Background: an optimization exercise with open tools, aiming at small area. Do not read the settings as production practice.
Only simulation tests tie the RTL to the original design; equivalence was not proved.
Power figures rest on the tool's default switching activity, not on a simulated workload.

**flow/config.mk**
```make
export PLATFORM = sky130hd
export DESIGN_NAME = DMAC_top
export DESIGN_NICKNAME = DMAC_top
export VERILOG_FILES = /design/flow/design.v
export SDC_FILE = /design/flow/constraint.sdc
export NUM_CORES = 4
export LEC_CHECK = 0
export CAP_MARGIN = 20
export CORE_MARGIN = 2
export CORE_UTILIZATION = 40
export PLACE_DENSITY = 0.6
export SLEW_MARGIN = 20
```
**flow/constraint.sdc**
```tcl
create_clock -name core_clock -period 12.0 [get_ports {S_APB_PCLK}]
set_input_delay 2.4000 -clock core_clock [delete_from_list [all_inputs] [get_ports {S_APB_PCLK}]]
set_output_delay 2.4000 -clock core_clock [all_outputs]
set_load 0.01 [all_outputs]
```
**flow/design.v**
```verilog
module APB_Subordinate
    #(parameter APB_S_DATA_DW = 32 ,
    					  APB_S_ADDR_DW = 32
    					  )
    (  
        input							S_APB_PCLK,
        input							S_APB_RESETn,
        input	[APB_S_ADDR_DW-1:0]		S_APB_PADDR,
        input							S_APB_PSEL,
        input							S_APB_PENABLE,
        input							S_APB_PWRITE,
        input	[APB_S_DATA_DW-1:0]		S_APB_WDATA,
        input	[2:0]					S_APB_PPROT,
        input	[APB_S_DATA_DW/8-1:0]	S_APB_STRB,
        output	[APB_S_DATA_DW-1:0]		S_APB_PRDATA,
        output							S_APB_PREADY,
        output							S_APB_PSLAVERR,
        input	[APB_S_DATA_DW-1:0]		reg_cfg_rdata,
        output	[APB_S_DATA_DW-1:0]		reg_cfg_wdata,
        output	[APB_S_ADDR_DW-1:0]		reg_cfg_addr,
        output	[APB_S_DATA_DW/8-1:0]	reg_cfg_strobe,
        output 							reg_cfg_wr
    );
       reg [APB_S_DATA_DW-1:0] 		r_wdata;
       reg [APB_S_ADDR_DW-1:0]		r_addr;
       reg [APB_S_DATA_DW/8-1:0] 	r_strb;
       reg 							r_pwrite;
       assign S_APB_PREADY		=		1'b1;
       assign reg_cfg_wdata	=		r_wdata;
       assign reg_cfg_addr		=		r_addr;
       assign reg_cfg_strobe	=		r_strb;
       assign S_APB_PSLAVERR	=		0;
       assign reg_cfg_wr				=		r_pwrite;
       assign S_APB_PRDATA    = reg_cfg_rdata;  
		always @(posedge S_APB_PCLK or negedge S_APB_RESETn) begin
		    	if (~S_APB_RESETn) 
		    			r_wdata<=0;
		    	else if(S_APB_PSEL&&S_APB_PREADY)
		    			r_wdata<=S_APB_WDATA;
		    	else
		    			r_wdata<=r_wdata;
		end
		always @(posedge S_APB_PCLK or negedge S_APB_RESETn) begin
		    	if (~S_APB_RESETn) 
		    			r_addr<=0;
		    	else if(S_APB_PSEL)
		    			r_addr<=S_APB_PADDR;
		    	else
		    			r_addr<=r_addr;
		end
		always @(posedge S_APB_PCLK or negedge S_APB_RESETn) begin
		    	if (~S_APB_RESETn) 
		    			r_strb<=0;
		    	else if(S_APB_PSEL)
		    			r_strb<=S_APB_STRB;
		    	else
		    			r_strb<=r_strb;
		end
		always @(posedge S_APB_PCLK or negedge S_APB_RESETn) begin
		    	if (~S_APB_RESETn) 
		    			r_pwrite<=0;
		    	else if(S_APB_PSEL)
		    			r_pwrite<=S_APB_PWRITE;
		    	else
		    			r_pwrite<=r_pwrite;
		end
endmodule
module AXI_FULL_MANAGER
    #( 	parameter                   M_AXI_DATA_WIDTH               	= 64,
       	parameter                  M_AXI_ADDR_WIDTH                	= 32,
     	parameter                  M_AXI_ID_WIDTH                   = 1,
        parameter                  M_AXI_WUSER_WIDTH              	= 1,
        parameter                  M_AXI_AWUSER_WIDTH             	= 1,
        parameter                  M_AXI_ARUSER_WIDTH             	= 1,
        parameter                  M_AXI_RUSER_WIDTH              	= 1,
        parameter                  M_AXI_BUSER_WIDTH              	= 1
)(  	
        input								M_AXI_ACLK		,
        input								M_AXI_ARESETN	,
        input 								axi_dma_awvalid_i,
        input 								axi_dma_wvalid_i,
        output								axi_dma_wready_o,
        input	[7:0]						axi_dma_awlen_i,
        input	[2:0]						axi_dma_awsize_i,
        input	[1:0]						axi_dma_awburst_i,
        input 	[M_AXI_ADDR_WIDTH-1:0]		axi_dma_awaddr_i,
        output								axi_dma_wlast_o,
        output								axi_dma_rlast_o,
        input								axi_dma_arvalid_i,
        input								axi_dma_rready_i,
        output								axi_dma_rvalid_o,
        input	[7:0]						axi_dma_arlen_i,
        input	[2:0]						axi_dma_arsize_i,
        input	[1:0]						axi_dma_arburst_i,
        input 	[M_AXI_ADDR_WIDTH-1:0]		axi_dma_araddr_i,
        input	[M_AXI_DATA_WIDTH-1:0]		axi_dma_wdata_i,
        output 	[M_AXI_DATA_WIDTH-1:0]		axi_dma_rdata_o,
		output								M_AXI_AWVALID	,
		input								M_AXI_AWREADY	,
		output	[M_AXI_ID_WIDTH-1:0]		M_AXI_AWID    	,
		output								M_AXI_WVALID  	,
		output								M_AXI_WLAST  	,	
		input								M_AXI_WREADY	,
		output	[M_AXI_DATA_WIDTH-1:0]		M_AXI_WDATA		,
		output	[M_AXI_WUSER_WIDTH-1:0]		M_AXI_WUSER   	,
		output	[M_AXI_AWUSER_WIDTH-1:0]	M_AXI_AWUSER  	,
		output	[M_AXI_ADDR_WIDTH-1:0]		M_AXI_AWADDR  	,
		output	[M_AXI_DATA_WIDTH/8-1:0]	M_AXI_WSTRB   	,
		output	[7:0]						M_AXI_AWLEN   	,
		output	[2:0]						M_AXI_AWSIZE	,
		output	[1:0]						M_AXI_AWBUSRT	,
		output								M_AXI_AWLOCK 	,
		output	[3:0]						M_AXI_AWCACHE	,
		output	[3:0]						M_AXI_AWQOS  	,
		output	[2:0]						M_AXI_AWPROT  	,
		output								M_AXI_ARVALID	,
		input								M_AXI_ARREADY	,
		output	[M_AXI_ID_WIDTH-1:0]		M_AXI_ARID    	,
		input	[M_AXI_ID_WIDTH-1:0]		M_AXI_RID    	,
		input								M_AXI_RVALID  	,
		input								M_AXI_RLAST  	,	
		output								M_AXI_RREADY	,
		input	[M_AXI_DATA_WIDTH-1:0]		M_AXI_RDATA		,
		output	[M_AXI_WUSER_WIDTH-1:0]		M_AXI_RUSER   	,
		output	[M_AXI_AWUSER_WIDTH-1:0]	M_AXI_ARUSER  	,
		output	[M_AXI_ADDR_WIDTH-1:0]		M_AXI_ARADDR  	,
		output	[7:0]						M_AXI_ARLEN   	,
		output	[2:0]						M_AXI_ARSIZE	,
		output	[1:0]						M_AXI_ARBUSRT	,
		output								M_AXI_ARLOCK 	,
		output	[3:0]						M_AXI_ARCACHE	,
		output	[3:0]						M_AXI_ARQOS  	,
		output	[2:0]						M_AXI_ARPROT  	,
		input	[1:0]						M_AXI_RRESP		,
		input	[M_AXI_ID_WIDTH-1:0]		M_AXI_BID      	,
		input	[1:0]						M_AXI_BRESP     , 
		input	[M_AXI_BUSER_WIDTH-1:0]		M_AXI_BUSER   	,
		input								M_AXI_BVALID	,
		output								M_AXI_BREADY		
    );
		localparam           ST_IDLE        =   0   ,
							 ST_WRITE_START =   1   ,
							 ST_WRITE_TRANS =   2   ,
							 ST_WRITE_END   =   3   ,
							 ST_READ_START  =   4   ,
							 ST_READ_TRANS  =   5   ,
							 ST_READ_END    =   6   ;
		reg	[M_AXI_ADDR_WIDTH-1:0]	r_m_axi_awaddr	;
		reg							r_m_axi_write_start	;
		reg	[M_AXI_ADDR_WIDTH-1:0]	r_m_axi_araddr	;
		reg							r_m_axi_read_start	;
		reg	[3:0]					r_m_burst_cnt;
		reg	[2:0]					r_current_st;
		reg	[2:0]					r_next_st;
		wire       	w_m_axi_whandshake ;
		wire       	w_m_axi_awhandshake ;
		wire       	w_m_axi_rhandshake ;
		wire       	w_m_axi_arhandshake ;
		wire  	   	w_m_axi_bhandshake	; 
		wire 		w_m_axi_wlast;   
		assign    M_AXI_AWVALID       = axi_dma_awvalid_i ;
		assign    M_AXI_WVALID        = axi_dma_wvalid_i ;
		assign    M_AXI_AWID          = 0 ;
		assign    M_AXI_WUSER         = 0 ;
		assign    M_AXI_AWUSER        = 0 ;
		assign    M_AXI_AWADDR        = axi_dma_awaddr_i; 
		assign    M_AXI_WSTRB         = {(M_AXI_DATA_WIDTH/8){1'b1}};
		assign    M_AXI_AWLEN         = axi_dma_awlen_i;
		assign    M_AXI_AWSIZE        = axi_dma_awsize_i;
		assign    M_AXI_WLAST         = w_m_axi_wlast;
		assign    w_m_axi_wlast       = (M_AXI_AWLEN==1'b1)? w_m_axi_whandshake:(r_m_burst_cnt==M_AXI_AWLEN-1'b1);
		assign    M_AXI_AWBUSRT       = 2'b01;
		assign    M_AXI_AWLOCK        = 0 ;
		assign    M_AXI_AWCACHE       = 4'b0010;
		assign    M_AXI_AWQOS         = 0;
		assign    M_AXI_AWPROT        = 0;
		assign    M_AXI_WDATA         = axi_dma_wdata_i;
		assign    axi_dma_wready_o    = M_AXI_WREADY;
		assign    axi_dma_wlast_o     = w_m_axi_wlast;
		assign    axi_dma_rlast_o     = M_AXI_RLAST;
		assign    axi_dma_rvalid_o    = M_AXI_RVALID;
		assign    axi_dma_rdata_o     = M_AXI_RDATA;
		assign    w_m_axi_awhandshake = M_AXI_AWVALID    &   M_AXI_AWREADY;
		assign    w_m_axi_whandshake  = M_AXI_WVALID     &   M_AXI_WREADY;
		assign    M_AXI_ARVALID  	  = axi_dma_arvalid_i ;
		assign    M_AXI_RREADY  	  = axi_dma_rready_i ;
		assign 	  M_AXI_ARID 		  = 0 ;
		assign 	  M_AXI_RUSER 		  = 0 ;
		assign 	  M_AXI_ARUSER 	      = 0 ;
		assign 	  M_AXI_ARADDR   	  = axi_dma_araddr_i ; 
		assign 	  M_AXI_ARLEN      	  = axi_dma_arlen_i;
		assign    M_AXI_ARSIZE    	  = axi_dma_arsize_i;
		assign    M_AXI_ARBUSRT  	  = 2'b01;
		assign    M_AXI_ARLOCK		  = 0 ;
		assign    M_AXI_ARCACHE  	  = 4'b0010;
		assign    M_AXI_ARQOS     	  =	0;
		assign    M_AXI_ARPROT		  =	0;
		assign    w_m_axi_arhandshake = M_AXI_ARVALID   & M_AXI_ARREADY;
		assign    w_m_axi_rhandshake  = M_AXI_RVALID 	& M_AXI_RREADY;
		assign 	  M_AXI_BREADY		  = 1;
		assign    w_m_axi_bhandshake  = M_AXI_BVALID & M_AXI_BREADY;	
		always @(posedge M_AXI_ACLK or negedge M_AXI_ARESETN) begin
		    	if (~M_AXI_ARESETN) 
		    			r_current_st<=ST_IDLE;
		    	else 
		    			r_current_st<=r_next_st;
		end
		always @(posedge M_AXI_ACLK or negedge M_AXI_ARESETN) begin
		    	if (~M_AXI_ARESETN)
		    			r_m_burst_cnt<=0;
		    	else if (M_AXI_AWVALID || (w_m_axi_whandshake && w_m_axi_wlast))
		    			r_m_burst_cnt<=0;
		    	else if (w_m_axi_whandshake)
		    			r_m_burst_cnt<=r_m_burst_cnt+1'b1;
		end
		always @(posedge M_AXI_ACLK or negedge M_AXI_ARESETN) begin 
		        if(~M_AXI_ARESETN) begin
		            r_next_st						<= ST_IDLE;
		        end else begin
		            case(r_current_st)
		            		ST_IDLE: begin
		            				r_next_st<=ST_WRITE_START;
		            		end
		            		ST_WRITE_START : begin
		            				if(M_AXI_AWVALID)
		            						r_next_st<=ST_WRITE_TRANS;
		            				else
		            						r_next_st<=r_next_st;
		            		end
		            		ST_WRITE_TRANS :begin
		            				if (w_m_axi_bhandshake) 
		            						r_next_st<=ST_WRITE_END;
		            				else 
		            						r_next_st<=r_next_st;
		            		end
		            		ST_WRITE_END :begin
		            				r_next_st<=ST_READ_START;
		            		end
		            		ST_READ_START :	begin
		            				if(M_AXI_ARVALID)
		            						r_next_st<=ST_READ_TRANS;
		            				else
		            						r_next_st<=r_next_st;
		            		end
							ST_READ_TRANS : begin
									if (M_AXI_RLAST) 
		            						r_next_st<=ST_READ_END;
		            				else 
		            						r_next_st<=r_next_st;
							end
							ST_READ_END : begin
		            				r_next_st<=ST_IDLE;
							end	
		            		default : r_next_st<=ST_IDLE;
		            endcase
		        end
		end
		function integer clogb2(integer number);
		       begin
		           for(clogb2=0;number >0;clogb2=clogb2+1)
		                number=number>>1;
		           end
		       endfunction
endmodule	 
module Arbiter
    (  
      input			clk_i,
      input			resetn_i,
      output		P0_ACK_o,
      output		P1_ACK_o,
      output		P2_ACK_o,
      output		P3_ACK_o,
      input			SYNC_P0_REQ_i,
      input			SYNC_P1_REQ_i,
      input			SYNC_P2_REQ_i,
      input			SYNC_P3_REQ_i,
      input			arbiter_src_ack_i,
      input			arbiter_dst_ack_i,
      output		arbiter_src_req_o,
      output		arbiter_dst_req_o,
      input	[31:0]	arbiter_transfer_data_i,
      input 		arbiter_src_work_i,
      input         arbiter_dst_work_i,
      input [31:0]  arbiter_peri_pri_i,
      input [31:0]  arbiter_mem_pri_i
    );
    wire [2:0]p0_pri;
    wire [2:0]p1_pri;
    wire [2:0]p2_pri;
    wire [2:0]p3_pri;
    wire [2:0]m0_pri;
    wire [2:0]m1_pri;
    wire [1:0]peri_max_bit;
    wire [1:0]final_max_bit;
    wire [2:0]peri_max;
    wire [2:0]final_max;
    wire [5:0]channel_enable;
    wire p0_gnt;
    wire p1_gnt;
    wire p2_gnt;
    wire p3_gnt;
    wire m0_gnt;
    wire m1_gnt;
    wire m2m;
    wire p2m;
    wire m2p;
    wire p2p;
    wire p0_active;
    max #(.DW(3)) inst_max0 (.A(p0_pri), .B(p1_pri), .C(p2_pri), .D(p3_pri), .max(peri_max), .pri_bit(peri_max_bit));
    max #(.DW(3)) inst_max1 (.A(peri_max), .B(m0_pri), .C(m1_pri), .D(0), .max(final_max), .pri_bit(final_max_bit));
    assign m2m = (arbiter_transfer_data_i[13:12]==2'b11);
    assign p2m = (arbiter_transfer_data_i[13:12]==2'b00);
    assign m2p = (arbiter_transfer_data_i[13:12]==2'b01);
    assign p2p = (arbiter_transfer_data_i[13:12]==2'b10);
    assign p0_pri = arbiter_peri_pri_i[2:0] ;
    assign p1_pri = arbiter_peri_pri_i[6:4] ;
    assign p2_pri = arbiter_peri_pri_i[10:8] ;
    assign p3_pri = arbiter_peri_pri_i[14:12] ;       
    assign m0_pri = arbiter_mem_pri_i[2:0] ;
    assign m1_pri = arbiter_mem_pri_i[6:4] ;
    assign p0_gnt = (peri_max_bit==2'b00) & (final_max_bit==2'b00) ;  
    assign p1_gnt = (peri_max_bit==2'b01) & (final_max_bit==2'b00) ;
    assign p2_gnt = (peri_max_bit==2'b10) & (final_max_bit==2'b00) ;
    assign p3_gnt = (peri_max_bit==2'b11) & (final_max_bit==2'b00) ;
    assign m0_gnt = final_max_bit==2'b01;
    assign m1_gnt = final_max_bit==2'b10;
    assign p0_active=arbiter_transfer_data_i[16];
    assign p1_active=arbiter_transfer_data_i[17];
    assign p2_active=arbiter_transfer_data_i[18];
    assign p3_active=arbiter_transfer_data_i[19];
    assign m0_active=arbiter_transfer_data_i[20];
    assign m1_active=arbiter_transfer_data_i[21];
    assign arbiter_src_req_o = arbiter_src_work_i & ((p0_active & p0_gnt& SYNC_P0_REQ_i) |
    												 (p1_active & p1_gnt& SYNC_P1_REQ_i) |
    												 (p2_active & p2_gnt& SYNC_P2_REQ_i) |
    												 (p3_active & p3_gnt& SYNC_P3_REQ_i)& (p2m| p2p) ) |
    												 ((m0_active & m0_gnt & 1'b1) |
    												  (m1_active & m1_gnt & 1'b1) & (m2m)) ;
    assign arbiter_dst_req_o = arbiter_dst_work_i & ((p0_active & p0_gnt & SYNC_P0_REQ_i) |
    												 (p1_active & p1_gnt & SYNC_P1_REQ_i) |
    												 (p2_active & p2_gnt & SYNC_P2_REQ_i) |
    												 (p3_active & p3_gnt & SYNC_P3_REQ_i)& (m2p| p2p) ) |
    												 ((m0_active & m0_gnt & 1'b1) |
    												  (m1_active & m1_gnt & 1'b1) & (m2m)) ;
    assign P0_ACK_o = p0_gnt & p0_active & (arbiter_src_ack_i | arbiter_dst_ack_i);
    assign P1_ACK_o = p1_gnt & p1_active & (arbiter_src_ack_i | arbiter_dst_ack_i);
    assign P2_ACK_o = p2_gnt & p2_active & (arbiter_src_ack_i | arbiter_dst_ack_i);
    assign P3_ACK_o = p3_gnt & p3_active & (arbiter_src_ack_i | arbiter_dst_ack_i);
    assign M0_ACK_o = m0_gnt & m0_active & (arbiter_src_ack_i | arbiter_dst_ack_i);
    assign M1_ACK_o = m1_gnt & m1_active & (arbiter_src_ack_i | arbiter_dst_ack_i);
endmodule
module DMAC_top
	#( parameter				   DMA_BASE_ADDR 									= 0,
		parameter				   APB_S_DATA_DW 									= 32,
		parameter				   APB_S_ADDR_DW 									= 32,
		parameter 				   M_AXI_DATA_WIDTH 			 					= 64,
    	parameter				   M_AXI_ADDR_WIDTH 							   	= 32,
    	parameter				   M_AXI_ID_WIDTH 	   								= 7,
    	parameter				   M_AXI_WUSER_WIDTH   							= 1,
    	parameter				   M_AXI_AWUSER_WIDTH 							= 1,
    	parameter				   M_AXI_ARUSER_WIDTH 							= 1,
    	parameter				   M_AXI_RUSER_WIDTH 							= 1,
    	parameter				   M_AXI_BUSER_WIDTH 							= 1
)
    (  
    	input								S_APB_PCLK,
        input								S_APB_RESETn,
        input	[APB_S_ADDR_DW-1:0]			S_APB_PADDR,
        input								S_APB_PSEL,
        input								S_APB_PENABLE,
        input								S_APB_PWRITE,
        input	[APB_S_DATA_DW-1:0]			S_APB_WDATA,
        input	[2:0]						S_APB_PPROT,
        input	[APB_S_DATA_DW/8-1:0]		S_APB_STRB,
        output								S_APB_PREADY,
        output	[APB_S_DATA_DW-1:0]			S_APB_PRDATA,
		output								M_AXI_AWVALID	,
		input								M_AXI_AWREADY	,
		output	[M_AXI_ID_WIDTH-1:0]		M_AXI_AWID    		,
		output								M_AXI_WVALID  	,
		output								M_AXI_WLAST  		,	
		input								M_AXI_WREADY		,
		output	[M_AXI_DATA_WIDTH-1:0]		M_AXI_WDATA		,
		output	[M_AXI_WUSER_WIDTH-1:0]		M_AXI_WUSER   	,
		output	[M_AXI_AWUSER_WIDTH-1:0]	M_AXI_AWUSER  	,
		output	[M_AXI_ADDR_WIDTH-1:0]		M_AXI_AWADDR  	,
		output	[M_AXI_DATA_WIDTH/8-1:0]	M_AXI_WSTRB   	,
		output	[7:0]						M_AXI_AWLEN   	,
		output	[2:0]						M_AXI_AWSIZE		,
		output	[1:0]						M_AXI_AWBUSRT	,
		output								M_AXI_AWLOCK 	,
		output	[3:0]						M_AXI_AWCACHE	,
		output	[3:0]						M_AXI_AWQOS  		,
		output	[2:0]						M_AXI_AWPROT  	,
		output								M_AXI_ARVALID	,
		input								M_AXI_ARREADY	,
		output	[M_AXI_ID_WIDTH-1:0]		M_AXI_ARID    		,
		input	[M_AXI_ID_WIDTH-1:0]		M_AXI_RID    		,
		input								M_AXI_RVALID  	,
		input								M_AXI_RLAST  		,	
		output								M_AXI_RREADY		,
		input	[M_AXI_DATA_WIDTH-1:0]		M_AXI_RDATA		,
		output	[M_AXI_WUSER_WIDTH-1:0]		M_AXI_RUSER   	,
		output	[M_AXI_AWUSER_WIDTH-1:0]	M_AXI_ARUSER  	,
		output	[M_AXI_ADDR_WIDTH-1:0]		M_AXI_ARADDR  	,
		output	[7:0]						M_AXI_ARLEN   	,
		output	[2:0]						M_AXI_ARSIZE		,
		output	[1:0]						M_AXI_ARBUSRT	,
		output								M_AXI_ARLOCK 	,
		output	[3:0]						M_AXI_ARCACHE	,
		output	[3:0]						M_AXI_ARQOS  		,
		output	[2:0]						M_AXI_ARPROT  	,
		input	[1:0]						M_AXI_RRESP		,
		input	[M_AXI_ID_WIDTH-1:0]		M_AXI_BID      		,
		input	[1:0]						M_AXI_BRESP      	, 
		input	[M_AXI_BUSER_WIDTH-1:0]		M_AXI_BUSER   	,
		input								M_AXI_BVALID		,
		output								M_AXI_BREADY		,
		input								DMA_P0_REQ,
		input								DMA_P1_REQ,
		input								DMA_P2_REQ,
		input								DMA_P3_REQ,
		output								DMA_P0_ACK,
		output								DMA_P1_ACK,
		output								DMA_P2_ACK,
		output								DMA_P3_ACK,
		output								DMA_IRQ,
		output								EP_SOFT_RST,
		output								EP_DONE
    );
        wire								S_APB_PSLAVERR;
        wire	[APB_S_DATA_DW-1:0]			reg_cfg_wdata;
        wire	[APB_S_ADDR_DW-1:0]			reg_cfg_addr;
        wire	[APB_S_DATA_DW/8-1:0]		reg_cfg_strobe;
        wire    [31:0]						src_addr;
        wire    [31:0]						dst_addr;
        wire    [31:0]						transfer_data;
        wire    [31:0]						time_out;
        wire    [31:0]						peri_pri;
        wire    [31:0]						mem_pri;
        wire    [31:0]						src_cur_addr;
        wire    [31:0]						dst_cur_addr;
        wire    [31:0]						cur_transfer_data;
        wire	[M_AXI_ADDR_WIDTH-1:0]		dma_axi_awaddr;
		wire	[M_AXI_ADDR_WIDTH-1:0]		dma_axi_araddr;
		wire	[2:0]						dma_axi_awburst;
		wire	[2:0]						dma_axi_awsize;
		wire	[6:0]						dma_axi_awlen;
		wire	[2:0]						dma_axi_arburst;
		wire	[2:0]						dma_axi_arsize;
		wire	[6:0]						dma_axi_arlen;
		wire								dma_axi_awready;
		wire 								dma_axi_awvalid;
		wire 								dma_axi_arvalid;
		wire								dma_axi_arready;
		wire								dma_axi_ack_req;
		wire								dma_axi_aerror;
		wire	[M_AXI_DATA_WIDTH-1:0]		dma_axi_rdata;
		wire	[M_AXI_DATA_WIDTH-1:0]		dma_axi_wdata;
		wire								dma_axi_wlast;
		wire 								dma_axi_rlast;
		wire 								dma_axi_wvalid;
		wire 								dma_axi_wready;
		wire 								dma_axi_rvalid;
		wire 								dma_axi_rready;
		wire [M_AXI_DATA_WIDTH-1:0]			dma_fifo_din;
		wire 								dma_fifo_wren;
		wire 								dma_fifo_rden;
		wire [M_AXI_DATA_WIDTH-1:0]			dma_fifo_dout;
		wire 								dma_fifo_empty;
		wire 								dma_fifo_full;
		wire 								dma_fifo_overflow;
		wire 								dma_fifo_underflow;
		wire                                dma_done_int;
		wire                                dma_error_int;
		wire                                dma_timeout_int;
		wire   								dma_start;
		wire   								dma_soft_rst;
		wire                                dma_clk_gating;
		wire 								dma_arbiter_src_req;
		wire 								dma_arbiter_dst_req;
		wire [31:0]							dma_arbiter_transfer_data;
		wire 								dma_arbiter_src_work;
		wire 								dma_arbiter_dst_work;
		wire 								dma_arbiter_src_ack;
		wire 								dma_arbiter_dst_ack;
		wire [31:0]							dma_arbiter_peri_pri;
		wire [31:0]							dma_arbiter_mem_pri;
		wire								reg_cfg_wr;
		wire	[M_AXI_DATA_WIDTH-1:0]		reg_cfg_rdata;
       	wire								sync_int_done;
       	wire								sync_int_error;
       	wire								sync_int_timeout;
       	wire								reg_clk_gating;
       	wire								DMA_START;
    	wire								reg_soft_rst;
    	wire 								SYNC_P0_REQ;
		wire 								SYNC_P1_REQ;
		wire 								SYNC_P2_REQ;
		wire 								SYNC_P3_REQ;
    	assign EP_DONE = dma_done_int;
    	assign dma_axi_awready = M_AXI_AWREADY;
    	assign dma_axi_arready = M_AXI_ARREADY;
    	assign dma_axi_aerror = 1'b0;
    			APB_Subordinate #(
			.APB_S_DATA_DW(APB_S_DATA_DW),
			.APB_S_ADDR_DW(APB_S_ADDR_DW)
		) inst_APB_Subordinate (
			.S_APB_PCLK     (S_APB_PCLK),
			.S_APB_RESETn   (S_APB_RESETn),
			.S_APB_PADDR    (S_APB_PADDR),
			.S_APB_PSEL     (S_APB_PSEL),
			.S_APB_PENABLE  (S_APB_PENABLE),
			.S_APB_PWRITE   (S_APB_PWRITE),
			.S_APB_WDATA    (S_APB_WDATA),
			.S_APB_PPROT    (S_APB_PPROT),
			.S_APB_STRB     (S_APB_STRB),
			.S_APB_PRDATA   (S_APB_PRDATA),
			.S_APB_PREADY   (S_APB_PREADY),
			.S_APB_PSLAVERR (S_APB_PSLAVERR),
			.reg_cfg_rdata  (reg_cfg_rdata),
			.reg_cfg_wdata  (reg_cfg_wdata),
			.reg_cfg_addr   (reg_cfg_addr),
			.reg_cfg_strobe (reg_cfg_strobe),
			.reg_cfg_wr     (reg_cfg_wr)
		);
			reg_cfg #(
			.DMAC_BASE_ADDR(DMA_BASE_ADDR)
		) inst_reg_cfg (
			.wdata_i               (reg_cfg_wdata),
			.addr_i                (reg_cfg_addr),
			.presetn_i             (S_APB_RESETn),
			.pclk_i                (S_APB_PCLK),
			.pwrite_i               (reg_cfg_wr),
			.rdata_o               (reg_cfg_rdata),
			.sync_int_done_i       (sync_int_done),
			.sync_int_error_i      (sync_int_error),
			.sync_int_timeout_i    (sync_int_timeout),
			.reg_soft_rst_o        (reg_soft_rst),
			.DMA_START_o           (DMA_START),
			.reg_clk_gating_o      (reg_clk_gating),
			.DMA_burst_cur_srcaddr_i (src_cur_addr),
			.DMA_burst_cur_dstaddr_i (dst_cur_addr),
			.DMA_cur_transfer_data_i(transfer_data),
			.reg_src_addr_o        (src_addr),
			.reg_dst_addr_o        (dst_addr),
			.reg_transfer_data_o    (transfer_data),
			.reg_time_out_o        (time_out),
			.reg_peri_pri_o        (peri_pri),
			.reg_mem_pri_o         (mem_pri),
			.reg_int_o             (DMA_IRQ)
		);
			sync inst_sync(
			.PCLK_i                (S_APB_PCLK),
			.ACLK_i                (S_APB_PCLK),
			.CLK_peri_i            (S_APB_PCLK),
			.apb_s_rstn_i          (S_APB_RESETn),
			.axi_m_rstn_i          (S_APB_RESETn),
			.rstn_peri_i           (S_APB_RESETn),
			.reg_soft_rst_i        (reg_soft_rst),
			.reg_start_i           (DMA_START),
			.reg_clk_gating_i      (reg_clk_gating),
			.sync_int_done_o       (sync_int_done),
			.sync_int_error_o      (sync_int_error),
			.sync_int_timeout_o    (sync_int_timeout),
			.sync_dma_int_done_i   (dma_done_int),
			.sync_dma_int_error_i (dma_error_int),
			.sync_dma_int_timeout_i  (dma_timeout_int),
			.sync_start_o          (dma_start),
			.sync_dma_soft_rst_o   (dma_soft_rst),
			.sync_dma_clk_gating_o (dma_clk_gating),
			.DMA_P0_REQ_i          (DMA_P0_REQ),
			.DMA_P1_REQ_i          (DMA_P1_REQ),
			.DMA_P2_REQ_i          (DMA_P2_REQ),
			.DMA_P3_REQ_i          (DMA_P3_REQ),
			.SYNC_P0_REQ_o         (SYNC_P0_REQ),
			.SYNC_P1_REQ_o         (SYNC_P1_REQ),
			.SYNC_P2_REQ_o         (SYNC_P2_REQ),
			.SYNC_P3_REQ_o         (SYNC_P3_REQ)
		);
	DMA_engine #(
			.M_AXI_DATA_WIDTH(M_AXI_DATA_WIDTH),
			.M_AXI_ADDR_WIDTH(M_AXI_ADDR_WIDTH),
			.M_AXI_ID_WIDTH(M_AXI_ID_WIDTH)
		) inst_DMA_engine (
			.ACLK_i                      (S_APB_PCLK),
			.ARESETN_i                   (S_APB_RESETn),
			.dma_axi_awaddr_o            (dma_axi_awaddr),
			.dma_axi_araddr_o            (dma_axi_araddr),
			.dma_axi_awburst_o           (dma_axi_awburst),
			.dma_axi_awsize_o            (dma_axi_awsize),
			.dma_axi_awlen_o             (dma_axi_awlen),
			.dma_axi_arburst_o           (dma_axi_arburst),
			.dma_axi_arsize_o            (dma_axi_arsize),
			.dma_axi_arlen_o             (dma_axi_arlen),
			.dma_axi_awready_i           (dma_axi_awready),
			.dma_axi_arready_i           (dma_axi_arready),
			.dma_axi_awvalid_o			 (dma_axi_awvalid),
			.dma_axi_arvalid_o			 (dma_axi_arvalid),
			.dma_axi_aerror_i            (dma_axi_aerror),
			.dma_axi_rdata_i             (dma_axi_rdata),
			.dma_axi_wdata_o             (dma_axi_wdata),
			.dma_axi_wlast_i             (dma_axi_wlast),
			.dma_axi_rlast_i             (dma_axi_rlast),
			.dma_axi_wvalid_o            (dma_axi_wvalid),
			.dma_axi_wready_i            (dma_axi_wready),
			.dma_axi_rvalid_i            (dma_axi_rvalid),
			.dma_axi_rready_o            (dma_axi_rready),
			.dma_fifo_wr_o               (dma_fifo_wren),
			.dma_fifo_rd_o               (dma_fifo_rden),
			.dma_fifo_full_i             (dma_fifo_full),
			.dma_fifo_empty_i            (dma_fifo_empty),
			.dma_fifo_rdata_i            (dma_fifo_dout),
			.dma_fifo_wdata_o            (dma_fifo_din),
			.dma_arbiter_src_req_i       (dma_arbiter_src_req),
			.dma_arbiter_dst_req_i       (dma_arbiter_dst_req),
			.dma_arbiter_transfer_data_o (dma_arbiter_transfer_data),
			.dma_arbiter_src_work_o      (dma_arbiter_src_work),
			.dma_arbiter_dst_work_o      (dma_arbiter_dst_work),
			.dma_arbiter_src_ack_o       (dma_arbiter_src_ack),
			.dma_arbiter_dst_ack_o       (dma_arbiter_dst_ack),
			.dma_arbiter_peri_pri_o      (dma_arbiter_peri_pri),
			.dma_arbiter_mem_pri_o       (dma_arbiter_mem_pri),
			.dma_reg_src_addr_i          (src_addr),
			.dma_reg_dst_addr_i          (dst_addr),
			.dma_reg_transfer_data_i     (transfer_data),
			.dma_reg_time_out_i          (time_out),
			.dma_reg_peri_pri_i          (peri_pri),
			.dma_reg_mem_pri_i           (mem_pri),
			.dma_reg_src_cur_addr_o      (src_cur_addr),
			.dma_reg_dst_cur_addr_o      (dst_cur_addr),
			.dma_reg_cur_transfer_data_o (cur_transfer_data),
			.dma_sync_int_done_o          (dma_done_int),
			.dma_sync_int_error_o        (dma_error_int),
			.dma_sync_int_timeout_o      (dma_timeout_int),
			.dma_sync_start_i            (dma_start),
			.dma_sync_soft_rst_i         (dma_soft_rst),
			.dma_clk_gating_i			 (dma_clk_gating),
			.dma_soft_rst                (EP_SOFT_RST)
		);
			Arbiter inst_Arbiter
		(
			.clk_i                   (S_APB_PCLK),
			.resetn_i                (S_APB_RESETn),
			.P0_ACK_o                (DMA_P0_ACK),
			.P1_ACK_o                (DMA_P1_ACK),
			.P2_ACK_o                (DMA_P2_ACK),
			.P3_ACK_o                (DMA_P3_ACK),
			.SYNC_P0_REQ_i           (SYNC_P0_REQ),
			.SYNC_P1_REQ_i           (SYNC_P1_REQ),
			.SYNC_P2_REQ_i           (SYNC_P2_REQ),
			.SYNC_P3_REQ_i           (SYNC_P3_REQ),
			.arbiter_src_ack_i       (dma_arbiter_src_ack),
			.arbiter_dst_ack_i       (dma_arbiter_dst_ack),
			.arbiter_src_req_o       (dma_arbiter_src_req),
			.arbiter_dst_req_o       (dma_arbiter_dst_req),
			.arbiter_transfer_data_i (dma_arbiter_transfer_data),
			.arbiter_src_work_i      (dma_arbiter_src_work),
			.arbiter_dst_work_i      (dma_arbiter_dst_work),
			.arbiter_peri_pri_i      (dma_arbiter_peri_pri),
			.arbiter_mem_pri_i       (dma_arbiter_mem_pri)
		);
    		sync_fifo #(
			.DW(M_AXI_DATA_WIDTH),
			.depth(16)
		) inst_sync_fifo (
			.clk       (S_APB_PCLK),
			.rstn      (S_APB_RESETn),
			.din       (dma_fifo_din),
			.wr_en     (dma_fifo_wren),
			.rd_en     (dma_fifo_rden),
			.dout      (dma_fifo_dout),
			.empty     (dma_fifo_empty),
			.full      (dma_fifo_full),
			.overflow  (dma_fifo_overflow),
			.underflow (dma_fifo_underflow)
		);
			AXI_FULL_MANAGER #(
			.M_AXI_DATA_WIDTH(M_AXI_DATA_WIDTH),
			.M_AXI_ADDR_WIDTH(M_AXI_ADDR_WIDTH),
			.M_AXI_ID_WIDTH(M_AXI_ID_WIDTH),
			.M_AXI_WUSER_WIDTH(M_AXI_WUSER_WIDTH),
			.M_AXI_AWUSER_WIDTH(M_AXI_AWUSER_WIDTH),
			.M_AXI_ARUSER_WIDTH(M_AXI_ARUSER_WIDTH),
			.M_AXI_RUSER_WIDTH(M_AXI_RUSER_WIDTH),
			.M_AXI_BUSER_WIDTH(M_AXI_BUSER_WIDTH)
		) inst_AXI_FULL_MANAGER (
			.M_AXI_ACLK        (S_APB_PCLK),
			.M_AXI_ARESETN     (S_APB_RESETn),
			.axi_dma_awvalid_i (dma_axi_awvalid),
			.axi_dma_wvalid_i  (dma_axi_wvalid),
			.axi_dma_wready_o  (dma_axi_wready),
			.axi_dma_awlen_i   (dma_axi_awlen),
			.axi_dma_awsize_i  (dma_axi_awsize),
			.axi_dma_awburst_i (dma_axi_awburst),
			.axi_dma_awaddr_i  (dma_axi_awaddr),
			.axi_dma_wlast_o   (dma_axi_wlast),
			.axi_dma_rlast_o   (dma_axi_rlast),
			.axi_dma_arvalid_i (dma_axi_arvalid),
			.axi_dma_rready_i  (dma_axi_rready),
			.axi_dma_rvalid_o  (dma_axi_rvalid),
			.axi_dma_arlen_i   (dma_axi_arlen),
			.axi_dma_arsize_i  (dma_axi_arsize),
			.axi_dma_arburst_i (dma_axi_arburst),
			.axi_dma_araddr_i  (dma_axi_araddr),
			.axi_dma_wdata_i   (dma_axi_wdata),
			.axi_dma_rdata_o   (dma_axi_rdata),
			.M_AXI_AWVALID     (M_AXI_AWVALID),
			.M_AXI_AWREADY     (M_AXI_AWREADY),
			.M_AXI_AWID        (M_AXI_AWID),
			.M_AXI_WVALID      (M_AXI_WVALID),
			.M_AXI_WLAST       (M_AXI_WLAST),
			.M_AXI_WREADY      (M_AXI_WREADY),
			.M_AXI_WDATA       (M_AXI_WDATA),
			.M_AXI_WUSER       (M_AXI_WUSER),
			.M_AXI_AWUSER      (M_AXI_AWUSER),
			.M_AXI_AWADDR      (M_AXI_AWADDR),
			.M_AXI_WSTRB       (M_AXI_WSTRB),
			.M_AXI_AWLEN       (M_AXI_AWLEN),
			.M_AXI_AWSIZE      (M_AXI_AWSIZE),
			.M_AXI_AWBUSRT     (M_AXI_AWBUSRT),
			.M_AXI_AWLOCK      (M_AXI_AWLOCK),
			.M_AXI_AWCACHE     (M_AXI_AWCACHE),
			.M_AXI_AWQOS       (M_AXI_AWQOS),
			.M_AXI_AWPROT      (M_AXI_AWPROT),
			.M_AXI_ARVALID     (M_AXI_ARVALID),
			.M_AXI_ARREADY     (M_AXI_ARREADY),
			.M_AXI_ARID        (M_AXI_ARID),
			.M_AXI_RID         (M_AXI_RID),
			.M_AXI_RVALID      (M_AXI_RVALID),
			.M_AXI_RLAST       (M_AXI_RLAST),
			.M_AXI_RREADY      (M_AXI_RREADY),
			.M_AXI_RDATA       (M_AXI_RDATA),
			.M_AXI_RUSER       (M_AXI_RUSER),
			.M_AXI_ARUSER      (M_AXI_ARUSER),
			.M_AXI_ARADDR      (M_AXI_ARADDR),
			.M_AXI_ARLEN       (M_AXI_ARLEN),
			.M_AXI_ARSIZE      (M_AXI_ARSIZE),
			.M_AXI_ARBUSRT     (M_AXI_ARBUSRT),
			.M_AXI_ARLOCK      (M_AXI_ARLOCK),
			.M_AXI_ARCACHE     (M_AXI_ARCACHE),
			.M_AXI_ARQOS       (M_AXI_ARQOS),
			.M_AXI_ARPROT      (M_AXI_ARPROT),
			.M_AXI_RRESP       (M_AXI_RRESP),
			.M_AXI_BID         (M_AXI_BID),
			.M_AXI_BRESP       (M_AXI_BRESP),
			.M_AXI_BUSER       (M_AXI_BUSER),
			.M_AXI_BVALID      (M_AXI_BVALID),
			.M_AXI_BREADY      (M_AXI_BREADY)
		);
endmodule
module DMA_engine
    #(  parameter                  M_AXI_DATA_WIDTH              = 64,
       	parameter                  M_AXI_ADDR_WIDTH              = 32,
     	parameter                  M_AXI_ID_WIDTH                = 7
        )
    (  
        input								ACLK_i,
        input								ARESETN_i,
        output	[M_AXI_ADDR_WIDTH-1:0]		dma_axi_awaddr_o,
        output	[M_AXI_ADDR_WIDTH-1:0]		dma_axi_araddr_o,
        output	[2:0]						dma_axi_awburst_o,
        output	[2:0]						dma_axi_awsize_o,
        output	[7:0]						dma_axi_awlen_o,
        output	[2:0]						dma_axi_arburst_o,
        output	[2:0]						dma_axi_arsize_o,
        output	[7:0]						dma_axi_arlen_o, 	
        input								dma_axi_awready_i,
        output								dma_axi_awvalid_o,
        output								dma_axi_arvalid_o,
        input								dma_axi_arready_i,
        input								dma_axi_aerror_i,
        input	[M_AXI_DATA_WIDTH-1:0]		dma_axi_rdata_i,
        output	[M_AXI_DATA_WIDTH-1:0]		dma_axi_wdata_o,
        input								dma_axi_wlast_i,
        input 								dma_axi_rlast_i,
        output 								dma_axi_wvalid_o,
        input 								dma_axi_wready_i,
        input 								dma_axi_rvalid_i,
        output 								dma_axi_rready_o,
        output								dma_fifo_wr_o,
        output								dma_fifo_rd_o,
        input								dma_fifo_full_i,
        input								dma_fifo_empty_i,
        input	[M_AXI_DATA_WIDTH-1:0]		dma_fifo_rdata_i,
        output	[M_AXI_DATA_WIDTH-1:0]		dma_fifo_wdata_o,
        input								dma_arbiter_src_req_i,
		input								dma_arbiter_dst_req_i,
		output	[31:0]						dma_arbiter_transfer_data_o,
		output 								dma_arbiter_src_work_o,
		output  							dma_arbiter_dst_work_o,
		output								dma_arbiter_src_ack_o,
		output								dma_arbiter_dst_ack_o,
		output [31:0]						dma_arbiter_peri_pri_o,
		output [31:0]						dma_arbiter_mem_pri_o,
		input	[M_AXI_ADDR_WIDTH-1:0]		dma_reg_src_addr_i,
		input	[M_AXI_ADDR_WIDTH-1:0]		dma_reg_dst_addr_i,
		input	[32-1:0]					dma_reg_transfer_data_i,
		input	[31:0]						dma_reg_time_out_i,
		input   [31:0]						dma_reg_peri_pri_i,
		input   [31:0]						dma_reg_mem_pri_i,
		output  [31:0]						dma_reg_src_cur_addr_o,
		output  [31:0]						dma_reg_dst_cur_addr_o,
		output  [31:0]						dma_reg_cur_transfer_data_o,
		output								dma_sync_int_done_o,
		output								dma_sync_int_error_o,
		output								dma_sync_int_timeout_o,
		input								dma_sync_start_i,
		input								dma_sync_soft_rst_i,
		input								dma_clk_gating_i,
		output dma_soft_rst
    );
		localparam IDLE=0;
		localparam WAIT_R_SRC=1;
		localparam R_SRC_START = 2;
		localparam R_SRC=3;
		localparam WAIT_W_DST=4;
		localparam W_DST_START=5;
		localparam W_DST=6;
		localparam FIXED=2'b00;
		localparam INCR=2'b01;
		localparam WRAP=2'b10;
		localparam INCR4=3'h3;
		localparam INCR8=3'h5;
		localparam INCR16=3'h7;
		localparam Byte=2'b00;
		localparam Halfword=2'b01;
		localparam Word=2'b10;
		localparam Double_word=2'b11;
		reg [2:0]state;
		reg [2:0]next_state;      
		reg [31:0]time_out_count;
		reg [31:0]r_cur_transfer_data;
		reg r_src_ack;
		reg r_dst_ack;
		reg [63:0]rdata_buffer1;
		reg [63:0]rdata_buffer2;
		reg [3:0]burst_cnt;
		reg r_dma_fifo_wr_en;
		reg r_wvalid;
		reg r_rready;
		reg r_awvalid;
		reg r_arvalid;
		reg buffer1_to_buffer2;
		reg [63:0]wdata_buffer;
		wire [1:0]burst_type;
		wire [1:0]src_burst_asize;
		wire [2:0]src_burst_length;
		wire [1:0]dst_burst_asize;
		wire [2:0]dst_burst_length;
		wire [4:0]cur_burst_length;
		wire waddr_handshake;
		wire raddr_handshake;
		wire wdata_handshake;
		wire rdata_handshake;
		assign dma_arbiter_src_work_o = state == WAIT_R_SRC;
		assign dma_arbiter_dst_work_o = state == WAIT_W_DST;
		assign dma_arbiter_transfer_data_o = dma_reg_transfer_data_i;
		assign dma_sync_int_timeout_o= time_out_count>dma_reg_time_out_i;       
		assign burst_type = dma_reg_transfer_data_i[15:14];
		assign src_burst_asize = dma_reg_transfer_data_i[9:8];
		assign dst_burst_asize = dma_reg_transfer_data_i[11:10];
		assign src_burst_length = dma_reg_transfer_data_i [2:0];
		assign dst_burst_length = dma_reg_transfer_data_i [6:4];
		assign dma_reg_cur_transfer_data_o = r_cur_transfer_data;
		assign cur_burst_length = (r_cur_transfer_data > 'd16 )? 'd16:r_cur_transfer_data;
		assign dma_axi_arlen_o = {8{(state == R_SRC)}} & cur_burst_length;
		assign dma_axi_awlen_o = {8{(state == W_DST)}} & cur_burst_length;
		assign dma_axi_awsize_o = {3{(state == W_DST)}} & dst_burst_asize;
		assign dma_axi_arsize_o = {3{(state == R_SRC)}} & src_burst_asize;
		assign dma_axi_araddr_o = {32{(state == R_SRC)}} & dma_reg_src_addr_i;
		assign dma_axi_awaddr_o = {32{(state == W_DST)}} & dma_reg_dst_addr_i;
		assign dma_axi_awburst_o = {3{(state == W_DST)}} & dst_burst_length;
		assign dma_axi_arburst_o = {3{(state == R_SRC)}} & src_burst_length;
		assign dma_reg_src_cur_addr_o = ({32{(src_burst_asize == Byte)}} 	 	& (dma_reg_src_addr_i + burst_cnt)) |
										({32{(src_burst_asize == Halfword)}} 	& (dma_reg_src_addr_i + burst_cnt<<1)) |
										({32{(src_burst_asize == Word)}} 	 	& (dma_reg_src_addr_i + burst_cnt<<2)) | 
										({32{(src_burst_asize == Double_word)}} & (dma_reg_src_addr_i + burst_cnt<<3));
		assign dma_reg_dst_cur_addr_o = ({32{(dst_burst_asize == Byte)}} 	 	& (dma_reg_dst_addr_i + burst_cnt)) |
										({32{(dst_burst_asize == Halfword)}} 	& (dma_reg_dst_addr_i + burst_cnt<<1)) |
										({32{(dst_burst_asize == Word)}} 	 	& (dma_reg_dst_addr_i + burst_cnt<<2)) | 
										({32{(dst_burst_asize == Double_word)}} & (dma_reg_dst_addr_i + burst_cnt<<3));
		assign dma_sync_int_error_o = 1'b0;
		assign dma_arbiter_src_ack_o = r_src_ack;
		assign dma_arbiter_dst_ack_o = r_dst_ack;
		assign dma_sync_int_done_o = (dma_fifo_empty_i | dma_axi_wlast_i) &(~dma_arbiter_dst_req_i)&dma_arbiter_dst_ack_o &(cur_burst_length==0);
		assign dma_arbiter_peri_pri_o = dma_reg_peri_pri_i;
		assign dma_arbiter_mem_pri_o = dma_reg_mem_pri_i;
		assign dma_soft_rst = dma_sync_soft_rst_i;
		assign dma_fifo_wr_o = rdata_handshake;
		assign dma_fifo_rd_o = r_wvalid;
		assign waddr_handshake = dma_axi_awvalid_o & dma_axi_awready_i;
		assign raddr_handshake = dma_axi_arvalid_o & dma_axi_arready_i;
		assign wdata_handshake = dma_axi_wvalid_o & dma_axi_wready_i;
		assign rdata_handshake = dma_axi_rvalid_i & dma_axi_rready_o;
		assign dma_fifo_wdata_o = rdata_buffer2;
		assign dma_axi_wdata_o =  {32{(state == W_DST)}} & dma_fifo_rdata_i;
		assign dma_axi_rready_o = r_rready ;
		assign dma_axi_arvalid_o = r_arvalid;
		assign dma_axi_awvalid_o = r_awvalid;
		assign dma_axi_wvalid_o = r_wvalid;
		always @(posedge ACLK_i or negedge ARESETN_i) begin
		        if (~ARESETN_i) 
		            state<=IDLE;   	    		
		        else 
		        	state<=next_state;
		end
		always @(posedge ACLK_i or negedge ARESETN_i) begin
		        if (~ARESETN_i) 
		            time_out_count<=0;   	    		
		        else 
		        	if(state==WAIT_R_SRC || state == WAIT_W_DST)begin
		        		if (dma_sync_int_timeout_o)
		        			time_out_count<=0;
		        		else
		        			time_out_count<=time_out_count+1'b1;
		        	end
		        	else
		        		time_out_count<=0;
		end
		always @(posedge ACLK_i or negedge ARESETN_i) begin
		        if (~ARESETN_i) 
		            r_cur_transfer_data<=0;   	    		
		        else begin
		        	if (state==IDLE)
		        		r_cur_transfer_data<=dma_reg_transfer_data_i;
		        	else if (state==W_DST && dma_axi_wlast_i)
		        		r_cur_transfer_data<=r_cur_transfer_data - cur_burst_length;
		        	else
		        		r_cur_transfer_data<=r_cur_transfer_data;
		        end
		end
		always @(posedge ACLK_i or negedge ARESETN_i) begin
		        if (~ARESETN_i) 
		            r_src_ack<=0;   	    		
		        else 
		        	if(state==R_SRC)
		        		if((~dma_arbiter_src_req_i)&&dma_arbiter_src_ack_o)
		        			r_src_ack<=0;
		        		else
		        			r_src_ack<=dma_arbiter_src_req_i;
		        	else
		        		r_src_ack<=r_src_ack;
		end
		always @(posedge ACLK_i or negedge ARESETN_i) begin
		        if (~ARESETN_i) 
		            r_dst_ack<=0;   	    		
		        else 
		        	if(state==W_DST)
		        		if((~dma_arbiter_dst_req_i)&&dma_arbiter_dst_ack_o)
		        			r_dst_ack<=0;
		        		else
		        			r_dst_ack<=dma_arbiter_dst_req_i;
		        	else
		        		r_dst_ack<=r_dst_ack;
		end
		always @(posedge ACLK_i or negedge ARESETN_i) begin
		        if (~ARESETN_i) 
		            burst_cnt<=0;   	    		
		        else 
		        	if(state == R_SRC && rdata_handshake)begin
		        		if (~dma_axi_rlast_i) 
		        			burst_cnt<=burst_cnt + 1'b1;
		        		else 
		        			burst_cnt<=0;
		        	end
		        	else if(state == W_DST && wdata_handshake) begin
		        		if (~dma_axi_wlast_i) 
		        			burst_cnt<=burst_cnt + 1'b1;
		        		else 
		        			burst_cnt<=0;
		        	end
		        	else
		        		burst_cnt<=burst_cnt;	
		end
		always @(posedge ACLK_i or negedge ARESETN_i) begin
		        if (~ARESETN_i) 
		            r_arvalid<=0;   	    		
		        else if(raddr_handshake)
		        	r_arvalid<=0;
		        else if(state == R_SRC_START)
		        	r_arvalid<=1'b1;
		        else
		        	r_arvalid<=r_arvalid;
		end
		always @(posedge ACLK_i or negedge ARESETN_i) begin
		        if (~ARESETN_i) 
		        	rdata_buffer1<=0;	
		        else if(state == R_SRC) begin
					case(src_burst_asize)
						Byte:begin
							case(burst_cnt[2:0])
								3'b000:rdata_buffer1[7:0]  <=dma_axi_rdata_i[7:0];
								3'b001:rdata_buffer1[15:8] <=dma_axi_rdata_i[15:8];
								3'b010:rdata_buffer1[23:16]<=dma_axi_rdata_i[23:16];
								3'b011:rdata_buffer1[31:24]<=dma_axi_rdata_i[31:24];
								3'b100:rdata_buffer1[39:32]<=dma_axi_rdata_i[39:32];
								3'b101:rdata_buffer1[47:40]<=dma_axi_rdata_i[47:40];
								3'b110:rdata_buffer1[55:48]<=dma_axi_rdata_i[55:48];
								3'b111:rdata_buffer1[63:56]<=dma_axi_rdata_i[63:56];
							endcase	
						end
						Halfword:begin
							case(burst_cnt[1:0])
								2'b00:rdata_buffer1[15:0]<=dma_axi_rdata_i[15:0];
								2'b01:rdata_buffer1[31:16]<=dma_axi_rdata_i[31:16];
								2'b10:rdata_buffer1[47:32]<=dma_axi_rdata_i[47:32];
								2'b11:rdata_buffer1[63:48]<=dma_axi_rdata_i[63:48];
							endcase	
						end
						Word:begin
							case(burst_cnt[0])
								1'b0:rdata_buffer1[31:0]<=dma_axi_rdata_i[31:0];
								1'b1:rdata_buffer1[63:32]<=dma_axi_rdata_i[63:32];
							endcase	
						end
						Double_word:rdata_buffer1<=dma_axi_rdata_i;
					endcase		
				end
				else
					rdata_buffer1<=rdata_buffer1;
		end
		always @(posedge ACLK_i or negedge ARESETN_i) begin
		        if (~ARESETN_i) 
		        	buffer1_to_buffer2<=0;	
		        else if(state == R_SRC) begin
					case(src_burst_asize)
						Byte:buffer1_to_buffer2 <= (burst_cnt[2:0]==3'b111) | dma_axi_rlast_i;
						Halfword:buffer1_to_buffer2 <= (burst_cnt[1:0]==2'b11) | dma_axi_rlast_i;
						Word:buffer1_to_buffer2 <= burst_cnt[0] | dma_axi_rlast_i;
						Double_word:buffer1_to_buffer2 <= dma_axi_rlast_i;
					endcase		
				end
				else
					buffer1_to_buffer2<=0;
		end
		always @(posedge ACLK_i or negedge ARESETN_i) begin
		        if (~ARESETN_i) 
		        	rdata_buffer2<=0;	
		        else if(buffer1_to_buffer2) begin
					case(burst_cnt[2:0])
						3'b000:rdata_buffer2<={56'h0,rdata_buffer1[7:0]};
						3'b001:rdata_buffer2<={48'h0,rdata_buffer1[15:0]};
						3'b010:rdata_buffer2<={40'h0,rdata_buffer1[23:0]};
						3'b011:rdata_buffer2<={32'h0,rdata_buffer1[31:0]};
						3'b100:rdata_buffer2<={24'h0,rdata_buffer1[39:0]};
						3'b101:rdata_buffer2<={16'h0,rdata_buffer1[47:0]};
						3'b110:rdata_buffer2<={8'h0,rdata_buffer1[55:0]};
						3'b111:rdata_buffer2<=rdata_buffer1[63:0];
					endcase	
				end
				else
					rdata_buffer2<=rdata_buffer2;
		end
		always @(posedge ACLK_i or negedge ARESETN_i) begin
		        if (~ARESETN_i) 
		            r_dma_fifo_wr_en<=0;   	    		
		        else 
		        	r_dma_fifo_wr_en<=buffer1_to_buffer2;
		end
		always @(posedge ACLK_i or negedge ARESETN_i) begin
		        if (~ARESETN_i) 
		            r_rready<=0;   	    		
		        else 
		        	if(dma_axi_rlast_i)
		        		r_rready<=0;
		        	else if(~dma_axi_rlast_i & state==R_SRC)
		        		r_rready<=1'b1;
		        	else
		        		r_rready<=r_rready;
		end
		always @(posedge ACLK_i or negedge ARESETN_i) begin
		        if (~ARESETN_i) 
		            r_awvalid<=0;   	    		
		        else if(waddr_handshake)
		        	r_awvalid<=0;
		        else if(state == W_DST_START)
		        	r_awvalid<=1'b1;
		        else
		        	r_awvalid<=r_awvalid;
		end
		always @(posedge ACLK_i or negedge ARESETN_i) begin
		        if (~ARESETN_i) 
		        	wdata_buffer<=0;	
		        else if(state == W_DST) begin
					case(dst_burst_asize)
						Byte:begin
							case(burst_cnt[2:0])
								3'b000:wdata_buffer<={56'h0,dma_fifo_rdata_i[7:0]};
								3'b001:wdata_buffer<={56'h0,dma_fifo_rdata_i[15:8]};
								3'b010:wdata_buffer<={56'h0,dma_fifo_rdata_i[23:16]};
								3'b011:wdata_buffer<={56'h0,dma_fifo_rdata_i[31:24]};
								3'b100:wdata_buffer<={56'h0,dma_fifo_rdata_i[39:32]};
								3'b101:wdata_buffer<={56'h0,dma_fifo_rdata_i[47:40]};
								3'b110:wdata_buffer<={56'h0,dma_fifo_rdata_i[55:48]};
								3'b111:wdata_buffer<={56'h0,dma_fifo_rdata_i[63:56]};
							endcase	
						end
						Halfword:begin
							case(burst_cnt[1:0])
								2'b00:wdata_buffer[15:0]<={48'h0,dma_fifo_rdata_i[15:0]};
								2'b01:wdata_buffer[15:0]<={48'h0,dma_fifo_rdata_i[31:16]};
								2'b10:wdata_buffer[15:0]<={48'h0,dma_fifo_rdata_i[47:32]};
								2'b11:wdata_buffer[15:0]<={48'h0,dma_fifo_rdata_i[63:48]};
							endcase	
						end
						Word:begin
							case(burst_cnt[0])
								1'b0:wdata_buffer[31:0]<={32'h0,dma_fifo_rdata_i[31:0]};
								1'b1:wdata_buffer[31:0]<={32'h0,dma_fifo_rdata_i[63:32]};
							endcase	
						end
						Double_word:wdata_buffer<=dma_fifo_rdata_i;
					endcase		
				end
				else
					wdata_buffer<=0;
		end
		always @(posedge ACLK_i or negedge ARESETN_i) begin
		        if (~ARESETN_i) 
		            r_wvalid<=0;   	    		
		        else 
		        	if(dma_axi_wlast_i)
		        		r_wvalid<=0;
		        	else if(state == W_DST & ~dma_axi_wlast_i)
		        		r_wvalid<=1'b1;
		        	else
		        		r_wvalid<=r_wvalid;
		end
		always @(posedge ACLK_i or negedge ARESETN_i) begin 
		        if(~ARESETN_i) begin
		            next_state<= 0;
		        end else begin
		            case(state)
		            IDLE:begin
		            	if (dma_sync_start_i) 
		            		next_state<=WAIT_R_SRC;
		            	else
		            		next_state<=IDLE;
		            end
		            WAIT_R_SRC:begin
		            	if (dma_sync_int_timeout_o ) 
		            		next_state<=IDLE;
		            	else begin
		            		if(dma_arbiter_src_req_i)
		            			next_state<=R_SRC_START;
		            		else
		            			next_state<=WAIT_R_SRC;
		            	end
		            end
		            R_SRC_START:begin
		            	if(raddr_handshake)
		            		next_state<=R_SRC;
		            	else
		            		next_state<=R_SRC_START;
		            end
		            R_SRC:begin
		            	if ((~dma_arbiter_src_req_i)&&dma_arbiter_src_ack_o && ~dma_fifo_full_i && ~dma_axi_rlast_i)
		            		next_state <= WAIT_R_SRC;
		            	else if(dma_fifo_full_i || dma_axi_rlast_i)
		            		next_state <= WAIT_W_DST;
		            	else
		            		next_state <= R_SRC;
		            end
		            WAIT_W_DST:begin
		            	if (dma_sync_int_timeout_o ) 
		            		next_state<=IDLE;
		            	else begin
		            		if(dma_arbiter_dst_req_i)
		            			next_state<=W_DST_START;
		            		else
		            			next_state<=WAIT_W_DST;
		            	end
		            end
		            W_DST_START:begin
		            	if(waddr_handshake)
		            		next_state<=W_DST;
		            	else
		            		next_state<=W_DST_START;
		            end
		            W_DST:begin
		            	if ((~dma_arbiter_dst_req_i)&&dma_arbiter_dst_ack_o && ~dma_fifo_empty_i && ~dma_axi_wlast_i)
		            		next_state <= WAIT_W_DST;
		            	else if((dma_fifo_empty_i || dma_axi_wlast_i) && (~dma_arbiter_dst_req_i)&&dma_arbiter_dst_ack_o) 
		            		if(r_cur_transfer_data>0)
		            			next_state <= WAIT_R_SRC;
		            		else
		            			next_state <= IDLE;
		            	else
		            		next_state <= W_DST;
		            end
		            default:next_state<=IDLE;
		            endcase
		        end
		end
		endmodule
`timescale 1ns / 1ps
module dp_ram
#(parameter DW=32,depth=16)
(
        wclk,
        rclk,
        dina,
        addra,
        wr_ena,
        addrb,
        rd_enb,
        doutb
    );
    input rclk;
    input wclk;
    input [DW-1:0]dina;
    input [$clog2(depth)-1:0]addra;
    input wr_ena;
    input [$clog2(depth)-1:0]addrb;
    input rd_enb;
    output reg [DW-1:0]doutb;
    reg [DW-1:0]mem[depth-1:0];
    always@(posedge wclk)begin
        if(wr_ena==1)begin
            mem[addra]<=dina;
        end
    end
    always@(posedge rclk)begin
        if(rd_enb==1)begin
            doutb<=mem[addrb];
        end
    end
    function integer clogb2(integer number);
           begin
               for(clogb2=0;number >0;clogb2=clogb2+1)
                    number=number>>1;
               end
           endfunction
endmodule
`timescale 1ns / 1ps
module sync_fifo
#(parameter DW=32,depth=16)
(
    clk,
    rstn,
    din,
    wr_en,
    rd_en,
    dout,
    empty,
    full,
    overflow,
    underflow
);
  input clk;
  input [DW-1:0]din;
  input rstn;
  input wr_en;
  input rd_en;
  output [DW-1:0]dout;
  output reg empty; 
  output reg full; 
  output  overflow; 
  output  underflow; 
  reg   [$clog2(depth)-1:0]rd_addr;
  reg   [$clog2(depth)-1:0]wr_addr;
  wire   [1:0]flag;
  reg   [$clog2(depth)-1:0]fifo_cnt;
    dp_ram #(
            .DW(DW),
            .depth(depth)
        ) inst_dp_ram (
            .wclk   (clk),
            .rclk   (clk),
            .dina   (din),
            .addra  (wr_addr),
            .wr_ena (wr_en),
            .addrb  (rd_addr),
            .rd_enb (rd_en),
            .doutb  (dout)
        );
    assign flag={rd_en,wr_en};
    always@(posedge clk)begin
        if(!rstn)begin
            empty<=1;
            full<=0;
        end
        else begin
            if(fifo_cnt==0)begin
                empty<=1;
            end
            else if(fifo_cnt==depth-1)
                    full<=1;
            else begin
                empty<=0;
                full<=0;
            end
        end
    end
    always@(posedge clk)begin
         if(!rstn)
            wr_addr<=0;
         else if(wr_en)
                      wr_addr<=wr_addr+1;
        else 
             wr_addr<=wr_addr;
    end
 always@(posedge clk)begin
         if(!rstn)
            rd_addr<=0;
         else if(rd_en)
                      rd_addr<=rd_addr+1;
        else
            rd_addr<=rd_addr;
    end
    always@(posedge clk or negedge rstn)begin
        if(!rstn)begin
            fifo_cnt<=0;
        end
        else begin
            case(flag)
                2'b00:  begin
                        fifo_cnt<=fifo_cnt;
                    end
                2'b01:begin  
                    if(fifo_cnt!=depth-1)
                     fifo_cnt<=fifo_cnt+1;
                end
                2'b10:begin
                   if(fifo_cnt!=0)
                    fifo_cnt<=fifo_cnt-1;
                  end
                2'b11:
                    fifo_cnt<=fifo_cnt;
                default:fifo_cnt<=fifo_cnt;
            endcase
        end
    end
 assign  overflow=(wr_en&&full&&flag!=2'b11)? 1'b1 :1'b0;
 assign  underflow=(rd_en&&empty&&flag!==2'b11)? 1'b1 :1'b0;
function integer clogb2(integer number);
       begin
           for(clogb2=0;number >0;clogb2=clogb2+1)
                number=number>>1;
           end
       endfunction
endmodule
module W1C_reg
    #(parameter DW=1)
    (  
        input clk_in,
        input resetn,
        input en,
        input clk_gen,
        input   [DW-1:0]d,
        output [DW-1:0]q
    );
    wire clk;
    assign clk=clk_in;
    reg [DW-1:0]dff_r;
    assign q=dff_r;
    always @(posedge clk or negedge resetn) begin
            if (~resetn) 
                    dff_r[DW-1:DW/2]<=0;              
            else if(en) 
                    dff_r[DW-1:DW/2]<=d[DW-1:DW/2];
            else 
                    dff_r[DW-1:DW/2]<=dff_r[DW-1:DW/2];
    end    
    generate
        genvar i;
                for (i = 0; i < DW/2; i = i + 1)begin
                       always @(posedge clk or negedge resetn) begin
                                if (~resetn) 
                                        dff_r[i]<=0;              
                                else if(dff_r[i])
                                        dff_r[i]<=0;
                                else if(en&d[i+DW/2]) 
                                        dff_r[i]<=d[i];
                                else
                                        dff_r[i]<=dff_r[i];
                end  
                        end
    endgenerate
endmodule
module config_reg
    #(parameter DW=1)
    (  
        input clk_in,
        input resetn,
        input en,
        input clk_gen,
        input   [DW-1:0]d,
        output [DW-1:0]q
    );
    wire clk;
    assign clk=clk_in;
    reg [DW-1:0]dff_r;
    assign q=dff_r;
    always @(posedge clk or negedge resetn) begin
            if (~resetn) 
                    dff_r[DW-1:DW/2]<=0;              
            else if(en) 
                    dff_r[DW-1:DW/2]<=d[DW-1:DW/2];
            else 
                    dff_r[DW-1:DW/2]<=dff_r[DW-1:DW/2];
    end    
    generate
        genvar i;
                for (i = 0; i < DW/2; i = i + 1)begin
                       always @(posedge clk or negedge resetn) begin
                                if (~resetn) 
                                        dff_r[i]<=0;              
                                else if(en&d[i+DW/2]) 
                                        dff_r[i]<=d[i];
                                else
                                        dff_r[i]<=dff_r[i];
                end  
                        end
    endgenerate
endmodule
module dff
    #(parameter DW=1)
    (  
        input clk_in,
        input resetn,
        input en,
        input clk_gen,
        input   [DW-1:0]d,
        output [DW-1:0]q
    );
    wire clk;
    assign clk=clk_in;
    reg [DW-1:0]dff_r;
    assign q=dff_r;
    always @(posedge clk or negedge resetn) begin
        	if (~resetn) 
        	       	dff_r<='h0;	
        	else  if (en)
        			dff_r<=d;
        	else
        			dff_r<=dff_r;
    end
endmodule
module max
    #(parameter DW=8)
    (  
        input [DW-1:0] A,
        input [DW-1:0] B,
        input [DW-1:0] C,
        input [DW-1:0] D,
        output [DW-1:0]max,
        output [1:0]pri_bit
    );
    wire [DW:0]E,F;
    wire [DW+1:0]max_pri;
    assign E=(A>=B)?{1'b0,A}:{1'b1,B};
    assign F=(C>=D)?{1'b0,C}:{1'b1,D};
    assign {pri_bit,max}=(E[DW-1:0]>=F[DW-1:0])?{1'b0,E}:{1'b1,F}; 
endmodule
module reg_cfg
	#(parameter DMAC_BASE_ADDR=0)
    (  
        input	[31:0]		wdata_i,
        input	[31:0]		addr_i,
        input				presetn_i,
        input				pclk_i,
        input				pwrite_i,
        output reg	[31:0]	rdata_o,
        input				sync_int_done_i,
        input				sync_int_error_i,
        input				sync_int_timeout_i,
        output 				reg_soft_rst_o,
        output				DMA_START_o,
        output 				reg_clk_gating_o,
        input	[31:0]		DMA_burst_cur_srcaddr_i,
        input	[31:0]		DMA_burst_cur_dstaddr_i,
        input   [31:0]		DMA_cur_transfer_data_i,
        output	[31:0]		reg_src_addr_o,
        output	[31:0]		reg_dst_addr_o,
        output	[31:0]		reg_transfer_data_o,
        output	[31:0]		reg_time_out_o,
        output  [31:0]		reg_peri_pri_o,
        output  [31:0]		reg_mem_pri_o,
        output 				reg_int_o
    );
    			wire	[127:0]	reg_en;
    			wire	[31:0]	cfg_addr;
    			wire			clk_gen;
    			wire	[31:0]	DMAC_CON ;
				wire	[31:0]	DMAC_CKGEN; 
				wire	[31:0]	DMAC_PERI_REQ_PRI;
				wire	[31:0]	DMAC_SOFT_REQ_PRI;
				wire	[31:0]	DMAC_CHAN_ST;
				wire	[31:0]	DMAC_INT_EN ;
				wire	[31:0]	DMAC_INT_MASK; 
				wire	[31:0]	DMAC_INT_CLEAR; 
				wire	[31:0]	DMAC_INT_ORIST;
				wire	[31:0]	DMAC_INT_ST ;
				wire	[31:0]	DMAC_SRCADDR_P0;
				wire	[31:0]	DMAC_DSTADDR_P0; 
				wire	[31:0]	DMAC_LEN_P0 ;
				wire	[31:0]	DMAC_CON_P0 ;
				wire	[31:0]	DMAC_CUR_SRCADDR_P0;
				wire	[31:0]	DMAC_CUR_DSTADDR_P0; 
				wire	[31:0]	DMAC_CUR_LEN_P0; 
				wire	[31:0]	DMAC_LLI_P0;
				wire	[31:0]	DMAC_SRCADDR_P1;
				wire	[31:0]	DMAC_DSTADDR_P1 ;
				wire	[31:0]	DMAC_LEN_P1; 
				wire	[31:0]	DMAC_CON_P1 ;
				wire	[31:0]	DMAC_CUR_SRCADDR_P1;
				wire	[31:0]	DMAC_CUR_DSTADDR_P1; 
				wire	[31:0]	DMAC_CUR_LEN_P1; 
				wire	[31:0]	DMAC_LLI_P1;
				wire	[31:0]	DMAC_SRCADDR_P2;
				wire	[31:0]	DMAC_DSTADDR_P2; 
				wire	[31:0]	DMAC_LEN_P2; 
				wire	[31:0]	DMAC_CON_P2; 
				wire	[31:0]	DMAC_CUR_SRCADDR_P2;
				wire	[31:0]	DMAC_CUR_DSTADDR_P2; 
				wire	[31:0]	DMAC_CUR_LEN_P2;
				wire	[31:0]	DMAC_LLI_P2 ;
				wire	[31:0]	DMAC_SRCADDR_P3;
				wire	[31:0]	DMAC_DSTADDR_P3; 
				wire	[31:0]	DMAC_LEN_P3 ;
				wire	[31:0]	DMAC_CON_P3 ;
				wire	[31:0]	DMAC_CUR_SRCADDR_P3;
				wire	[31:0]	DMAC_CUR_DSTADDR_P3; 
				wire	[31:0]	DMAC_CUR_LEN_P3;
				wire	[31:0]	DMAC_LLI_P3 ;
				wire	[31:0]	DMAC_SRCADDR_M0;
				wire	[31:0]	DMAC_DSTADDR_M0; 
				wire	[31:0]	DMAC_LEN_M0 ;
				wire	[31:0]	DMAC_CON_M0 ;
				wire	[31:0]	DMAC_CUR_SRCADDR_M0;
				wire	[31:0]	DMAC_CUR_DSTADDR_M0; 
				wire	[31:0]	DMAC_CUR_LEN_M0;
				wire	[31:0]	DMAC_LLI_M0; 
				wire	[31:0]	DMAC_SRCADDR_M1;
				wire	[31:0]	DMAC_DSTADDR_M1; 
				wire	[31:0]	DMAC_LEN_M1 ;
				wire	[31:0]	DMAC_CON_M1 ;
				wire	[31:0]	DMAC_CUR_SRCADDR_M1;
				wire	[31:0]	DMAC_CUR_DSTADDR_M1; 
				wire	[31:0]	DMAC_CUR_LEN_M1;
				wire	[31:0]	DMAC_LLI_M1 ;
				wire			P0_start;
				wire			P1_start;
				wire			P2_start;
				wire			P3_start;
				wire			M0_start;
				wire			M1_start;
				wire    [15:0]  burst_data;
				wire			READ_ONLY_SIGN;
				wire			wr_error;
				wire	[31:0]	channel_status;
				wire	[31:0]	irq_status;
				wire	[31:0]	irq_ori_status;
				wire	[31:0]	P0_cur_srcaddr;
				wire	[31:0]	P0_cur_dstaddr;
				wire	[31:0]	P0_cur_length;
				wire	[31:0]	P1_cur_srcaddr;
				wire	[31:0]	P1_cur_dstaddr;
				wire	[31:0]	P1_cur_length;
				wire	[31:0]	P2_cur_srcaddr;
				wire	[31:0]	P2_cur_dstaddr;
				wire	[31:0]	P2_cur_length;
				wire	[31:0]	P3_cur_srcaddr;
				wire	[31:0]	P3_cur_dstaddr;
				wire	[31:0]	P3_cur_length;
				wire	[31:0]	M0_cur_srcaddr;
				wire	[31:0]	M0_cur_dstaddr;
				wire	[31:0]	M0_cur_length;
				wire	[31:0]	M1_cur_srcaddr;
				wire	[31:0]	M1_cur_dstaddr;
				wire	[31:0]	M1_cur_length;
    			config_reg #(.DW(32)) inst_dff0 (.clk_in(pclk_i), .resetn(presetn_i), .en(reg_en[0]),.clk_gen(clk_gen), .d(wdata_i), .q(DMAC_CON));
    			config_reg #(.DW(32)) inst_dff1 (.clk_in(pclk_i), .resetn(presetn_i), .en(reg_en[1]),.clk_gen(clk_gen), .d(wdata_i), .q(DMAC_CKGEN));
    			config_reg #(.DW(32)) inst_dff2 (.clk_in(pclk_i), .resetn(presetn_i), .en(reg_en[2]),.clk_gen(clk_gen), .d(wdata_i), .q(DMAC_PERI_REQ_PRI));
    			config_reg #(.DW(32)) inst_dff3 (.clk_in(pclk_i), .resetn(presetn_i), .en(reg_en[3]),.clk_gen(clk_gen), .d(wdata_i), .q(DMAC_SOFT_REQ_PRI));
    			dff #(.DW(32)) inst_dff4 (.clk_in(pclk_i), .resetn(presetn_i), .en(1),.clk_gen(clk_gen), .d(channel_status), .q(DMAC_CHAN_ST)); 
    			config_reg #(.DW(32)) inst_dff5 (.clk_in(pclk_i), .resetn(presetn_i), .en(reg_en[5]),.clk_gen(clk_gen), .d(wdata_i), .q(DMAC_INT_EN));
    			config_reg #(.DW(32)) inst_dff6 (.clk_in(pclk_i), .resetn(presetn_i), .en(reg_en[6]),.clk_gen(clk_gen), .d(wdata_i), .q(DMAC_INT_MASK));
    			W1C_reg #(.DW(32)) inst_clr_reg7 (.clk_in(pclk_i),.resetn (presetn_i),.en(reg_en[7]),.clk_gen (clk_gen),.d(wdata_i),.q(DMAC_INT_CLEAR));
    			dff #(.DW(32)) inst_dff8 (.clk_in(pclk_i), .resetn(presetn_i), .en(reg_en[8]),.clk_gen(clk_gen), .d(irq_ori_status), .q(DMAC_INT_ORIST)); 
    			dff #(.DW(32)) inst_dff9 (.clk_in(pclk_i), .resetn(presetn_i), .en(reg_en[9]),.clk_gen(clk_gen), .d(irq_status), .q(DMAC_INT_ST)); 
    			dff #(.DW(32)) inst_dff10 (.clk_in(pclk_i), .resetn(presetn_i), .en(reg_en[10]),.clk_gen(clk_gen), .d(wdata_i), .q(DMAC_SRCADDR_P0));
    			dff #(.DW(32)) inst_dff11 (.clk_in(pclk_i), .resetn(presetn_i), .en(reg_en[11]),.clk_gen(clk_gen), .d(wdata_i), .q(DMAC_DSTADDR_P0));
    			dff #(.DW(32)) inst_dff12 (.clk_in(pclk_i), .resetn(presetn_i), .en(reg_en[12]),.clk_gen(clk_gen), .d(wdata_i), .q(DMAC_LEN_P0));
    			config_reg #(.DW(32)) inst_dff13 (.clk_in(pclk_i), .resetn(presetn_i), .en(reg_en[13]),.clk_gen(clk_gen), .d(wdata_i), .q(DMAC_CON_P0));
    			dff #(.DW(32)) inst_dff14 (.clk_in(pclk_i), .resetn(presetn_i), .en(reg_en[14]),.clk_gen(clk_gen), .d(P0_cur_srcaddr), .q(DMAC_CUR_SRCADDR_P0)); 
    			dff #(.DW(32)) inst_dff15 (.clk_in(pclk_i), .resetn(presetn_i), .en(reg_en[15]),.clk_gen(clk_gen), .d(P0_cur_dstaddr), .q(DMAC_CUR_DSTADDR_P0)); 
    			dff #(.DW(32)) inst_dff16 (.clk_in(pclk_i), .resetn(presetn_i), .en(reg_en[16]),.clk_gen(clk_gen), .d(P0_cur_length), .q(DMAC_CUR_LEN_P0)); 
    			dff #(.DW(32)) inst_dff17 (.clk_in(pclk_i), .resetn(presetn_i), .en(reg_en[17]),.clk_gen(clk_gen), .d(wdata_i), .q(DMAC_LLI_P0));
    			dff #(.DW(32)) inst_dff18 (.clk_in(pclk_i), .resetn(presetn_i), .en(reg_en[18]),.clk_gen(clk_gen), .d(wdata_i), .q(DMAC_SRCADDR_P1));
    			dff #(.DW(32)) inst_dff19 (.clk_in(pclk_i), .resetn(presetn_i), .en(reg_en[19]),.clk_gen(clk_gen), .d(wdata_i), .q(DMAC_DSTADDR_P1));
    			dff #(.DW(32)) inst_dff20 (.clk_in(pclk_i), .resetn(presetn_i), .en(reg_en[20]),.clk_gen(clk_gen), .d(wdata_i), .q(DMAC_LEN_P1));
    			dff #(.DW(32)) inst_dff21 (.clk_in(pclk_i), .resetn(presetn_i), .en(reg_en[21]),.clk_gen(clk_gen), .d(wdata_i), .q(DMAC_CON_P1));
    			dff #(.DW(32)) inst_dff22 (.clk_in(pclk_i), .resetn(presetn_i), .en(reg_en[22]),.clk_gen(clk_gen), .d(P1_cur_srcaddr), .q(DMAC_CUR_SRCADDR_P1));
    			dff #(.DW(32)) inst_dff23 (.clk_in(pclk_i), .resetn(presetn_i), .en(reg_en[23]),.clk_gen(clk_gen), .d(P1_cur_dstaddr), .q(DMAC_CUR_DSTADDR_P1));
    			dff #(.DW(32)) inst_dff24 (.clk_in(pclk_i), .resetn(presetn_i), .en(reg_en[24]),.clk_gen(clk_gen), .d(P1_cur_length), .q(DMAC_CUR_LEN_P1));
    			dff #(.DW(32)) inst_dff25 (.clk_in(pclk_i), .resetn(presetn_i), .en(reg_en[25]),.clk_gen(clk_gen), .d(wdata_i), .q(DMAC_LLI_P1));
    			dff #(.DW(32)) inst_dff26 (.clk_in(pclk_i), .resetn(presetn_i), .en(reg_en[26]),.clk_gen(clk_gen), .d(wdata_i), .q(DMAC_SRCADDR_P2));
    			dff #(.DW(32)) inst_dff27 (.clk_in(pclk_i), .resetn(presetn_i), .en(reg_en[27]),.clk_gen(clk_gen), .d(wdata_i), .q(DMAC_DSTADDR_P2));
    			dff #(.DW(32)) inst_dff28 (.clk_in(pclk_i), .resetn(presetn_i), .en(reg_en[28]),.clk_gen(clk_gen), .d(wdata_i), .q(DMAC_LEN_P2));
    			config_reg #(.DW(32)) inst_dff29 (.clk_in(pclk_i), .resetn(presetn_i), .en(reg_en[29]),.clk_gen(clk_gen), .d(wdata_i), .q(DMAC_CON_P2));
    			dff #(.DW(32)) inst_dff30 (.clk_in(pclk_i), .resetn(presetn_i), .en(reg_en[30]),.clk_gen(clk_gen), .d(P2_cur_srcaddr), .q(DMAC_CUR_SRCADDR_P2));
    			dff #(.DW(32)) inst_dff31 (.clk_in(pclk_i), .resetn(presetn_i), .en(reg_en[31]),.clk_gen(clk_gen), .d(P2_cur_dstaddr), .q(DMAC_CUR_DSTADDR_P2));
    			dff #(.DW(32)) inst_dff32 (.clk_in(pclk_i), .resetn(presetn_i), .en(reg_en[32]),.clk_gen(clk_gen), .d(P2_cur_length), .q(DMAC_CUR_LEN_P2));
    			dff #(.DW(32)) inst_dff33 (.clk_in(pclk_i), .resetn(presetn_i), .en(reg_en[33]),.clk_gen(clk_gen), .d(wdata_i), .q(DMAC_LLI_P2));
    			dff #(.DW(32)) inst_dff34 (.clk_in(pclk_i), .resetn(presetn_i), .en(reg_en[34]),.clk_gen(clk_gen), .d(wdata_i), .q(DMAC_SRCADDR_P3));
    			dff #(.DW(32)) inst_dff35 (.clk_in(pclk_i), .resetn(presetn_i), .en(reg_en[35]),.clk_gen(clk_gen), .d(wdata_i), .q(DMAC_DSTADDR_P3));
    			dff #(.DW(32)) inst_dff36 (.clk_in(pclk_i), .resetn(presetn_i), .en(reg_en[36]),.clk_gen(clk_gen), .d(wdata_i), .q(DMAC_LEN_P3));
    			config_reg #(.DW(32)) inst_dff37 (.clk_in(pclk_i), .resetn(presetn_i), .en(reg_en[37]),.clk_gen(clk_gen), .d(wdata_i), .q(DMAC_CON_P3));
    			dff #(.DW(32)) inst_dff38 (.clk_in(pclk_i), .resetn(presetn_i), .en(reg_en[38]),.clk_gen(clk_gen), .d(P3_cur_srcaddr), .q(DMAC_CUR_SRCADDR_P3));
    			dff #(.DW(32)) inst_dff39 (.clk_in(pclk_i), .resetn(presetn_i), .en(reg_en[39]),.clk_gen(clk_gen), .d(P3_cur_dstaddr), .q(DMAC_CUR_DSTADDR_P3));
    			dff #(.DW(32)) inst_dff40 (.clk_in(pclk_i), .resetn(presetn_i), .en(reg_en[40]),.clk_gen(clk_gen), .d(P3_cur_length), .q(DMAC_CUR_LEN_P3));
    			dff #(.DW(32)) inst_dff41 (.clk_in(pclk_i), .resetn(presetn_i), .en(reg_en[41]),.clk_gen(clk_gen), .d(wdata_i), .q(DMAC_LLI_P3));
    			dff #(.DW(32)) inst_dff42 (.clk_in(pclk_i), .resetn(presetn_i), .en(reg_en[42]),.clk_gen(clk_gen), .d(wdata_i), .q(DMAC_SRCADDR_M0));
    			dff #(.DW(32)) inst_dff43 (.clk_in(pclk_i), .resetn(presetn_i), .en(reg_en[43]),.clk_gen(clk_gen), .d(wdata_i), .q(DMAC_DSTADDR_M0));
    			dff #(.DW(32)) inst_dff44 (.clk_in(pclk_i), .resetn(presetn_i), .en(reg_en[44]),.clk_gen(clk_gen), .d(wdata_i), .q(DMAC_LEN_M0));
    			config_reg #(.DW(32)) inst_dff45 (.clk_in(pclk_i), .resetn(presetn_i), .en(reg_en[45]),.clk_gen(clk_gen), .d(wdata_i), .q(DMAC_CON_M0));
    			dff #(.DW(32)) inst_dff46 (.clk_in(pclk_i), .resetn(presetn_i), .en(reg_en[46]),.clk_gen(clk_gen), .d(M0_cur_srcaddr), .q(DMAC_CUR_SRCADDR_M0));
    			dff #(.DW(32)) inst_dff47 (.clk_in(pclk_i), .resetn(presetn_i), .en(reg_en[47]),.clk_gen(clk_gen), .d(M0_cur_dstaddr), .q(DMAC_CUR_DSTADDR_M0));
    			dff #(.DW(32)) inst_dff48 (.clk_in(pclk_i), .resetn(presetn_i), .en(reg_en[48]),.clk_gen(clk_gen), .d(M0_cur_length), .q(DMAC_CUR_LEN_M0));
    			dff #(.DW(32)) inst_dff49 (.clk_in(pclk_i), .resetn(presetn_i), .en(reg_en[49]),.clk_gen(clk_gen), .d(wdata_i), .q(DMAC_LLI_M0));
    			dff #(.DW(32)) inst_dff50 (.clk_in(pclk_i), .resetn(presetn_i), .en(reg_en[50]),.clk_gen(clk_gen), .d(wdata_i), .q(DMAC_SRCADDR_M1));
    			dff #(.DW(32)) inst_dff51 (.clk_in(pclk_i), .resetn(presetn_i), .en(reg_en[51]),.clk_gen(clk_gen), .d(wdata_i), .q(DMAC_DSTADDR_M1));
    			dff #(.DW(32)) inst_dff52 (.clk_in(pclk_i), .resetn(presetn_i), .en(reg_en[52]),.clk_gen(clk_gen), .d(wdata_i), .q(DMAC_LEN_M1));
    			config_reg #(.DW(32)) inst_dff53 (.clk_in(pclk_i), .resetn(presetn_i), .en(reg_en[53]),.clk_gen(clk_gen), .d(wdata_i), .q(DMAC_CON_M1));
    			dff #(.DW(32)) inst_dff54 (.clk_in(pclk_i), .resetn(presetn_i), .en(reg_en[54]),.clk_gen(clk_gen), .d(M1_cur_srcaddr), .q(DMAC_CUR_SRCADDR_M1));
    			dff #(.DW(32)) inst_dff55 (.clk_in(pclk_i), .resetn(presetn_i), .en(reg_en[55]),.clk_gen(clk_gen), .d(M1_cur_dstaddr), .q(DMAC_CUR_DSTADDR_M1));
    			dff #(.DW(32)) inst_dff56 (.clk_in(pclk_i), .resetn(presetn_i), .en(reg_en[56]),.clk_gen(clk_gen), .d(M1_cur_length), .q(DMAC_CUR_LEN_M1));
    			dff #(.DW(32)) inst_dff57 (.clk_in(pclk_i), .resetn(presetn_i), .en(reg_en[57]),.clk_gen(clk_gen), .d(wdata_i), .q(DMAC_LLI_M1));
    		   assign clk_gen = 1;
    		   assign reg_time_out_o = DMAC_CKGEN;
    		   assign reg_clk_gating_o = 1'b0;
    		   assign channel_status[7:6] = 2'b0;
    		   assign channel_status[31:11] = 21'b0;
    		   assign irq_ori_status[7:6] = 2'b0;
    		   assign irq_ori_status[15:14] = 2'b0;
    		   assign irq_ori_status[31:22] = 10'b0;
    		   assign irq_status[7:6] = 2'b0;
    		   assign irq_status[15:14] = 2'b0;
    		   assign irq_status[31:22] = 10'b0;
    		   assign {P0_cur_srcaddr,P1_cur_srcaddr,P2_cur_srcaddr,P3_cur_srcaddr,M0_cur_srcaddr,M1_cur_srcaddr} = {6{DMA_burst_cur_srcaddr_i}};
    		   assign {P0_cur_dstaddr,P1_cur_dstaddr,P2_cur_dstaddr,P3_cur_dstaddr,M0_cur_dstaddr,M1_cur_dstaddr} = {6{DMA_burst_cur_dstaddr_i}};
    		   assign {P0_cur_length,P1_cur_length,P2_cur_length,P3_cur_length,M0_cur_length,M1_cur_length} = {6{DMA_cur_transfer_data_i}};
    	       assign reg_int_o=sync_int_done_i|sync_int_timeout_i|sync_int_error_i;
    	       assign cfg_addr=addr_i;   
               assign READ_ONLY_SIGN =  (cfg_addr==(DMAC_BASE_ADDR)+'h38)|
    	       							(cfg_addr==(DMAC_BASE_ADDR)+'h3C)|
    	       							(cfg_addr==(DMAC_BASE_ADDR)+'h58)|
    	       							(cfg_addr==(DMAC_BASE_ADDR)+'h5C)|
    	       							(cfg_addr==(DMAC_BASE_ADDR)+'h78)|
    	       							(cfg_addr==(DMAC_BASE_ADDR)+'h7C)|
    	       							(cfg_addr==(DMAC_BASE_ADDR)+'h98)|
    	       							(cfg_addr==(DMAC_BASE_ADDR)+'h9C)|
    	       							(cfg_addr==(DMAC_BASE_ADDR)+'hB8)|
    	       							(cfg_addr==(DMAC_BASE_ADDR)+'hBC)|
    	       							(cfg_addr==(DMAC_BASE_ADDR)+'hD8)|
    	       							(cfg_addr==(DMAC_BASE_ADDR)+'hDC)|
    	       							(cfg_addr==(DMAC_BASE_ADDR)+'h10)|
    	       							(cfg_addr==(DMAC_BASE_ADDR)+'h20)|
    	       							(cfg_addr==(DMAC_BASE_ADDR)+'h24)|
    	       							(cfg_addr==(DMAC_BASE_ADDR)+'h40)|
    	       							(cfg_addr==(DMAC_BASE_ADDR)+'h60)|
    	       							(cfg_addr==(DMAC_BASE_ADDR)+'h80)|
    	       							(cfg_addr==(DMAC_BASE_ADDR)+'hA0)|
    	       							(cfg_addr==(DMAC_BASE_ADDR)+'hC0)|
    	       							(cfg_addr==(DMAC_BASE_ADDR)+'hE0);
    	       assign reg_soft_rst_o=DMAC_CON[15];
    	       generate
    	       	genvar i;
    	       	for (i = 0; i < 128; i = i + 1)begin
    	       		assign reg_en[i]=pwrite_i & ((cfg_addr>>2)==i) & ~READ_ONLY_SIGN;
    	       	end
    	       endgenerate
    	       assign {M1_start,M0_start,P3_start,P2_start,P1_start,P0_start}=DMAC_CON[5:0];
    	       assign reg_src_addr_o =  ({32{P0_start}} &DMAC_SRCADDR_P0)|
    	       							({32{P1_start}} &DMAC_SRCADDR_P1)|
    	       							({32{P2_start}} &DMAC_SRCADDR_P2)|
    	       							({32{P3_start}} &DMAC_SRCADDR_P3)|
    	       							({32{M0_start}} &DMAC_SRCADDR_M0)|
    	       							({32{M1_start}} &DMAC_SRCADDR_M1);
    	        assign reg_dst_addr_o = ({32{P0_start}} &DMAC_DSTADDR_P0)|
    	       							({32{P1_start}} &DMAC_DSTADDR_P1)|
    	       							({32{P2_start}} &DMAC_DSTADDR_P2)|
    	       							({32{P3_start}} &DMAC_DSTADDR_P3)|
    	       							({32{M0_start}} &DMAC_DSTADDR_M0)|
    	       							({32{M1_start}} &DMAC_DSTADDR_M1);
    	       	assign burst_data = 	({16{P0_start}} & DMAC_CON_P0[15:0])|
    	       							({16{P1_start}} & DMAC_CON_P1[15:0])|
    	       							({16{P2_start}} & DMAC_CON_P2[15:0])|
    	       							({16{P3_start}} & DMAC_CON_P3[15:0])|
    	       							({16{M0_start}} & DMAC_CON_M0[15:0])|
    	       							({16{M1_start}} & DMAC_CON_M1[15:0]);
                assign reg_transfer_data_o = {10'b0,DMAC_CON[5:0],burst_data};
                assign reg_peri_pri_o = DMAC_PERI_REQ_PRI;
                assign reg_mem_pri_o  = DMAC_SOFT_REQ_PRI;
                assign DMA_START_o = (P0_start &DMAC_CHAN_ST[0])|
    	       						 (P1_start &DMAC_CHAN_ST[1])|
    	       						 (P2_start &DMAC_CHAN_ST[2])|
    	       						 (P3_start &DMAC_CHAN_ST[3])|
    	       						 (M0_start &DMAC_CHAN_ST[4])|
    	       						 (M1_start &DMAC_CHAN_ST[5]); 
    	       	assign wr_error = (cfg_addr>(DMAC_BASE_ADDR+'hE4))|(pwrite_i&READ_ONLY_SIGN);
    	       	assign channel_status[5:0] = DMAC_CON[5:0];
    	       	assign channel_status[10:8]=P0_start?3'b001:
    	       								P1_start?3'b010:
    	       								P2_start?3'b011:
    	       								P3_start?3'b100:
    	       								M0_start?3'b101:
    	       								M1_start?3'b110:3'b0;
    	       	assign irq_ori_status[21:16] = (|DMAC_INT_CLEAR[5:0])?(~DMAC_INT_CLEAR[5:0]):({6{sync_int_timeout_i}}	&{DMAC_CON[5:0]} 	& {6{DMAC_INT_EN[7]}} & {DMAC_INT_EN[1:0],DMAC_INT_EN[5:2]});
    	       	assign irq_ori_status[13:8]   = (|DMAC_INT_CLEAR[5:0])?(~DMAC_INT_CLEAR[5:0]):({6{sync_int_error_i}}	&{DMAC_CON[5:0]}		& {6{DMAC_INT_EN[8]}} & {DMAC_INT_EN[1:0],DMAC_INT_EN[5:2]});
    	       	assign irq_ori_status[5:0]     = (|DMAC_INT_CLEAR[5:0])?(~DMAC_INT_CLEAR[5:0]):({6{sync_int_done_i}}		&{DMAC_CON[5:0]}		& {6{DMAC_INT_EN[6]}} & {DMAC_INT_EN[1:0],DMAC_INT_EN[5:2]});
    	       	assign irq_status[21:16]	 = irq_ori_status[21:16] &	{6{DMAC_INT_MASK[7]}} & {DMAC_INT_MASK[1:0],DMAC_INT_MASK[5:2]};
    	       	assign irq_status[13:8]	 = irq_ori_status[13:8] 	&	{6{DMAC_INT_MASK[8]}} & {DMAC_INT_MASK[1:0],DMAC_INT_MASK[5:2]};
    	       	assign irq_status[5:0]	 	 = irq_ori_status[5:0] 		&	{6{DMAC_INT_MASK[6]}} & {DMAC_INT_MASK[1:0],DMAC_INT_MASK[5:2]};
    	       	assign reg_transfer_size	= 	({32{P0_start}} & DMAC_LEN_P0) | 
												({32{P1_start}} & DMAC_LEN_P1) |
												({32{P2_start}} & DMAC_LEN_P2) |
												({32{P3_start}} & DMAC_LEN_P3) |
												({32{M0_start}} & DMAC_LEN_M0) |
												({32{M1_start}} & DMAC_LEN_M1) ;									
    	always @(posedge pclk_i or negedge presetn_i) begin 
    	            if(~presetn_i) begin
    	                	rdata_o<=128'h0;
    	            end else if(~pwrite_i) begin
    	                	case(cfg_addr)
    	                			DMAC_BASE_ADDR+'h00:rdata_o<=DMAC_CON;
    	                			DMAC_BASE_ADDR+'h04:rdata_o<=DMAC_CKGEN;
    	                			DMAC_BASE_ADDR+'h08:rdata_o<=DMAC_PERI_REQ_PRI;
    	                			DMAC_BASE_ADDR+'h0C:rdata_o<=DMAC_SOFT_REQ_PRI;
    	                			DMAC_BASE_ADDR+'h10:rdata_o<=DMAC_CHAN_ST;
    	                			DMAC_BASE_ADDR+'h14:rdata_o<=DMAC_INT_EN;
    	                			DMAC_BASE_ADDR+'h18:rdata_o<=DMAC_INT_MASK;
    	                			DMAC_BASE_ADDR+'h1C:rdata_o<=DMAC_INT_CLEAR;
    	                			DMAC_BASE_ADDR+'h20:rdata_o<=DMAC_INT_ORIST;
    	                			DMAC_BASE_ADDR+'h24:rdata_o<=DMAC_INT_ST;
    	                			DMAC_BASE_ADDR+'h28:rdata_o<=DMAC_SRCADDR_P0;
    	                			DMAC_BASE_ADDR+'h2C:rdata_o<=DMAC_DSTADDR_P0;
    	                			DMAC_BASE_ADDR+'h30:rdata_o<=DMAC_LEN_P0;
    	                			DMAC_BASE_ADDR+'h34:rdata_o<=DMAC_CON_P0;
    	                			DMAC_BASE_ADDR+'h38:rdata_o<=DMAC_CUR_SRCADDR_P0;
    	                			DMAC_BASE_ADDR+'h3C:rdata_o<=DMAC_CUR_DSTADDR_P0;
    	                			DMAC_BASE_ADDR+'h40:rdata_o<=DMAC_CUR_LEN_P0;
    	                			DMAC_BASE_ADDR+'h44:rdata_o<=DMAC_LLI_P0;
    	                			DMAC_BASE_ADDR+'h48:rdata_o<=DMAC_SRCADDR_P1;
    	                			DMAC_BASE_ADDR+'h4C:rdata_o<=DMAC_DSTADDR_P1;
    	                			DMAC_BASE_ADDR+'h50:rdata_o<=DMAC_LEN_P1;
    	                			DMAC_BASE_ADDR+'h54:rdata_o<=DMAC_CON_P1;
    	                			DMAC_BASE_ADDR+'h58:rdata_o<=DMAC_CUR_SRCADDR_P1;
    	                			DMAC_BASE_ADDR+'h5C:rdata_o<=DMAC_CUR_DSTADDR_P1;
    	                			DMAC_BASE_ADDR+'h60:rdata_o<=DMAC_CUR_LEN_P1;
    	                			DMAC_BASE_ADDR+'h64:rdata_o<=DMAC_LLI_P1;
    	                			DMAC_BASE_ADDR+'h68:rdata_o<=DMAC_SRCADDR_P2;
    	                			DMAC_BASE_ADDR+'h6C:rdata_o<=DMAC_DSTADDR_P2;
    	                			DMAC_BASE_ADDR+'h70:rdata_o<=DMAC_LEN_P2;
    	                			DMAC_BASE_ADDR+'h74:rdata_o<=DMAC_CON_P2;
    	                			DMAC_BASE_ADDR+'h78:rdata_o<=DMAC_CUR_SRCADDR_P2;
    	                			DMAC_BASE_ADDR+'h7C:rdata_o<=DMAC_CUR_DSTADDR_P2;
    	                			DMAC_BASE_ADDR+'h80:rdata_o<=DMAC_CUR_LEN_P2;
    	                			DMAC_BASE_ADDR+'h84:rdata_o<=DMAC_LLI_P2;
    	                			DMAC_BASE_ADDR+'h88:rdata_o<=DMAC_SRCADDR_P3;
    	                			DMAC_BASE_ADDR+'h8C:rdata_o<=DMAC_DSTADDR_P3;
    	                			DMAC_BASE_ADDR+'h90:rdata_o<=DMAC_LEN_P3;
    	                			DMAC_BASE_ADDR+'h94:rdata_o<=DMAC_CON_P3;
    	                			DMAC_BASE_ADDR+'h98:rdata_o<=DMAC_CUR_SRCADDR_P3;
    	                			DMAC_BASE_ADDR+'h9C:rdata_o<=DMAC_CUR_DSTADDR_P3;
    	                			DMAC_BASE_ADDR+'hA0:rdata_o<=DMAC_CUR_LEN_P3;
    	                			DMAC_BASE_ADDR+'hA4:rdata_o<=DMAC_LLI_P3;
    	                			DMAC_BASE_ADDR+'hA8:rdata_o<=DMAC_SRCADDR_M0;
    	                			DMAC_BASE_ADDR+'hAC:rdata_o<=DMAC_DSTADDR_M0;
    	                			DMAC_BASE_ADDR+'hB0:rdata_o<=DMAC_LEN_M0;
    	                			DMAC_BASE_ADDR+'hB4:rdata_o<=DMAC_CON_M0;
    	                			DMAC_BASE_ADDR+'hB8:rdata_o<=DMAC_CUR_SRCADDR_M0;
    	                			DMAC_BASE_ADDR+'hBC:rdata_o<=DMAC_CUR_DSTADDR_M0;
    	                			DMAC_BASE_ADDR+'hC0:rdata_o<=DMAC_CUR_LEN_M0;
    	                			DMAC_BASE_ADDR+'hC4:rdata_o<=DMAC_LLI_M0;
    	                			DMAC_BASE_ADDR+'hC8:rdata_o<=DMAC_SRCADDR_M1;
    	                			DMAC_BASE_ADDR+'hCC:rdata_o<=DMAC_DSTADDR_M1;
    	                			DMAC_BASE_ADDR+'hD0:rdata_o<=DMAC_LEN_M1;
    	                			DMAC_BASE_ADDR+'hD4:rdata_o<=DMAC_CON_M1;
    	                			DMAC_BASE_ADDR+'hD8:rdata_o<=DMAC_CUR_SRCADDR_M1;
    	                			DMAC_BASE_ADDR+'hDC:rdata_o<=DMAC_CUR_DSTADDR_M1;
    	                			DMAC_BASE_ADDR+'hE0:rdata_o<=DMAC_CUR_LEN_M1;
    	                			DMAC_BASE_ADDR+'hE4:rdata_o<=DMAC_LLI_M1;
    	                			default:rdata_o<=0;
    	                endcase
    	            end
    	            else
    	            	rdata_o<=0;
    	end
endmodule
module sync
    (  
        input PCLK_i,
        input ACLK_i,
        input CLK_peri_i,
        input apb_s_rstn_i,
        input axi_m_rstn_i,
        input rstn_peri_i,
        input reg_soft_rst_i,
        input reg_start_i,
        input reg_clk_gating_i,
        output sync_int_done_o,
        output sync_int_error_o,
        output sync_int_timeout_o,
        input sync_dma_int_done_i,
        input sync_dma_int_error_i,
        input sync_dma_int_timeout_i,
        output sync_start_o,
        output sync_dma_soft_rst_o,
        output sync_dma_clk_gating_o,
        input DMA_P0_REQ_i,
        input DMA_P1_REQ_i,
        input DMA_P2_REQ_i,
        input DMA_P3_REQ_i,
        output SYNC_P0_REQ_o,
        output SYNC_P1_REQ_o,
        output SYNC_P2_REQ_o,
        output SYNC_P3_REQ_o
    );
    	sync_4ff reg_sync_4ff1(
			.clk_a       (PCLK_i),
			.clk_b       (ACLK_i),
			.resetn_a    (apb_s_rstn_i),
			.resetn_b    (axi_m_rstn_i),
			.signal_in   (reg_soft_rst_i),
			.sync_signal (sync_dma_soft_rst_o)
		);
    	sync_4ff reg_sync_4ff2(
			.clk_a       (PCLK_i),
			.clk_b       (ACLK_i),
			.resetn_a    (apb_s_rstn_i),
			.resetn_b    (axi_m_rstn_i),
			.signal_in   (reg_start_i),
			.sync_signal (sync_start_o)
		);
		sync_4ff reg_sync_4ff3(
			.clk_a       (PCLK_i),
			.clk_b       (ACLK_i),
			.resetn_a    (apb_s_rstn_i),
			.resetn_b    (axi_m_rstn_i),
			.signal_in   (reg_clk_gating_i),
			.sync_signal (sync_dma_clk_gating_o)
		);
		sync_4ff dma_sync_4ff1(
			.clk_a       (ACLK_i),
			.clk_b       (PCLK_i),
			.resetn_a    (axi_m_rstn_i),
			.resetn_b    (apb_s_rstn_i),
			.signal_in   (sync_dma_int_done_i),
			.sync_signal (sync_int_done_o)
		);
		sync_4ff dma_sync_4ff2(
			.clk_a       (ACLK_i),
			.clk_b       (PCLK_i),
			.resetn_a    (axi_m_rstn_i),
			.resetn_b    (apb_s_rstn_i),
			.signal_in   (sync_dma_int_error_i),
			.sync_signal (sync_int_error_o)
		);
		sync_4ff dma_sync_4ff3(
			.clk_a       (ACLK_i),
			.clk_b       (PCLK_i),
			.resetn_a    (axi_m_rstn_i),
			.resetn_b    (apb_s_rstn_i),
			.signal_in   (sync_dma_int_timeout_i),
			.sync_signal (sync_int_timeout_o)
		);
		sync_4ff peri_sync_4ff1(
			.clk_a       (CLK_peri_i),
			.clk_b       (ACLK_i),
			.resetn_a    (rstn_peri_i),
			.resetn_b    (axi_m_rstn_i),
			.signal_in   (DMA_P0_REQ_i),
			.sync_signal (SYNC_P0_REQ_o)
		);
		sync_4ff peri_sync_4ff2(
			.clk_a       (CLK_peri_i),
			.clk_b       (ACLK_i),
			.resetn_a    (rstn_peri_i),
			.resetn_b    (axi_m_rstn_i),
			.signal_in   (DMA_P1_REQ_i),
			.sync_signal (SYNC_P1_REQ_o)
		);
		sync_4ff peri_sync_4ff3(
			.clk_a       (CLK_peri_i),
			.clk_b       (ACLK_i),
			.resetn_a    (rstn_peri_i),
			.resetn_b    (axi_m_rstn_i),
			.signal_in   (DMA_P2_REQ_i),
			.sync_signal (SYNC_P2_REQ_o)
		);
		sync_4ff peri_sync_4ff4(
			.clk_a       (CLK_peri_i),
			.clk_b       (ACLK_i),
			.resetn_a    (rstn_peri_i),
			.resetn_b    (axi_m_rstn_i),
			.signal_in   (DMA_P3_REQ_i),
			.sync_signal (SYNC_P3_REQ_o)
		);
endmodule
module sync_4ff
    (  
        input clk_a,
        input clk_b,
        input resetn_a,
        input resetn_b,
        input signal_in,
        output sync_signal
    );
    wire D0,D1,D2,D3;
    wire Q0,Q1,Q2,Q3;
    dff #(.DW(1)) inst_dff0 (.clk_in  (clk_a),.resetn  (resetn_a),.en      (1),.clk_gen (1),.d       (D0),.q       (Q0));
	dff #(.DW(1)) inst_dff1 (.clk_in  (clk_b),.resetn  (resetn_b),.en      (1),.clk_gen (1),.d       (D1),.q       (Q1));
	dff #(.DW(1)) inst_dff2 (.clk_in  (clk_b),.resetn  (resetn_b),.en      (1),.clk_gen (1),.d       (D2),.q       (Q2));
	dff #(.DW(1)) inst_dff3 (.clk_in  (clk_b),.resetn  (resetn_b),.en      (1),.clk_gen (1),.d       (D3),.q       (Q3)); 
      	assign D0=signal_in^Q0;
        assign D1=Q0;
        assign D2=Q1;
        assign D3=Q2;
        assign sync_signal = Q2^Q3;       
endmodule
```
**flow/run.sh**
```bash
#!/bin/bash
# synth_recipe.tcl (not shown) runs the flow's synth.tcl, then flattens the netlist and writes it again
# the make line also repeats each setting of config.mk as NAME=value (left out here)
make -C /OpenROAD-flow-scripts/flow DESIGN_CONFIG=/design/flow/config.mk WORK_HOME=/design/flow/orfs CLKGATE_MAP_FILE= SYNTH_SCRIPT=/design/flow/synth_recipe.tcl finish
```
**Power grid**

Pins as bars on the die edge. Tap cells in grey.
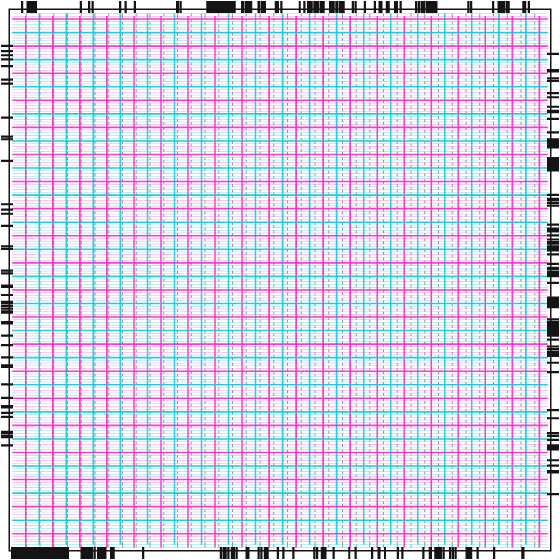
- magenta: VSS
- cyan: VDD
- met1 rails: 198
- met5 straps: 39
- tap cells: 3781
- rows: 197
Die Span X: 542.2 um
Peak VDD IR: 0.1080 mV
core area: 288100 sq um
chip height: 542.2 um

**Placed cells, one colour a class**

Bar = 200 um. Fill, decap, tap and diode cells in grey.
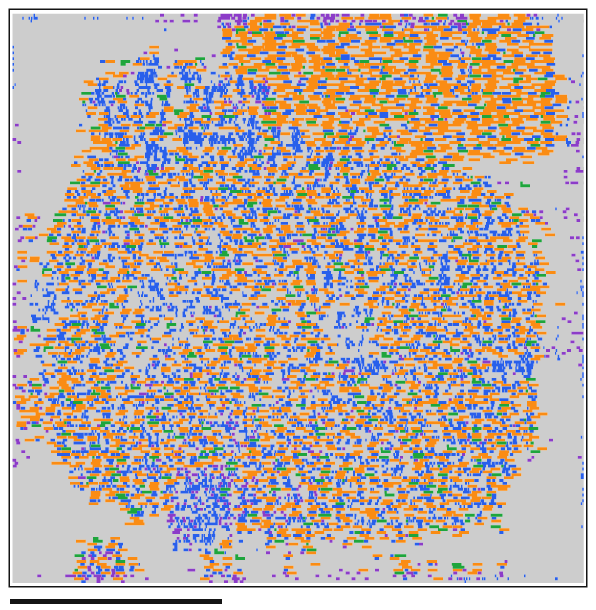
- blue: combinational and other logic (cells 6167; share of their area 36%)
- purple: remaining buffers and delay cells (cells 622; share of their area 4.3%)
- orange: sequential cells (cells 2581; share of their area 52%)
- green: clock drivers and dummy loads (cells 531; share of their area 7.5%)
sequential portion of the cell area: 50.27%
final instance area: 133900 sq um
Core Rows: 197
final core occ: 46.47%

==> flow_metrics.env <==
export IMPL_outcome="timing/DRC/antenna clean"
export IMPL_finalHoldViolCount=0
export IMPL_critPathCapture="EP_DONE"
export IMPL_critical_path_class="reg -> out"
export IMPL_power_frac_comb_pct=3.9
export IMPL_largest_reg_flops=512
export IMPL_multi_input_gates=6062
export IMPL_layout_nets=9919
export IMPL_seq_power_share_pct=47.7
export IMPL_antenna_cells=110
export IMPL_largestClassByArea="registers"
export IMPL_max_slew_margin_pct=2.162
export IMPL_startpoint="inst_reg_cfg.inst_dff2.dff_r[13]$_DFFE_PN0P_"
export IMPL_clock_area_share_pct=7.262
export IMPL_grt_antenna_before_repair=84
export IMPL_tns_ns=0
export IMPL_finalMaxSlewViolations=0
export IMPL_r2r_start="inst_reg_cfg.inst_dff2.dff_r[13]$_DFFE_PN0P_"
export IMPL_initial_utilization_pct=40.21
export IMPL_buffer_area_share_pct=4.145
export IMPL_hold_path_cell_count=0
export IMPL_synthFlopType="dfrtp_1"
export IMPL_cp_slowest_stage_delay_ns=0.68
export IMPL_power_internal_uw=14560
export IMPL_nFlopsAndLatches=2581
export IMPL_crit_arrival_ns=8.85
export IMPL_n_clock_buffer=435
export IMPL_via_per_inst=7.059
export IMPL_grt_pass1_vias=90210
export IMPL_max_freq_mhz=88.87
export IMPL_inverters=105
export IMPL_worst_path_most_repeated_cell="a21o_1"
export IMPL_syn_area_per_cell_sq_um=12.20
export IMPL_rrSetupSlack_ns=4.39
export IMPL_syn_to_final_growth_pct=15.56
export IMPL_synth_seq_cells=2581
export IMPL_postCtsSetupBuffers=0
export IMPL_num_io_pins=419
export IMPL_synth_seq_area_share_pct=58.05
export IMPL_cts_tree="yes"
export IMPL_ff2ff_path_depth=26
export IMPL_worstPathRequired_ns=9.60
export IMPL_layout_drive_gt1_share_pct=24.06
export IMPL_yosysTopAreaCellShare_pct=43.78
export IMPL_wl_per_cell_um=43.04
export IMPL_setup_violations_final=0
export IMPL_multiInputGateArea_sq_um=45910
export IMPL_syn_area_sq_um=115900
export IMPL_yosysWarnings=36
export IMPL_regArea_sq_um=67310
export IMPL_crit_family="compound AO/OA/AOI/OAI gates"
export IMPL_largest_register="inst_sync_fifo.inst_dp_ram.mem"
export IMPL_place_congestion=1.019
export IMPL_holdBufCountCts=0
export IMPL_fin_crit_sh_pct=93.77
export IMPL_fin_crit_ns=11.25
export IMPL_grt_start_max_net_pins=168
export IMPL_first_pass_iters=13
export IMPL_hold_class="reg -> reg"
export IMPL_cts_buffers=295
export IMPL_grt_usage_pct=39.57
export IMPL_synth_most_common_cell="dfrtp_1"
export IMPL_async_flop_share_pct=78.54
export IMPL_port_buffers=262
export IMPL_synthCells=9496
export IMPL_grt_pass1_wl_um=790300
export IMPL_hold_ws_ns=0.3470
export IMPL_final_cell_mix="dfrtp_1, mux2_2, nand2_1"
export IMPL_cts_resized_gates=0
export IMPL_synth_area_leaders="dfrtp_1, edfxtp_1, mux2_2, a22oi_1, nand2_1"
export IMPL_clock_sinks=2581
export IMPL_hpwlAfterDp_um=370800
export IMPL_ant_nets=0
export IMPL_drt_iter0_markers=16860
export IMPL_layout_non_clock_buffers=622
export IMPL_p_sw_uw=4558
export IMPL_synth_edf_count=544
export IMPL_hold_start="inst_sync.peri_sync_4ff1.inst_dff1.dff_r$_DFF_PN0_"
export IMPL_htree_levels=5
export IMPL_critical_path_buf_inv_count=3
export IMPL_rr_endpoint="inst_sync.dma_sync_4ff1.inst_dff0.dff_r$_DFF_PN0_"
export IMPL_clockBufferDepth=4
export IMPL_synth_largest_area_cell="dfrtp_1"
export IMPL_root_buffer="clkbuf_16"
export IMPL_slowest_stage="mux2i_1"
export IMPL_p_sw_share_pct=23.84
export IMPL_overflow=0
export IMPL_clk_pin_slew_worst_paths_ns=0.06
export IMPL_maxCapViolations=0
export IMPL_final_common_cell="dfrtp_1"
export IMPL_dieArea_sq_um=294000
export IMPL_critPathMaxFanout=9
export IMPL_num_tap_cells=3781
export IMPL_worstSetupEndpointType="primary output"
export IMPL_ys_top_cells_by_count="dfrtp_1, mux2_2, nand2_1"
export IMPL_drcViolationCount=0
export IMPL_grt_setup_unrepaired="false"
export IMPL_path_depth=26
export IMPL_multi_input_area_share_pct=34.29
export IMPL_power_leakage_uw=0.05716
export IMPL_worst_pin_slew_ns=1.468
export IMPL_worstSetupStartpointType="flop"
export IMPL_power_density_nw_per_um2=142.8
export IMPL_ys_types=88
export IMPL_fillers=25780
**Routed clock nets over the placement**

Bar = 200 um.
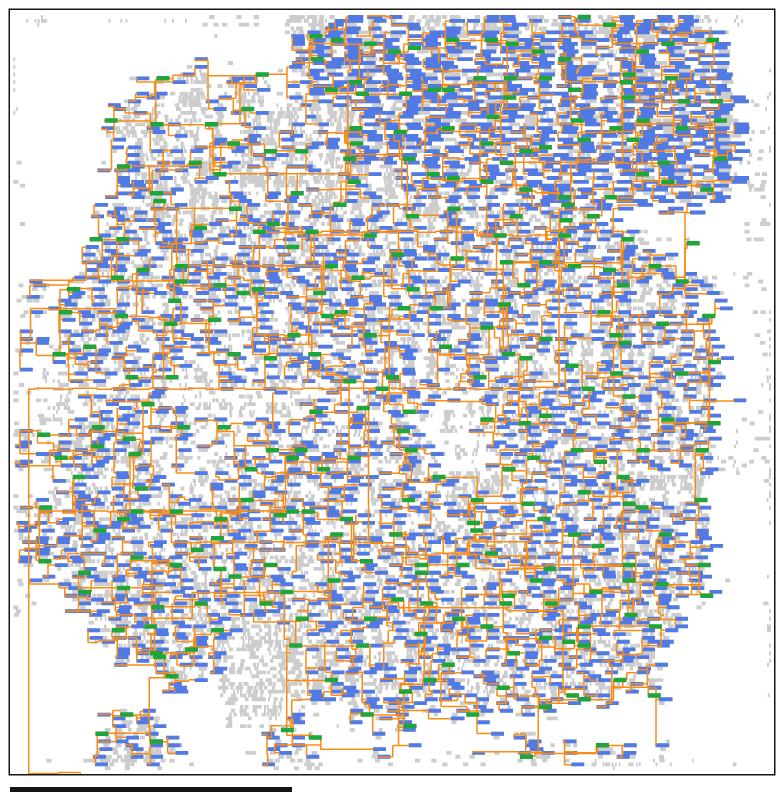
- green: clock drivers (count 295)
- orange: clock wires (length 34.3 mm)
- blue: flip-flops (count 2581)
- flops lie: all over the die
clk latency of the worst-skew pair: 0.95 ns
part of the power in the clock network: 48.4%
clock skew: 0.08322 ns

**Signal wires by layer**

Only two layers are drawn.
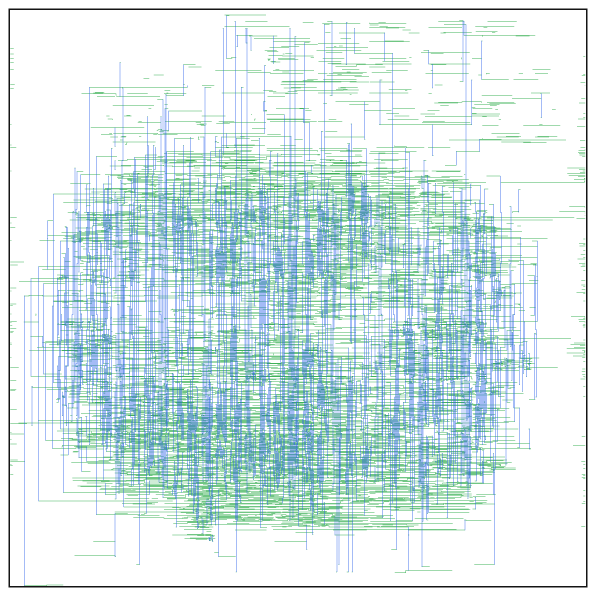
- blue: metal 4 (wire length 60.4 mm)
- green: metal 3 (wire length 91.8 mm)
Final Routed Wirelength: 593700 um
DR vias: 97.35k

power by group through the flow:
stage	sequential, uW	clock, uW	combinational [uW]
after CTS	9120	9240	727
after floorplan	9230	0	352
final	9120	9250	750
after global placement	9280	0	716
after global routing	9130	9610	790
after detailed placement	9280	0	725
how the worst min path moves through the flow:
stage,end
final,inst_sync.peri_sync_4ff1.inst_dff2.dff_r$_DFF_PN0_
after global routing,inst_sync.peri_sync_4ff1.inst_dff2.dff_r$_DFF_PN0_
after CTS,inst_sync.peri_sync_4ff1.inst_dff2.dff_r$_DFF_PN0_
after detailed placement,inst_sync.peri_sync_4ff1.inst_dff2.dff_r$_DFF_PN0_
after global placement,inst_DMA_engine.state[0]$_DFF_PN0_
after floorplan,inst_DMA_engine.state[0]$_DFF_PN0_
worst reg2reg max path, stage by stage, from the launching register on:
cell and delay (ns):
dfrtp_1 0.38, inv_1 0.17, ha_1 0.32, a21o_1 0.11, a21o_1 0.47, mux2i_1 0.68
inv_1 0.17, ha_1 0.32, nand2b_1 0.15, a21o_1 0.19, a21oi_1 0.42, nor2_1 0.10
a21oi_1 0.20, ha_1 0.28, a21o_1 0.16, a21o_1 0.27, mux2_2 0.32, ha_1 0.29
nand2b_1 0.14, a21o_1 0.19, a21oi_1 0.22, nor2_1 0.07, a32oi_1 0.68, and2_1 0.28
o221ai_2 0.12, nor4_2 0.56, xor2_1 0.14
stage by stage:
step	area, sq um	util (%)	power, uW	setup slack (ns)	cells
6_report	133900	46.47	19120	0.7472	13790
3_5_place_dp	123800	42.96	10010	1.659	13150
4_1_cts	133500	46.33	19080	0.6690	13680
2_1_floorplan	116200	-	9579	4.160	9591
5_1_grt	133700	46.39	19520	0.1920	13700
3_3_place_gp	123800	42.95	9992	1.421	13150
metal layers:
| metal | track usage (%) | vias to the layer above | share of wire [%] |
|---|---|---|---|
| met5 | 0.6083 | - | 0.11 |
| met4 | 32.42 | 44 | 10 |
| met3 | 18.96 | 2974 | 15 |
| met2 | 52.09 | 9519 | 39 |
| met1 | 48.56 | 49170 | 35 |
| li1 | - | 35650 | - |
cells by family after synthesis:
family	share of synthesized area, %
flops	58.05
simple gates	8.550
compound gates	13.23
mux	14.83
buf+inv	3.515
xor+xnor	0.8996
fa+ha+maj	0.9158
other cells	0.006482

==> what the ideal ports hide <==
No port has a modelled driver above. Below, the same layout with a new extraction and two added sets of constraints. Step 1 (the two cells are an assumption about what drives the block):
set clk [get_ports {S_APB_PCLK}]
set_driving_cell -lib_cell sky130_fd_sc_hd__clkbuf_16 $clk
set_driving_cell -lib_cell sky130_fd_sc_hd__buf_2 [delete_from_list [all_inputs] $clk]
Step 2 adds t to the input delays and takes it off the output delays; t is the mean of the earliest and latest rising clock arrival at the registers after step 1. Input paths then give back, and output paths get back, about the clock's delay inside the block. Three values: no drivers, after step 1, after step 2; two values: the first two.
t, ns: 1.030
slack for setup (ns): 0.747 / 0.629 / 1.659
worst data-port slew with drivers (ns): 0.09
After both steps this run still meets setup and hold. For this run, drivers alone change the setup slack by -0.118 ns; drivers and shift together by +0.912 ns.
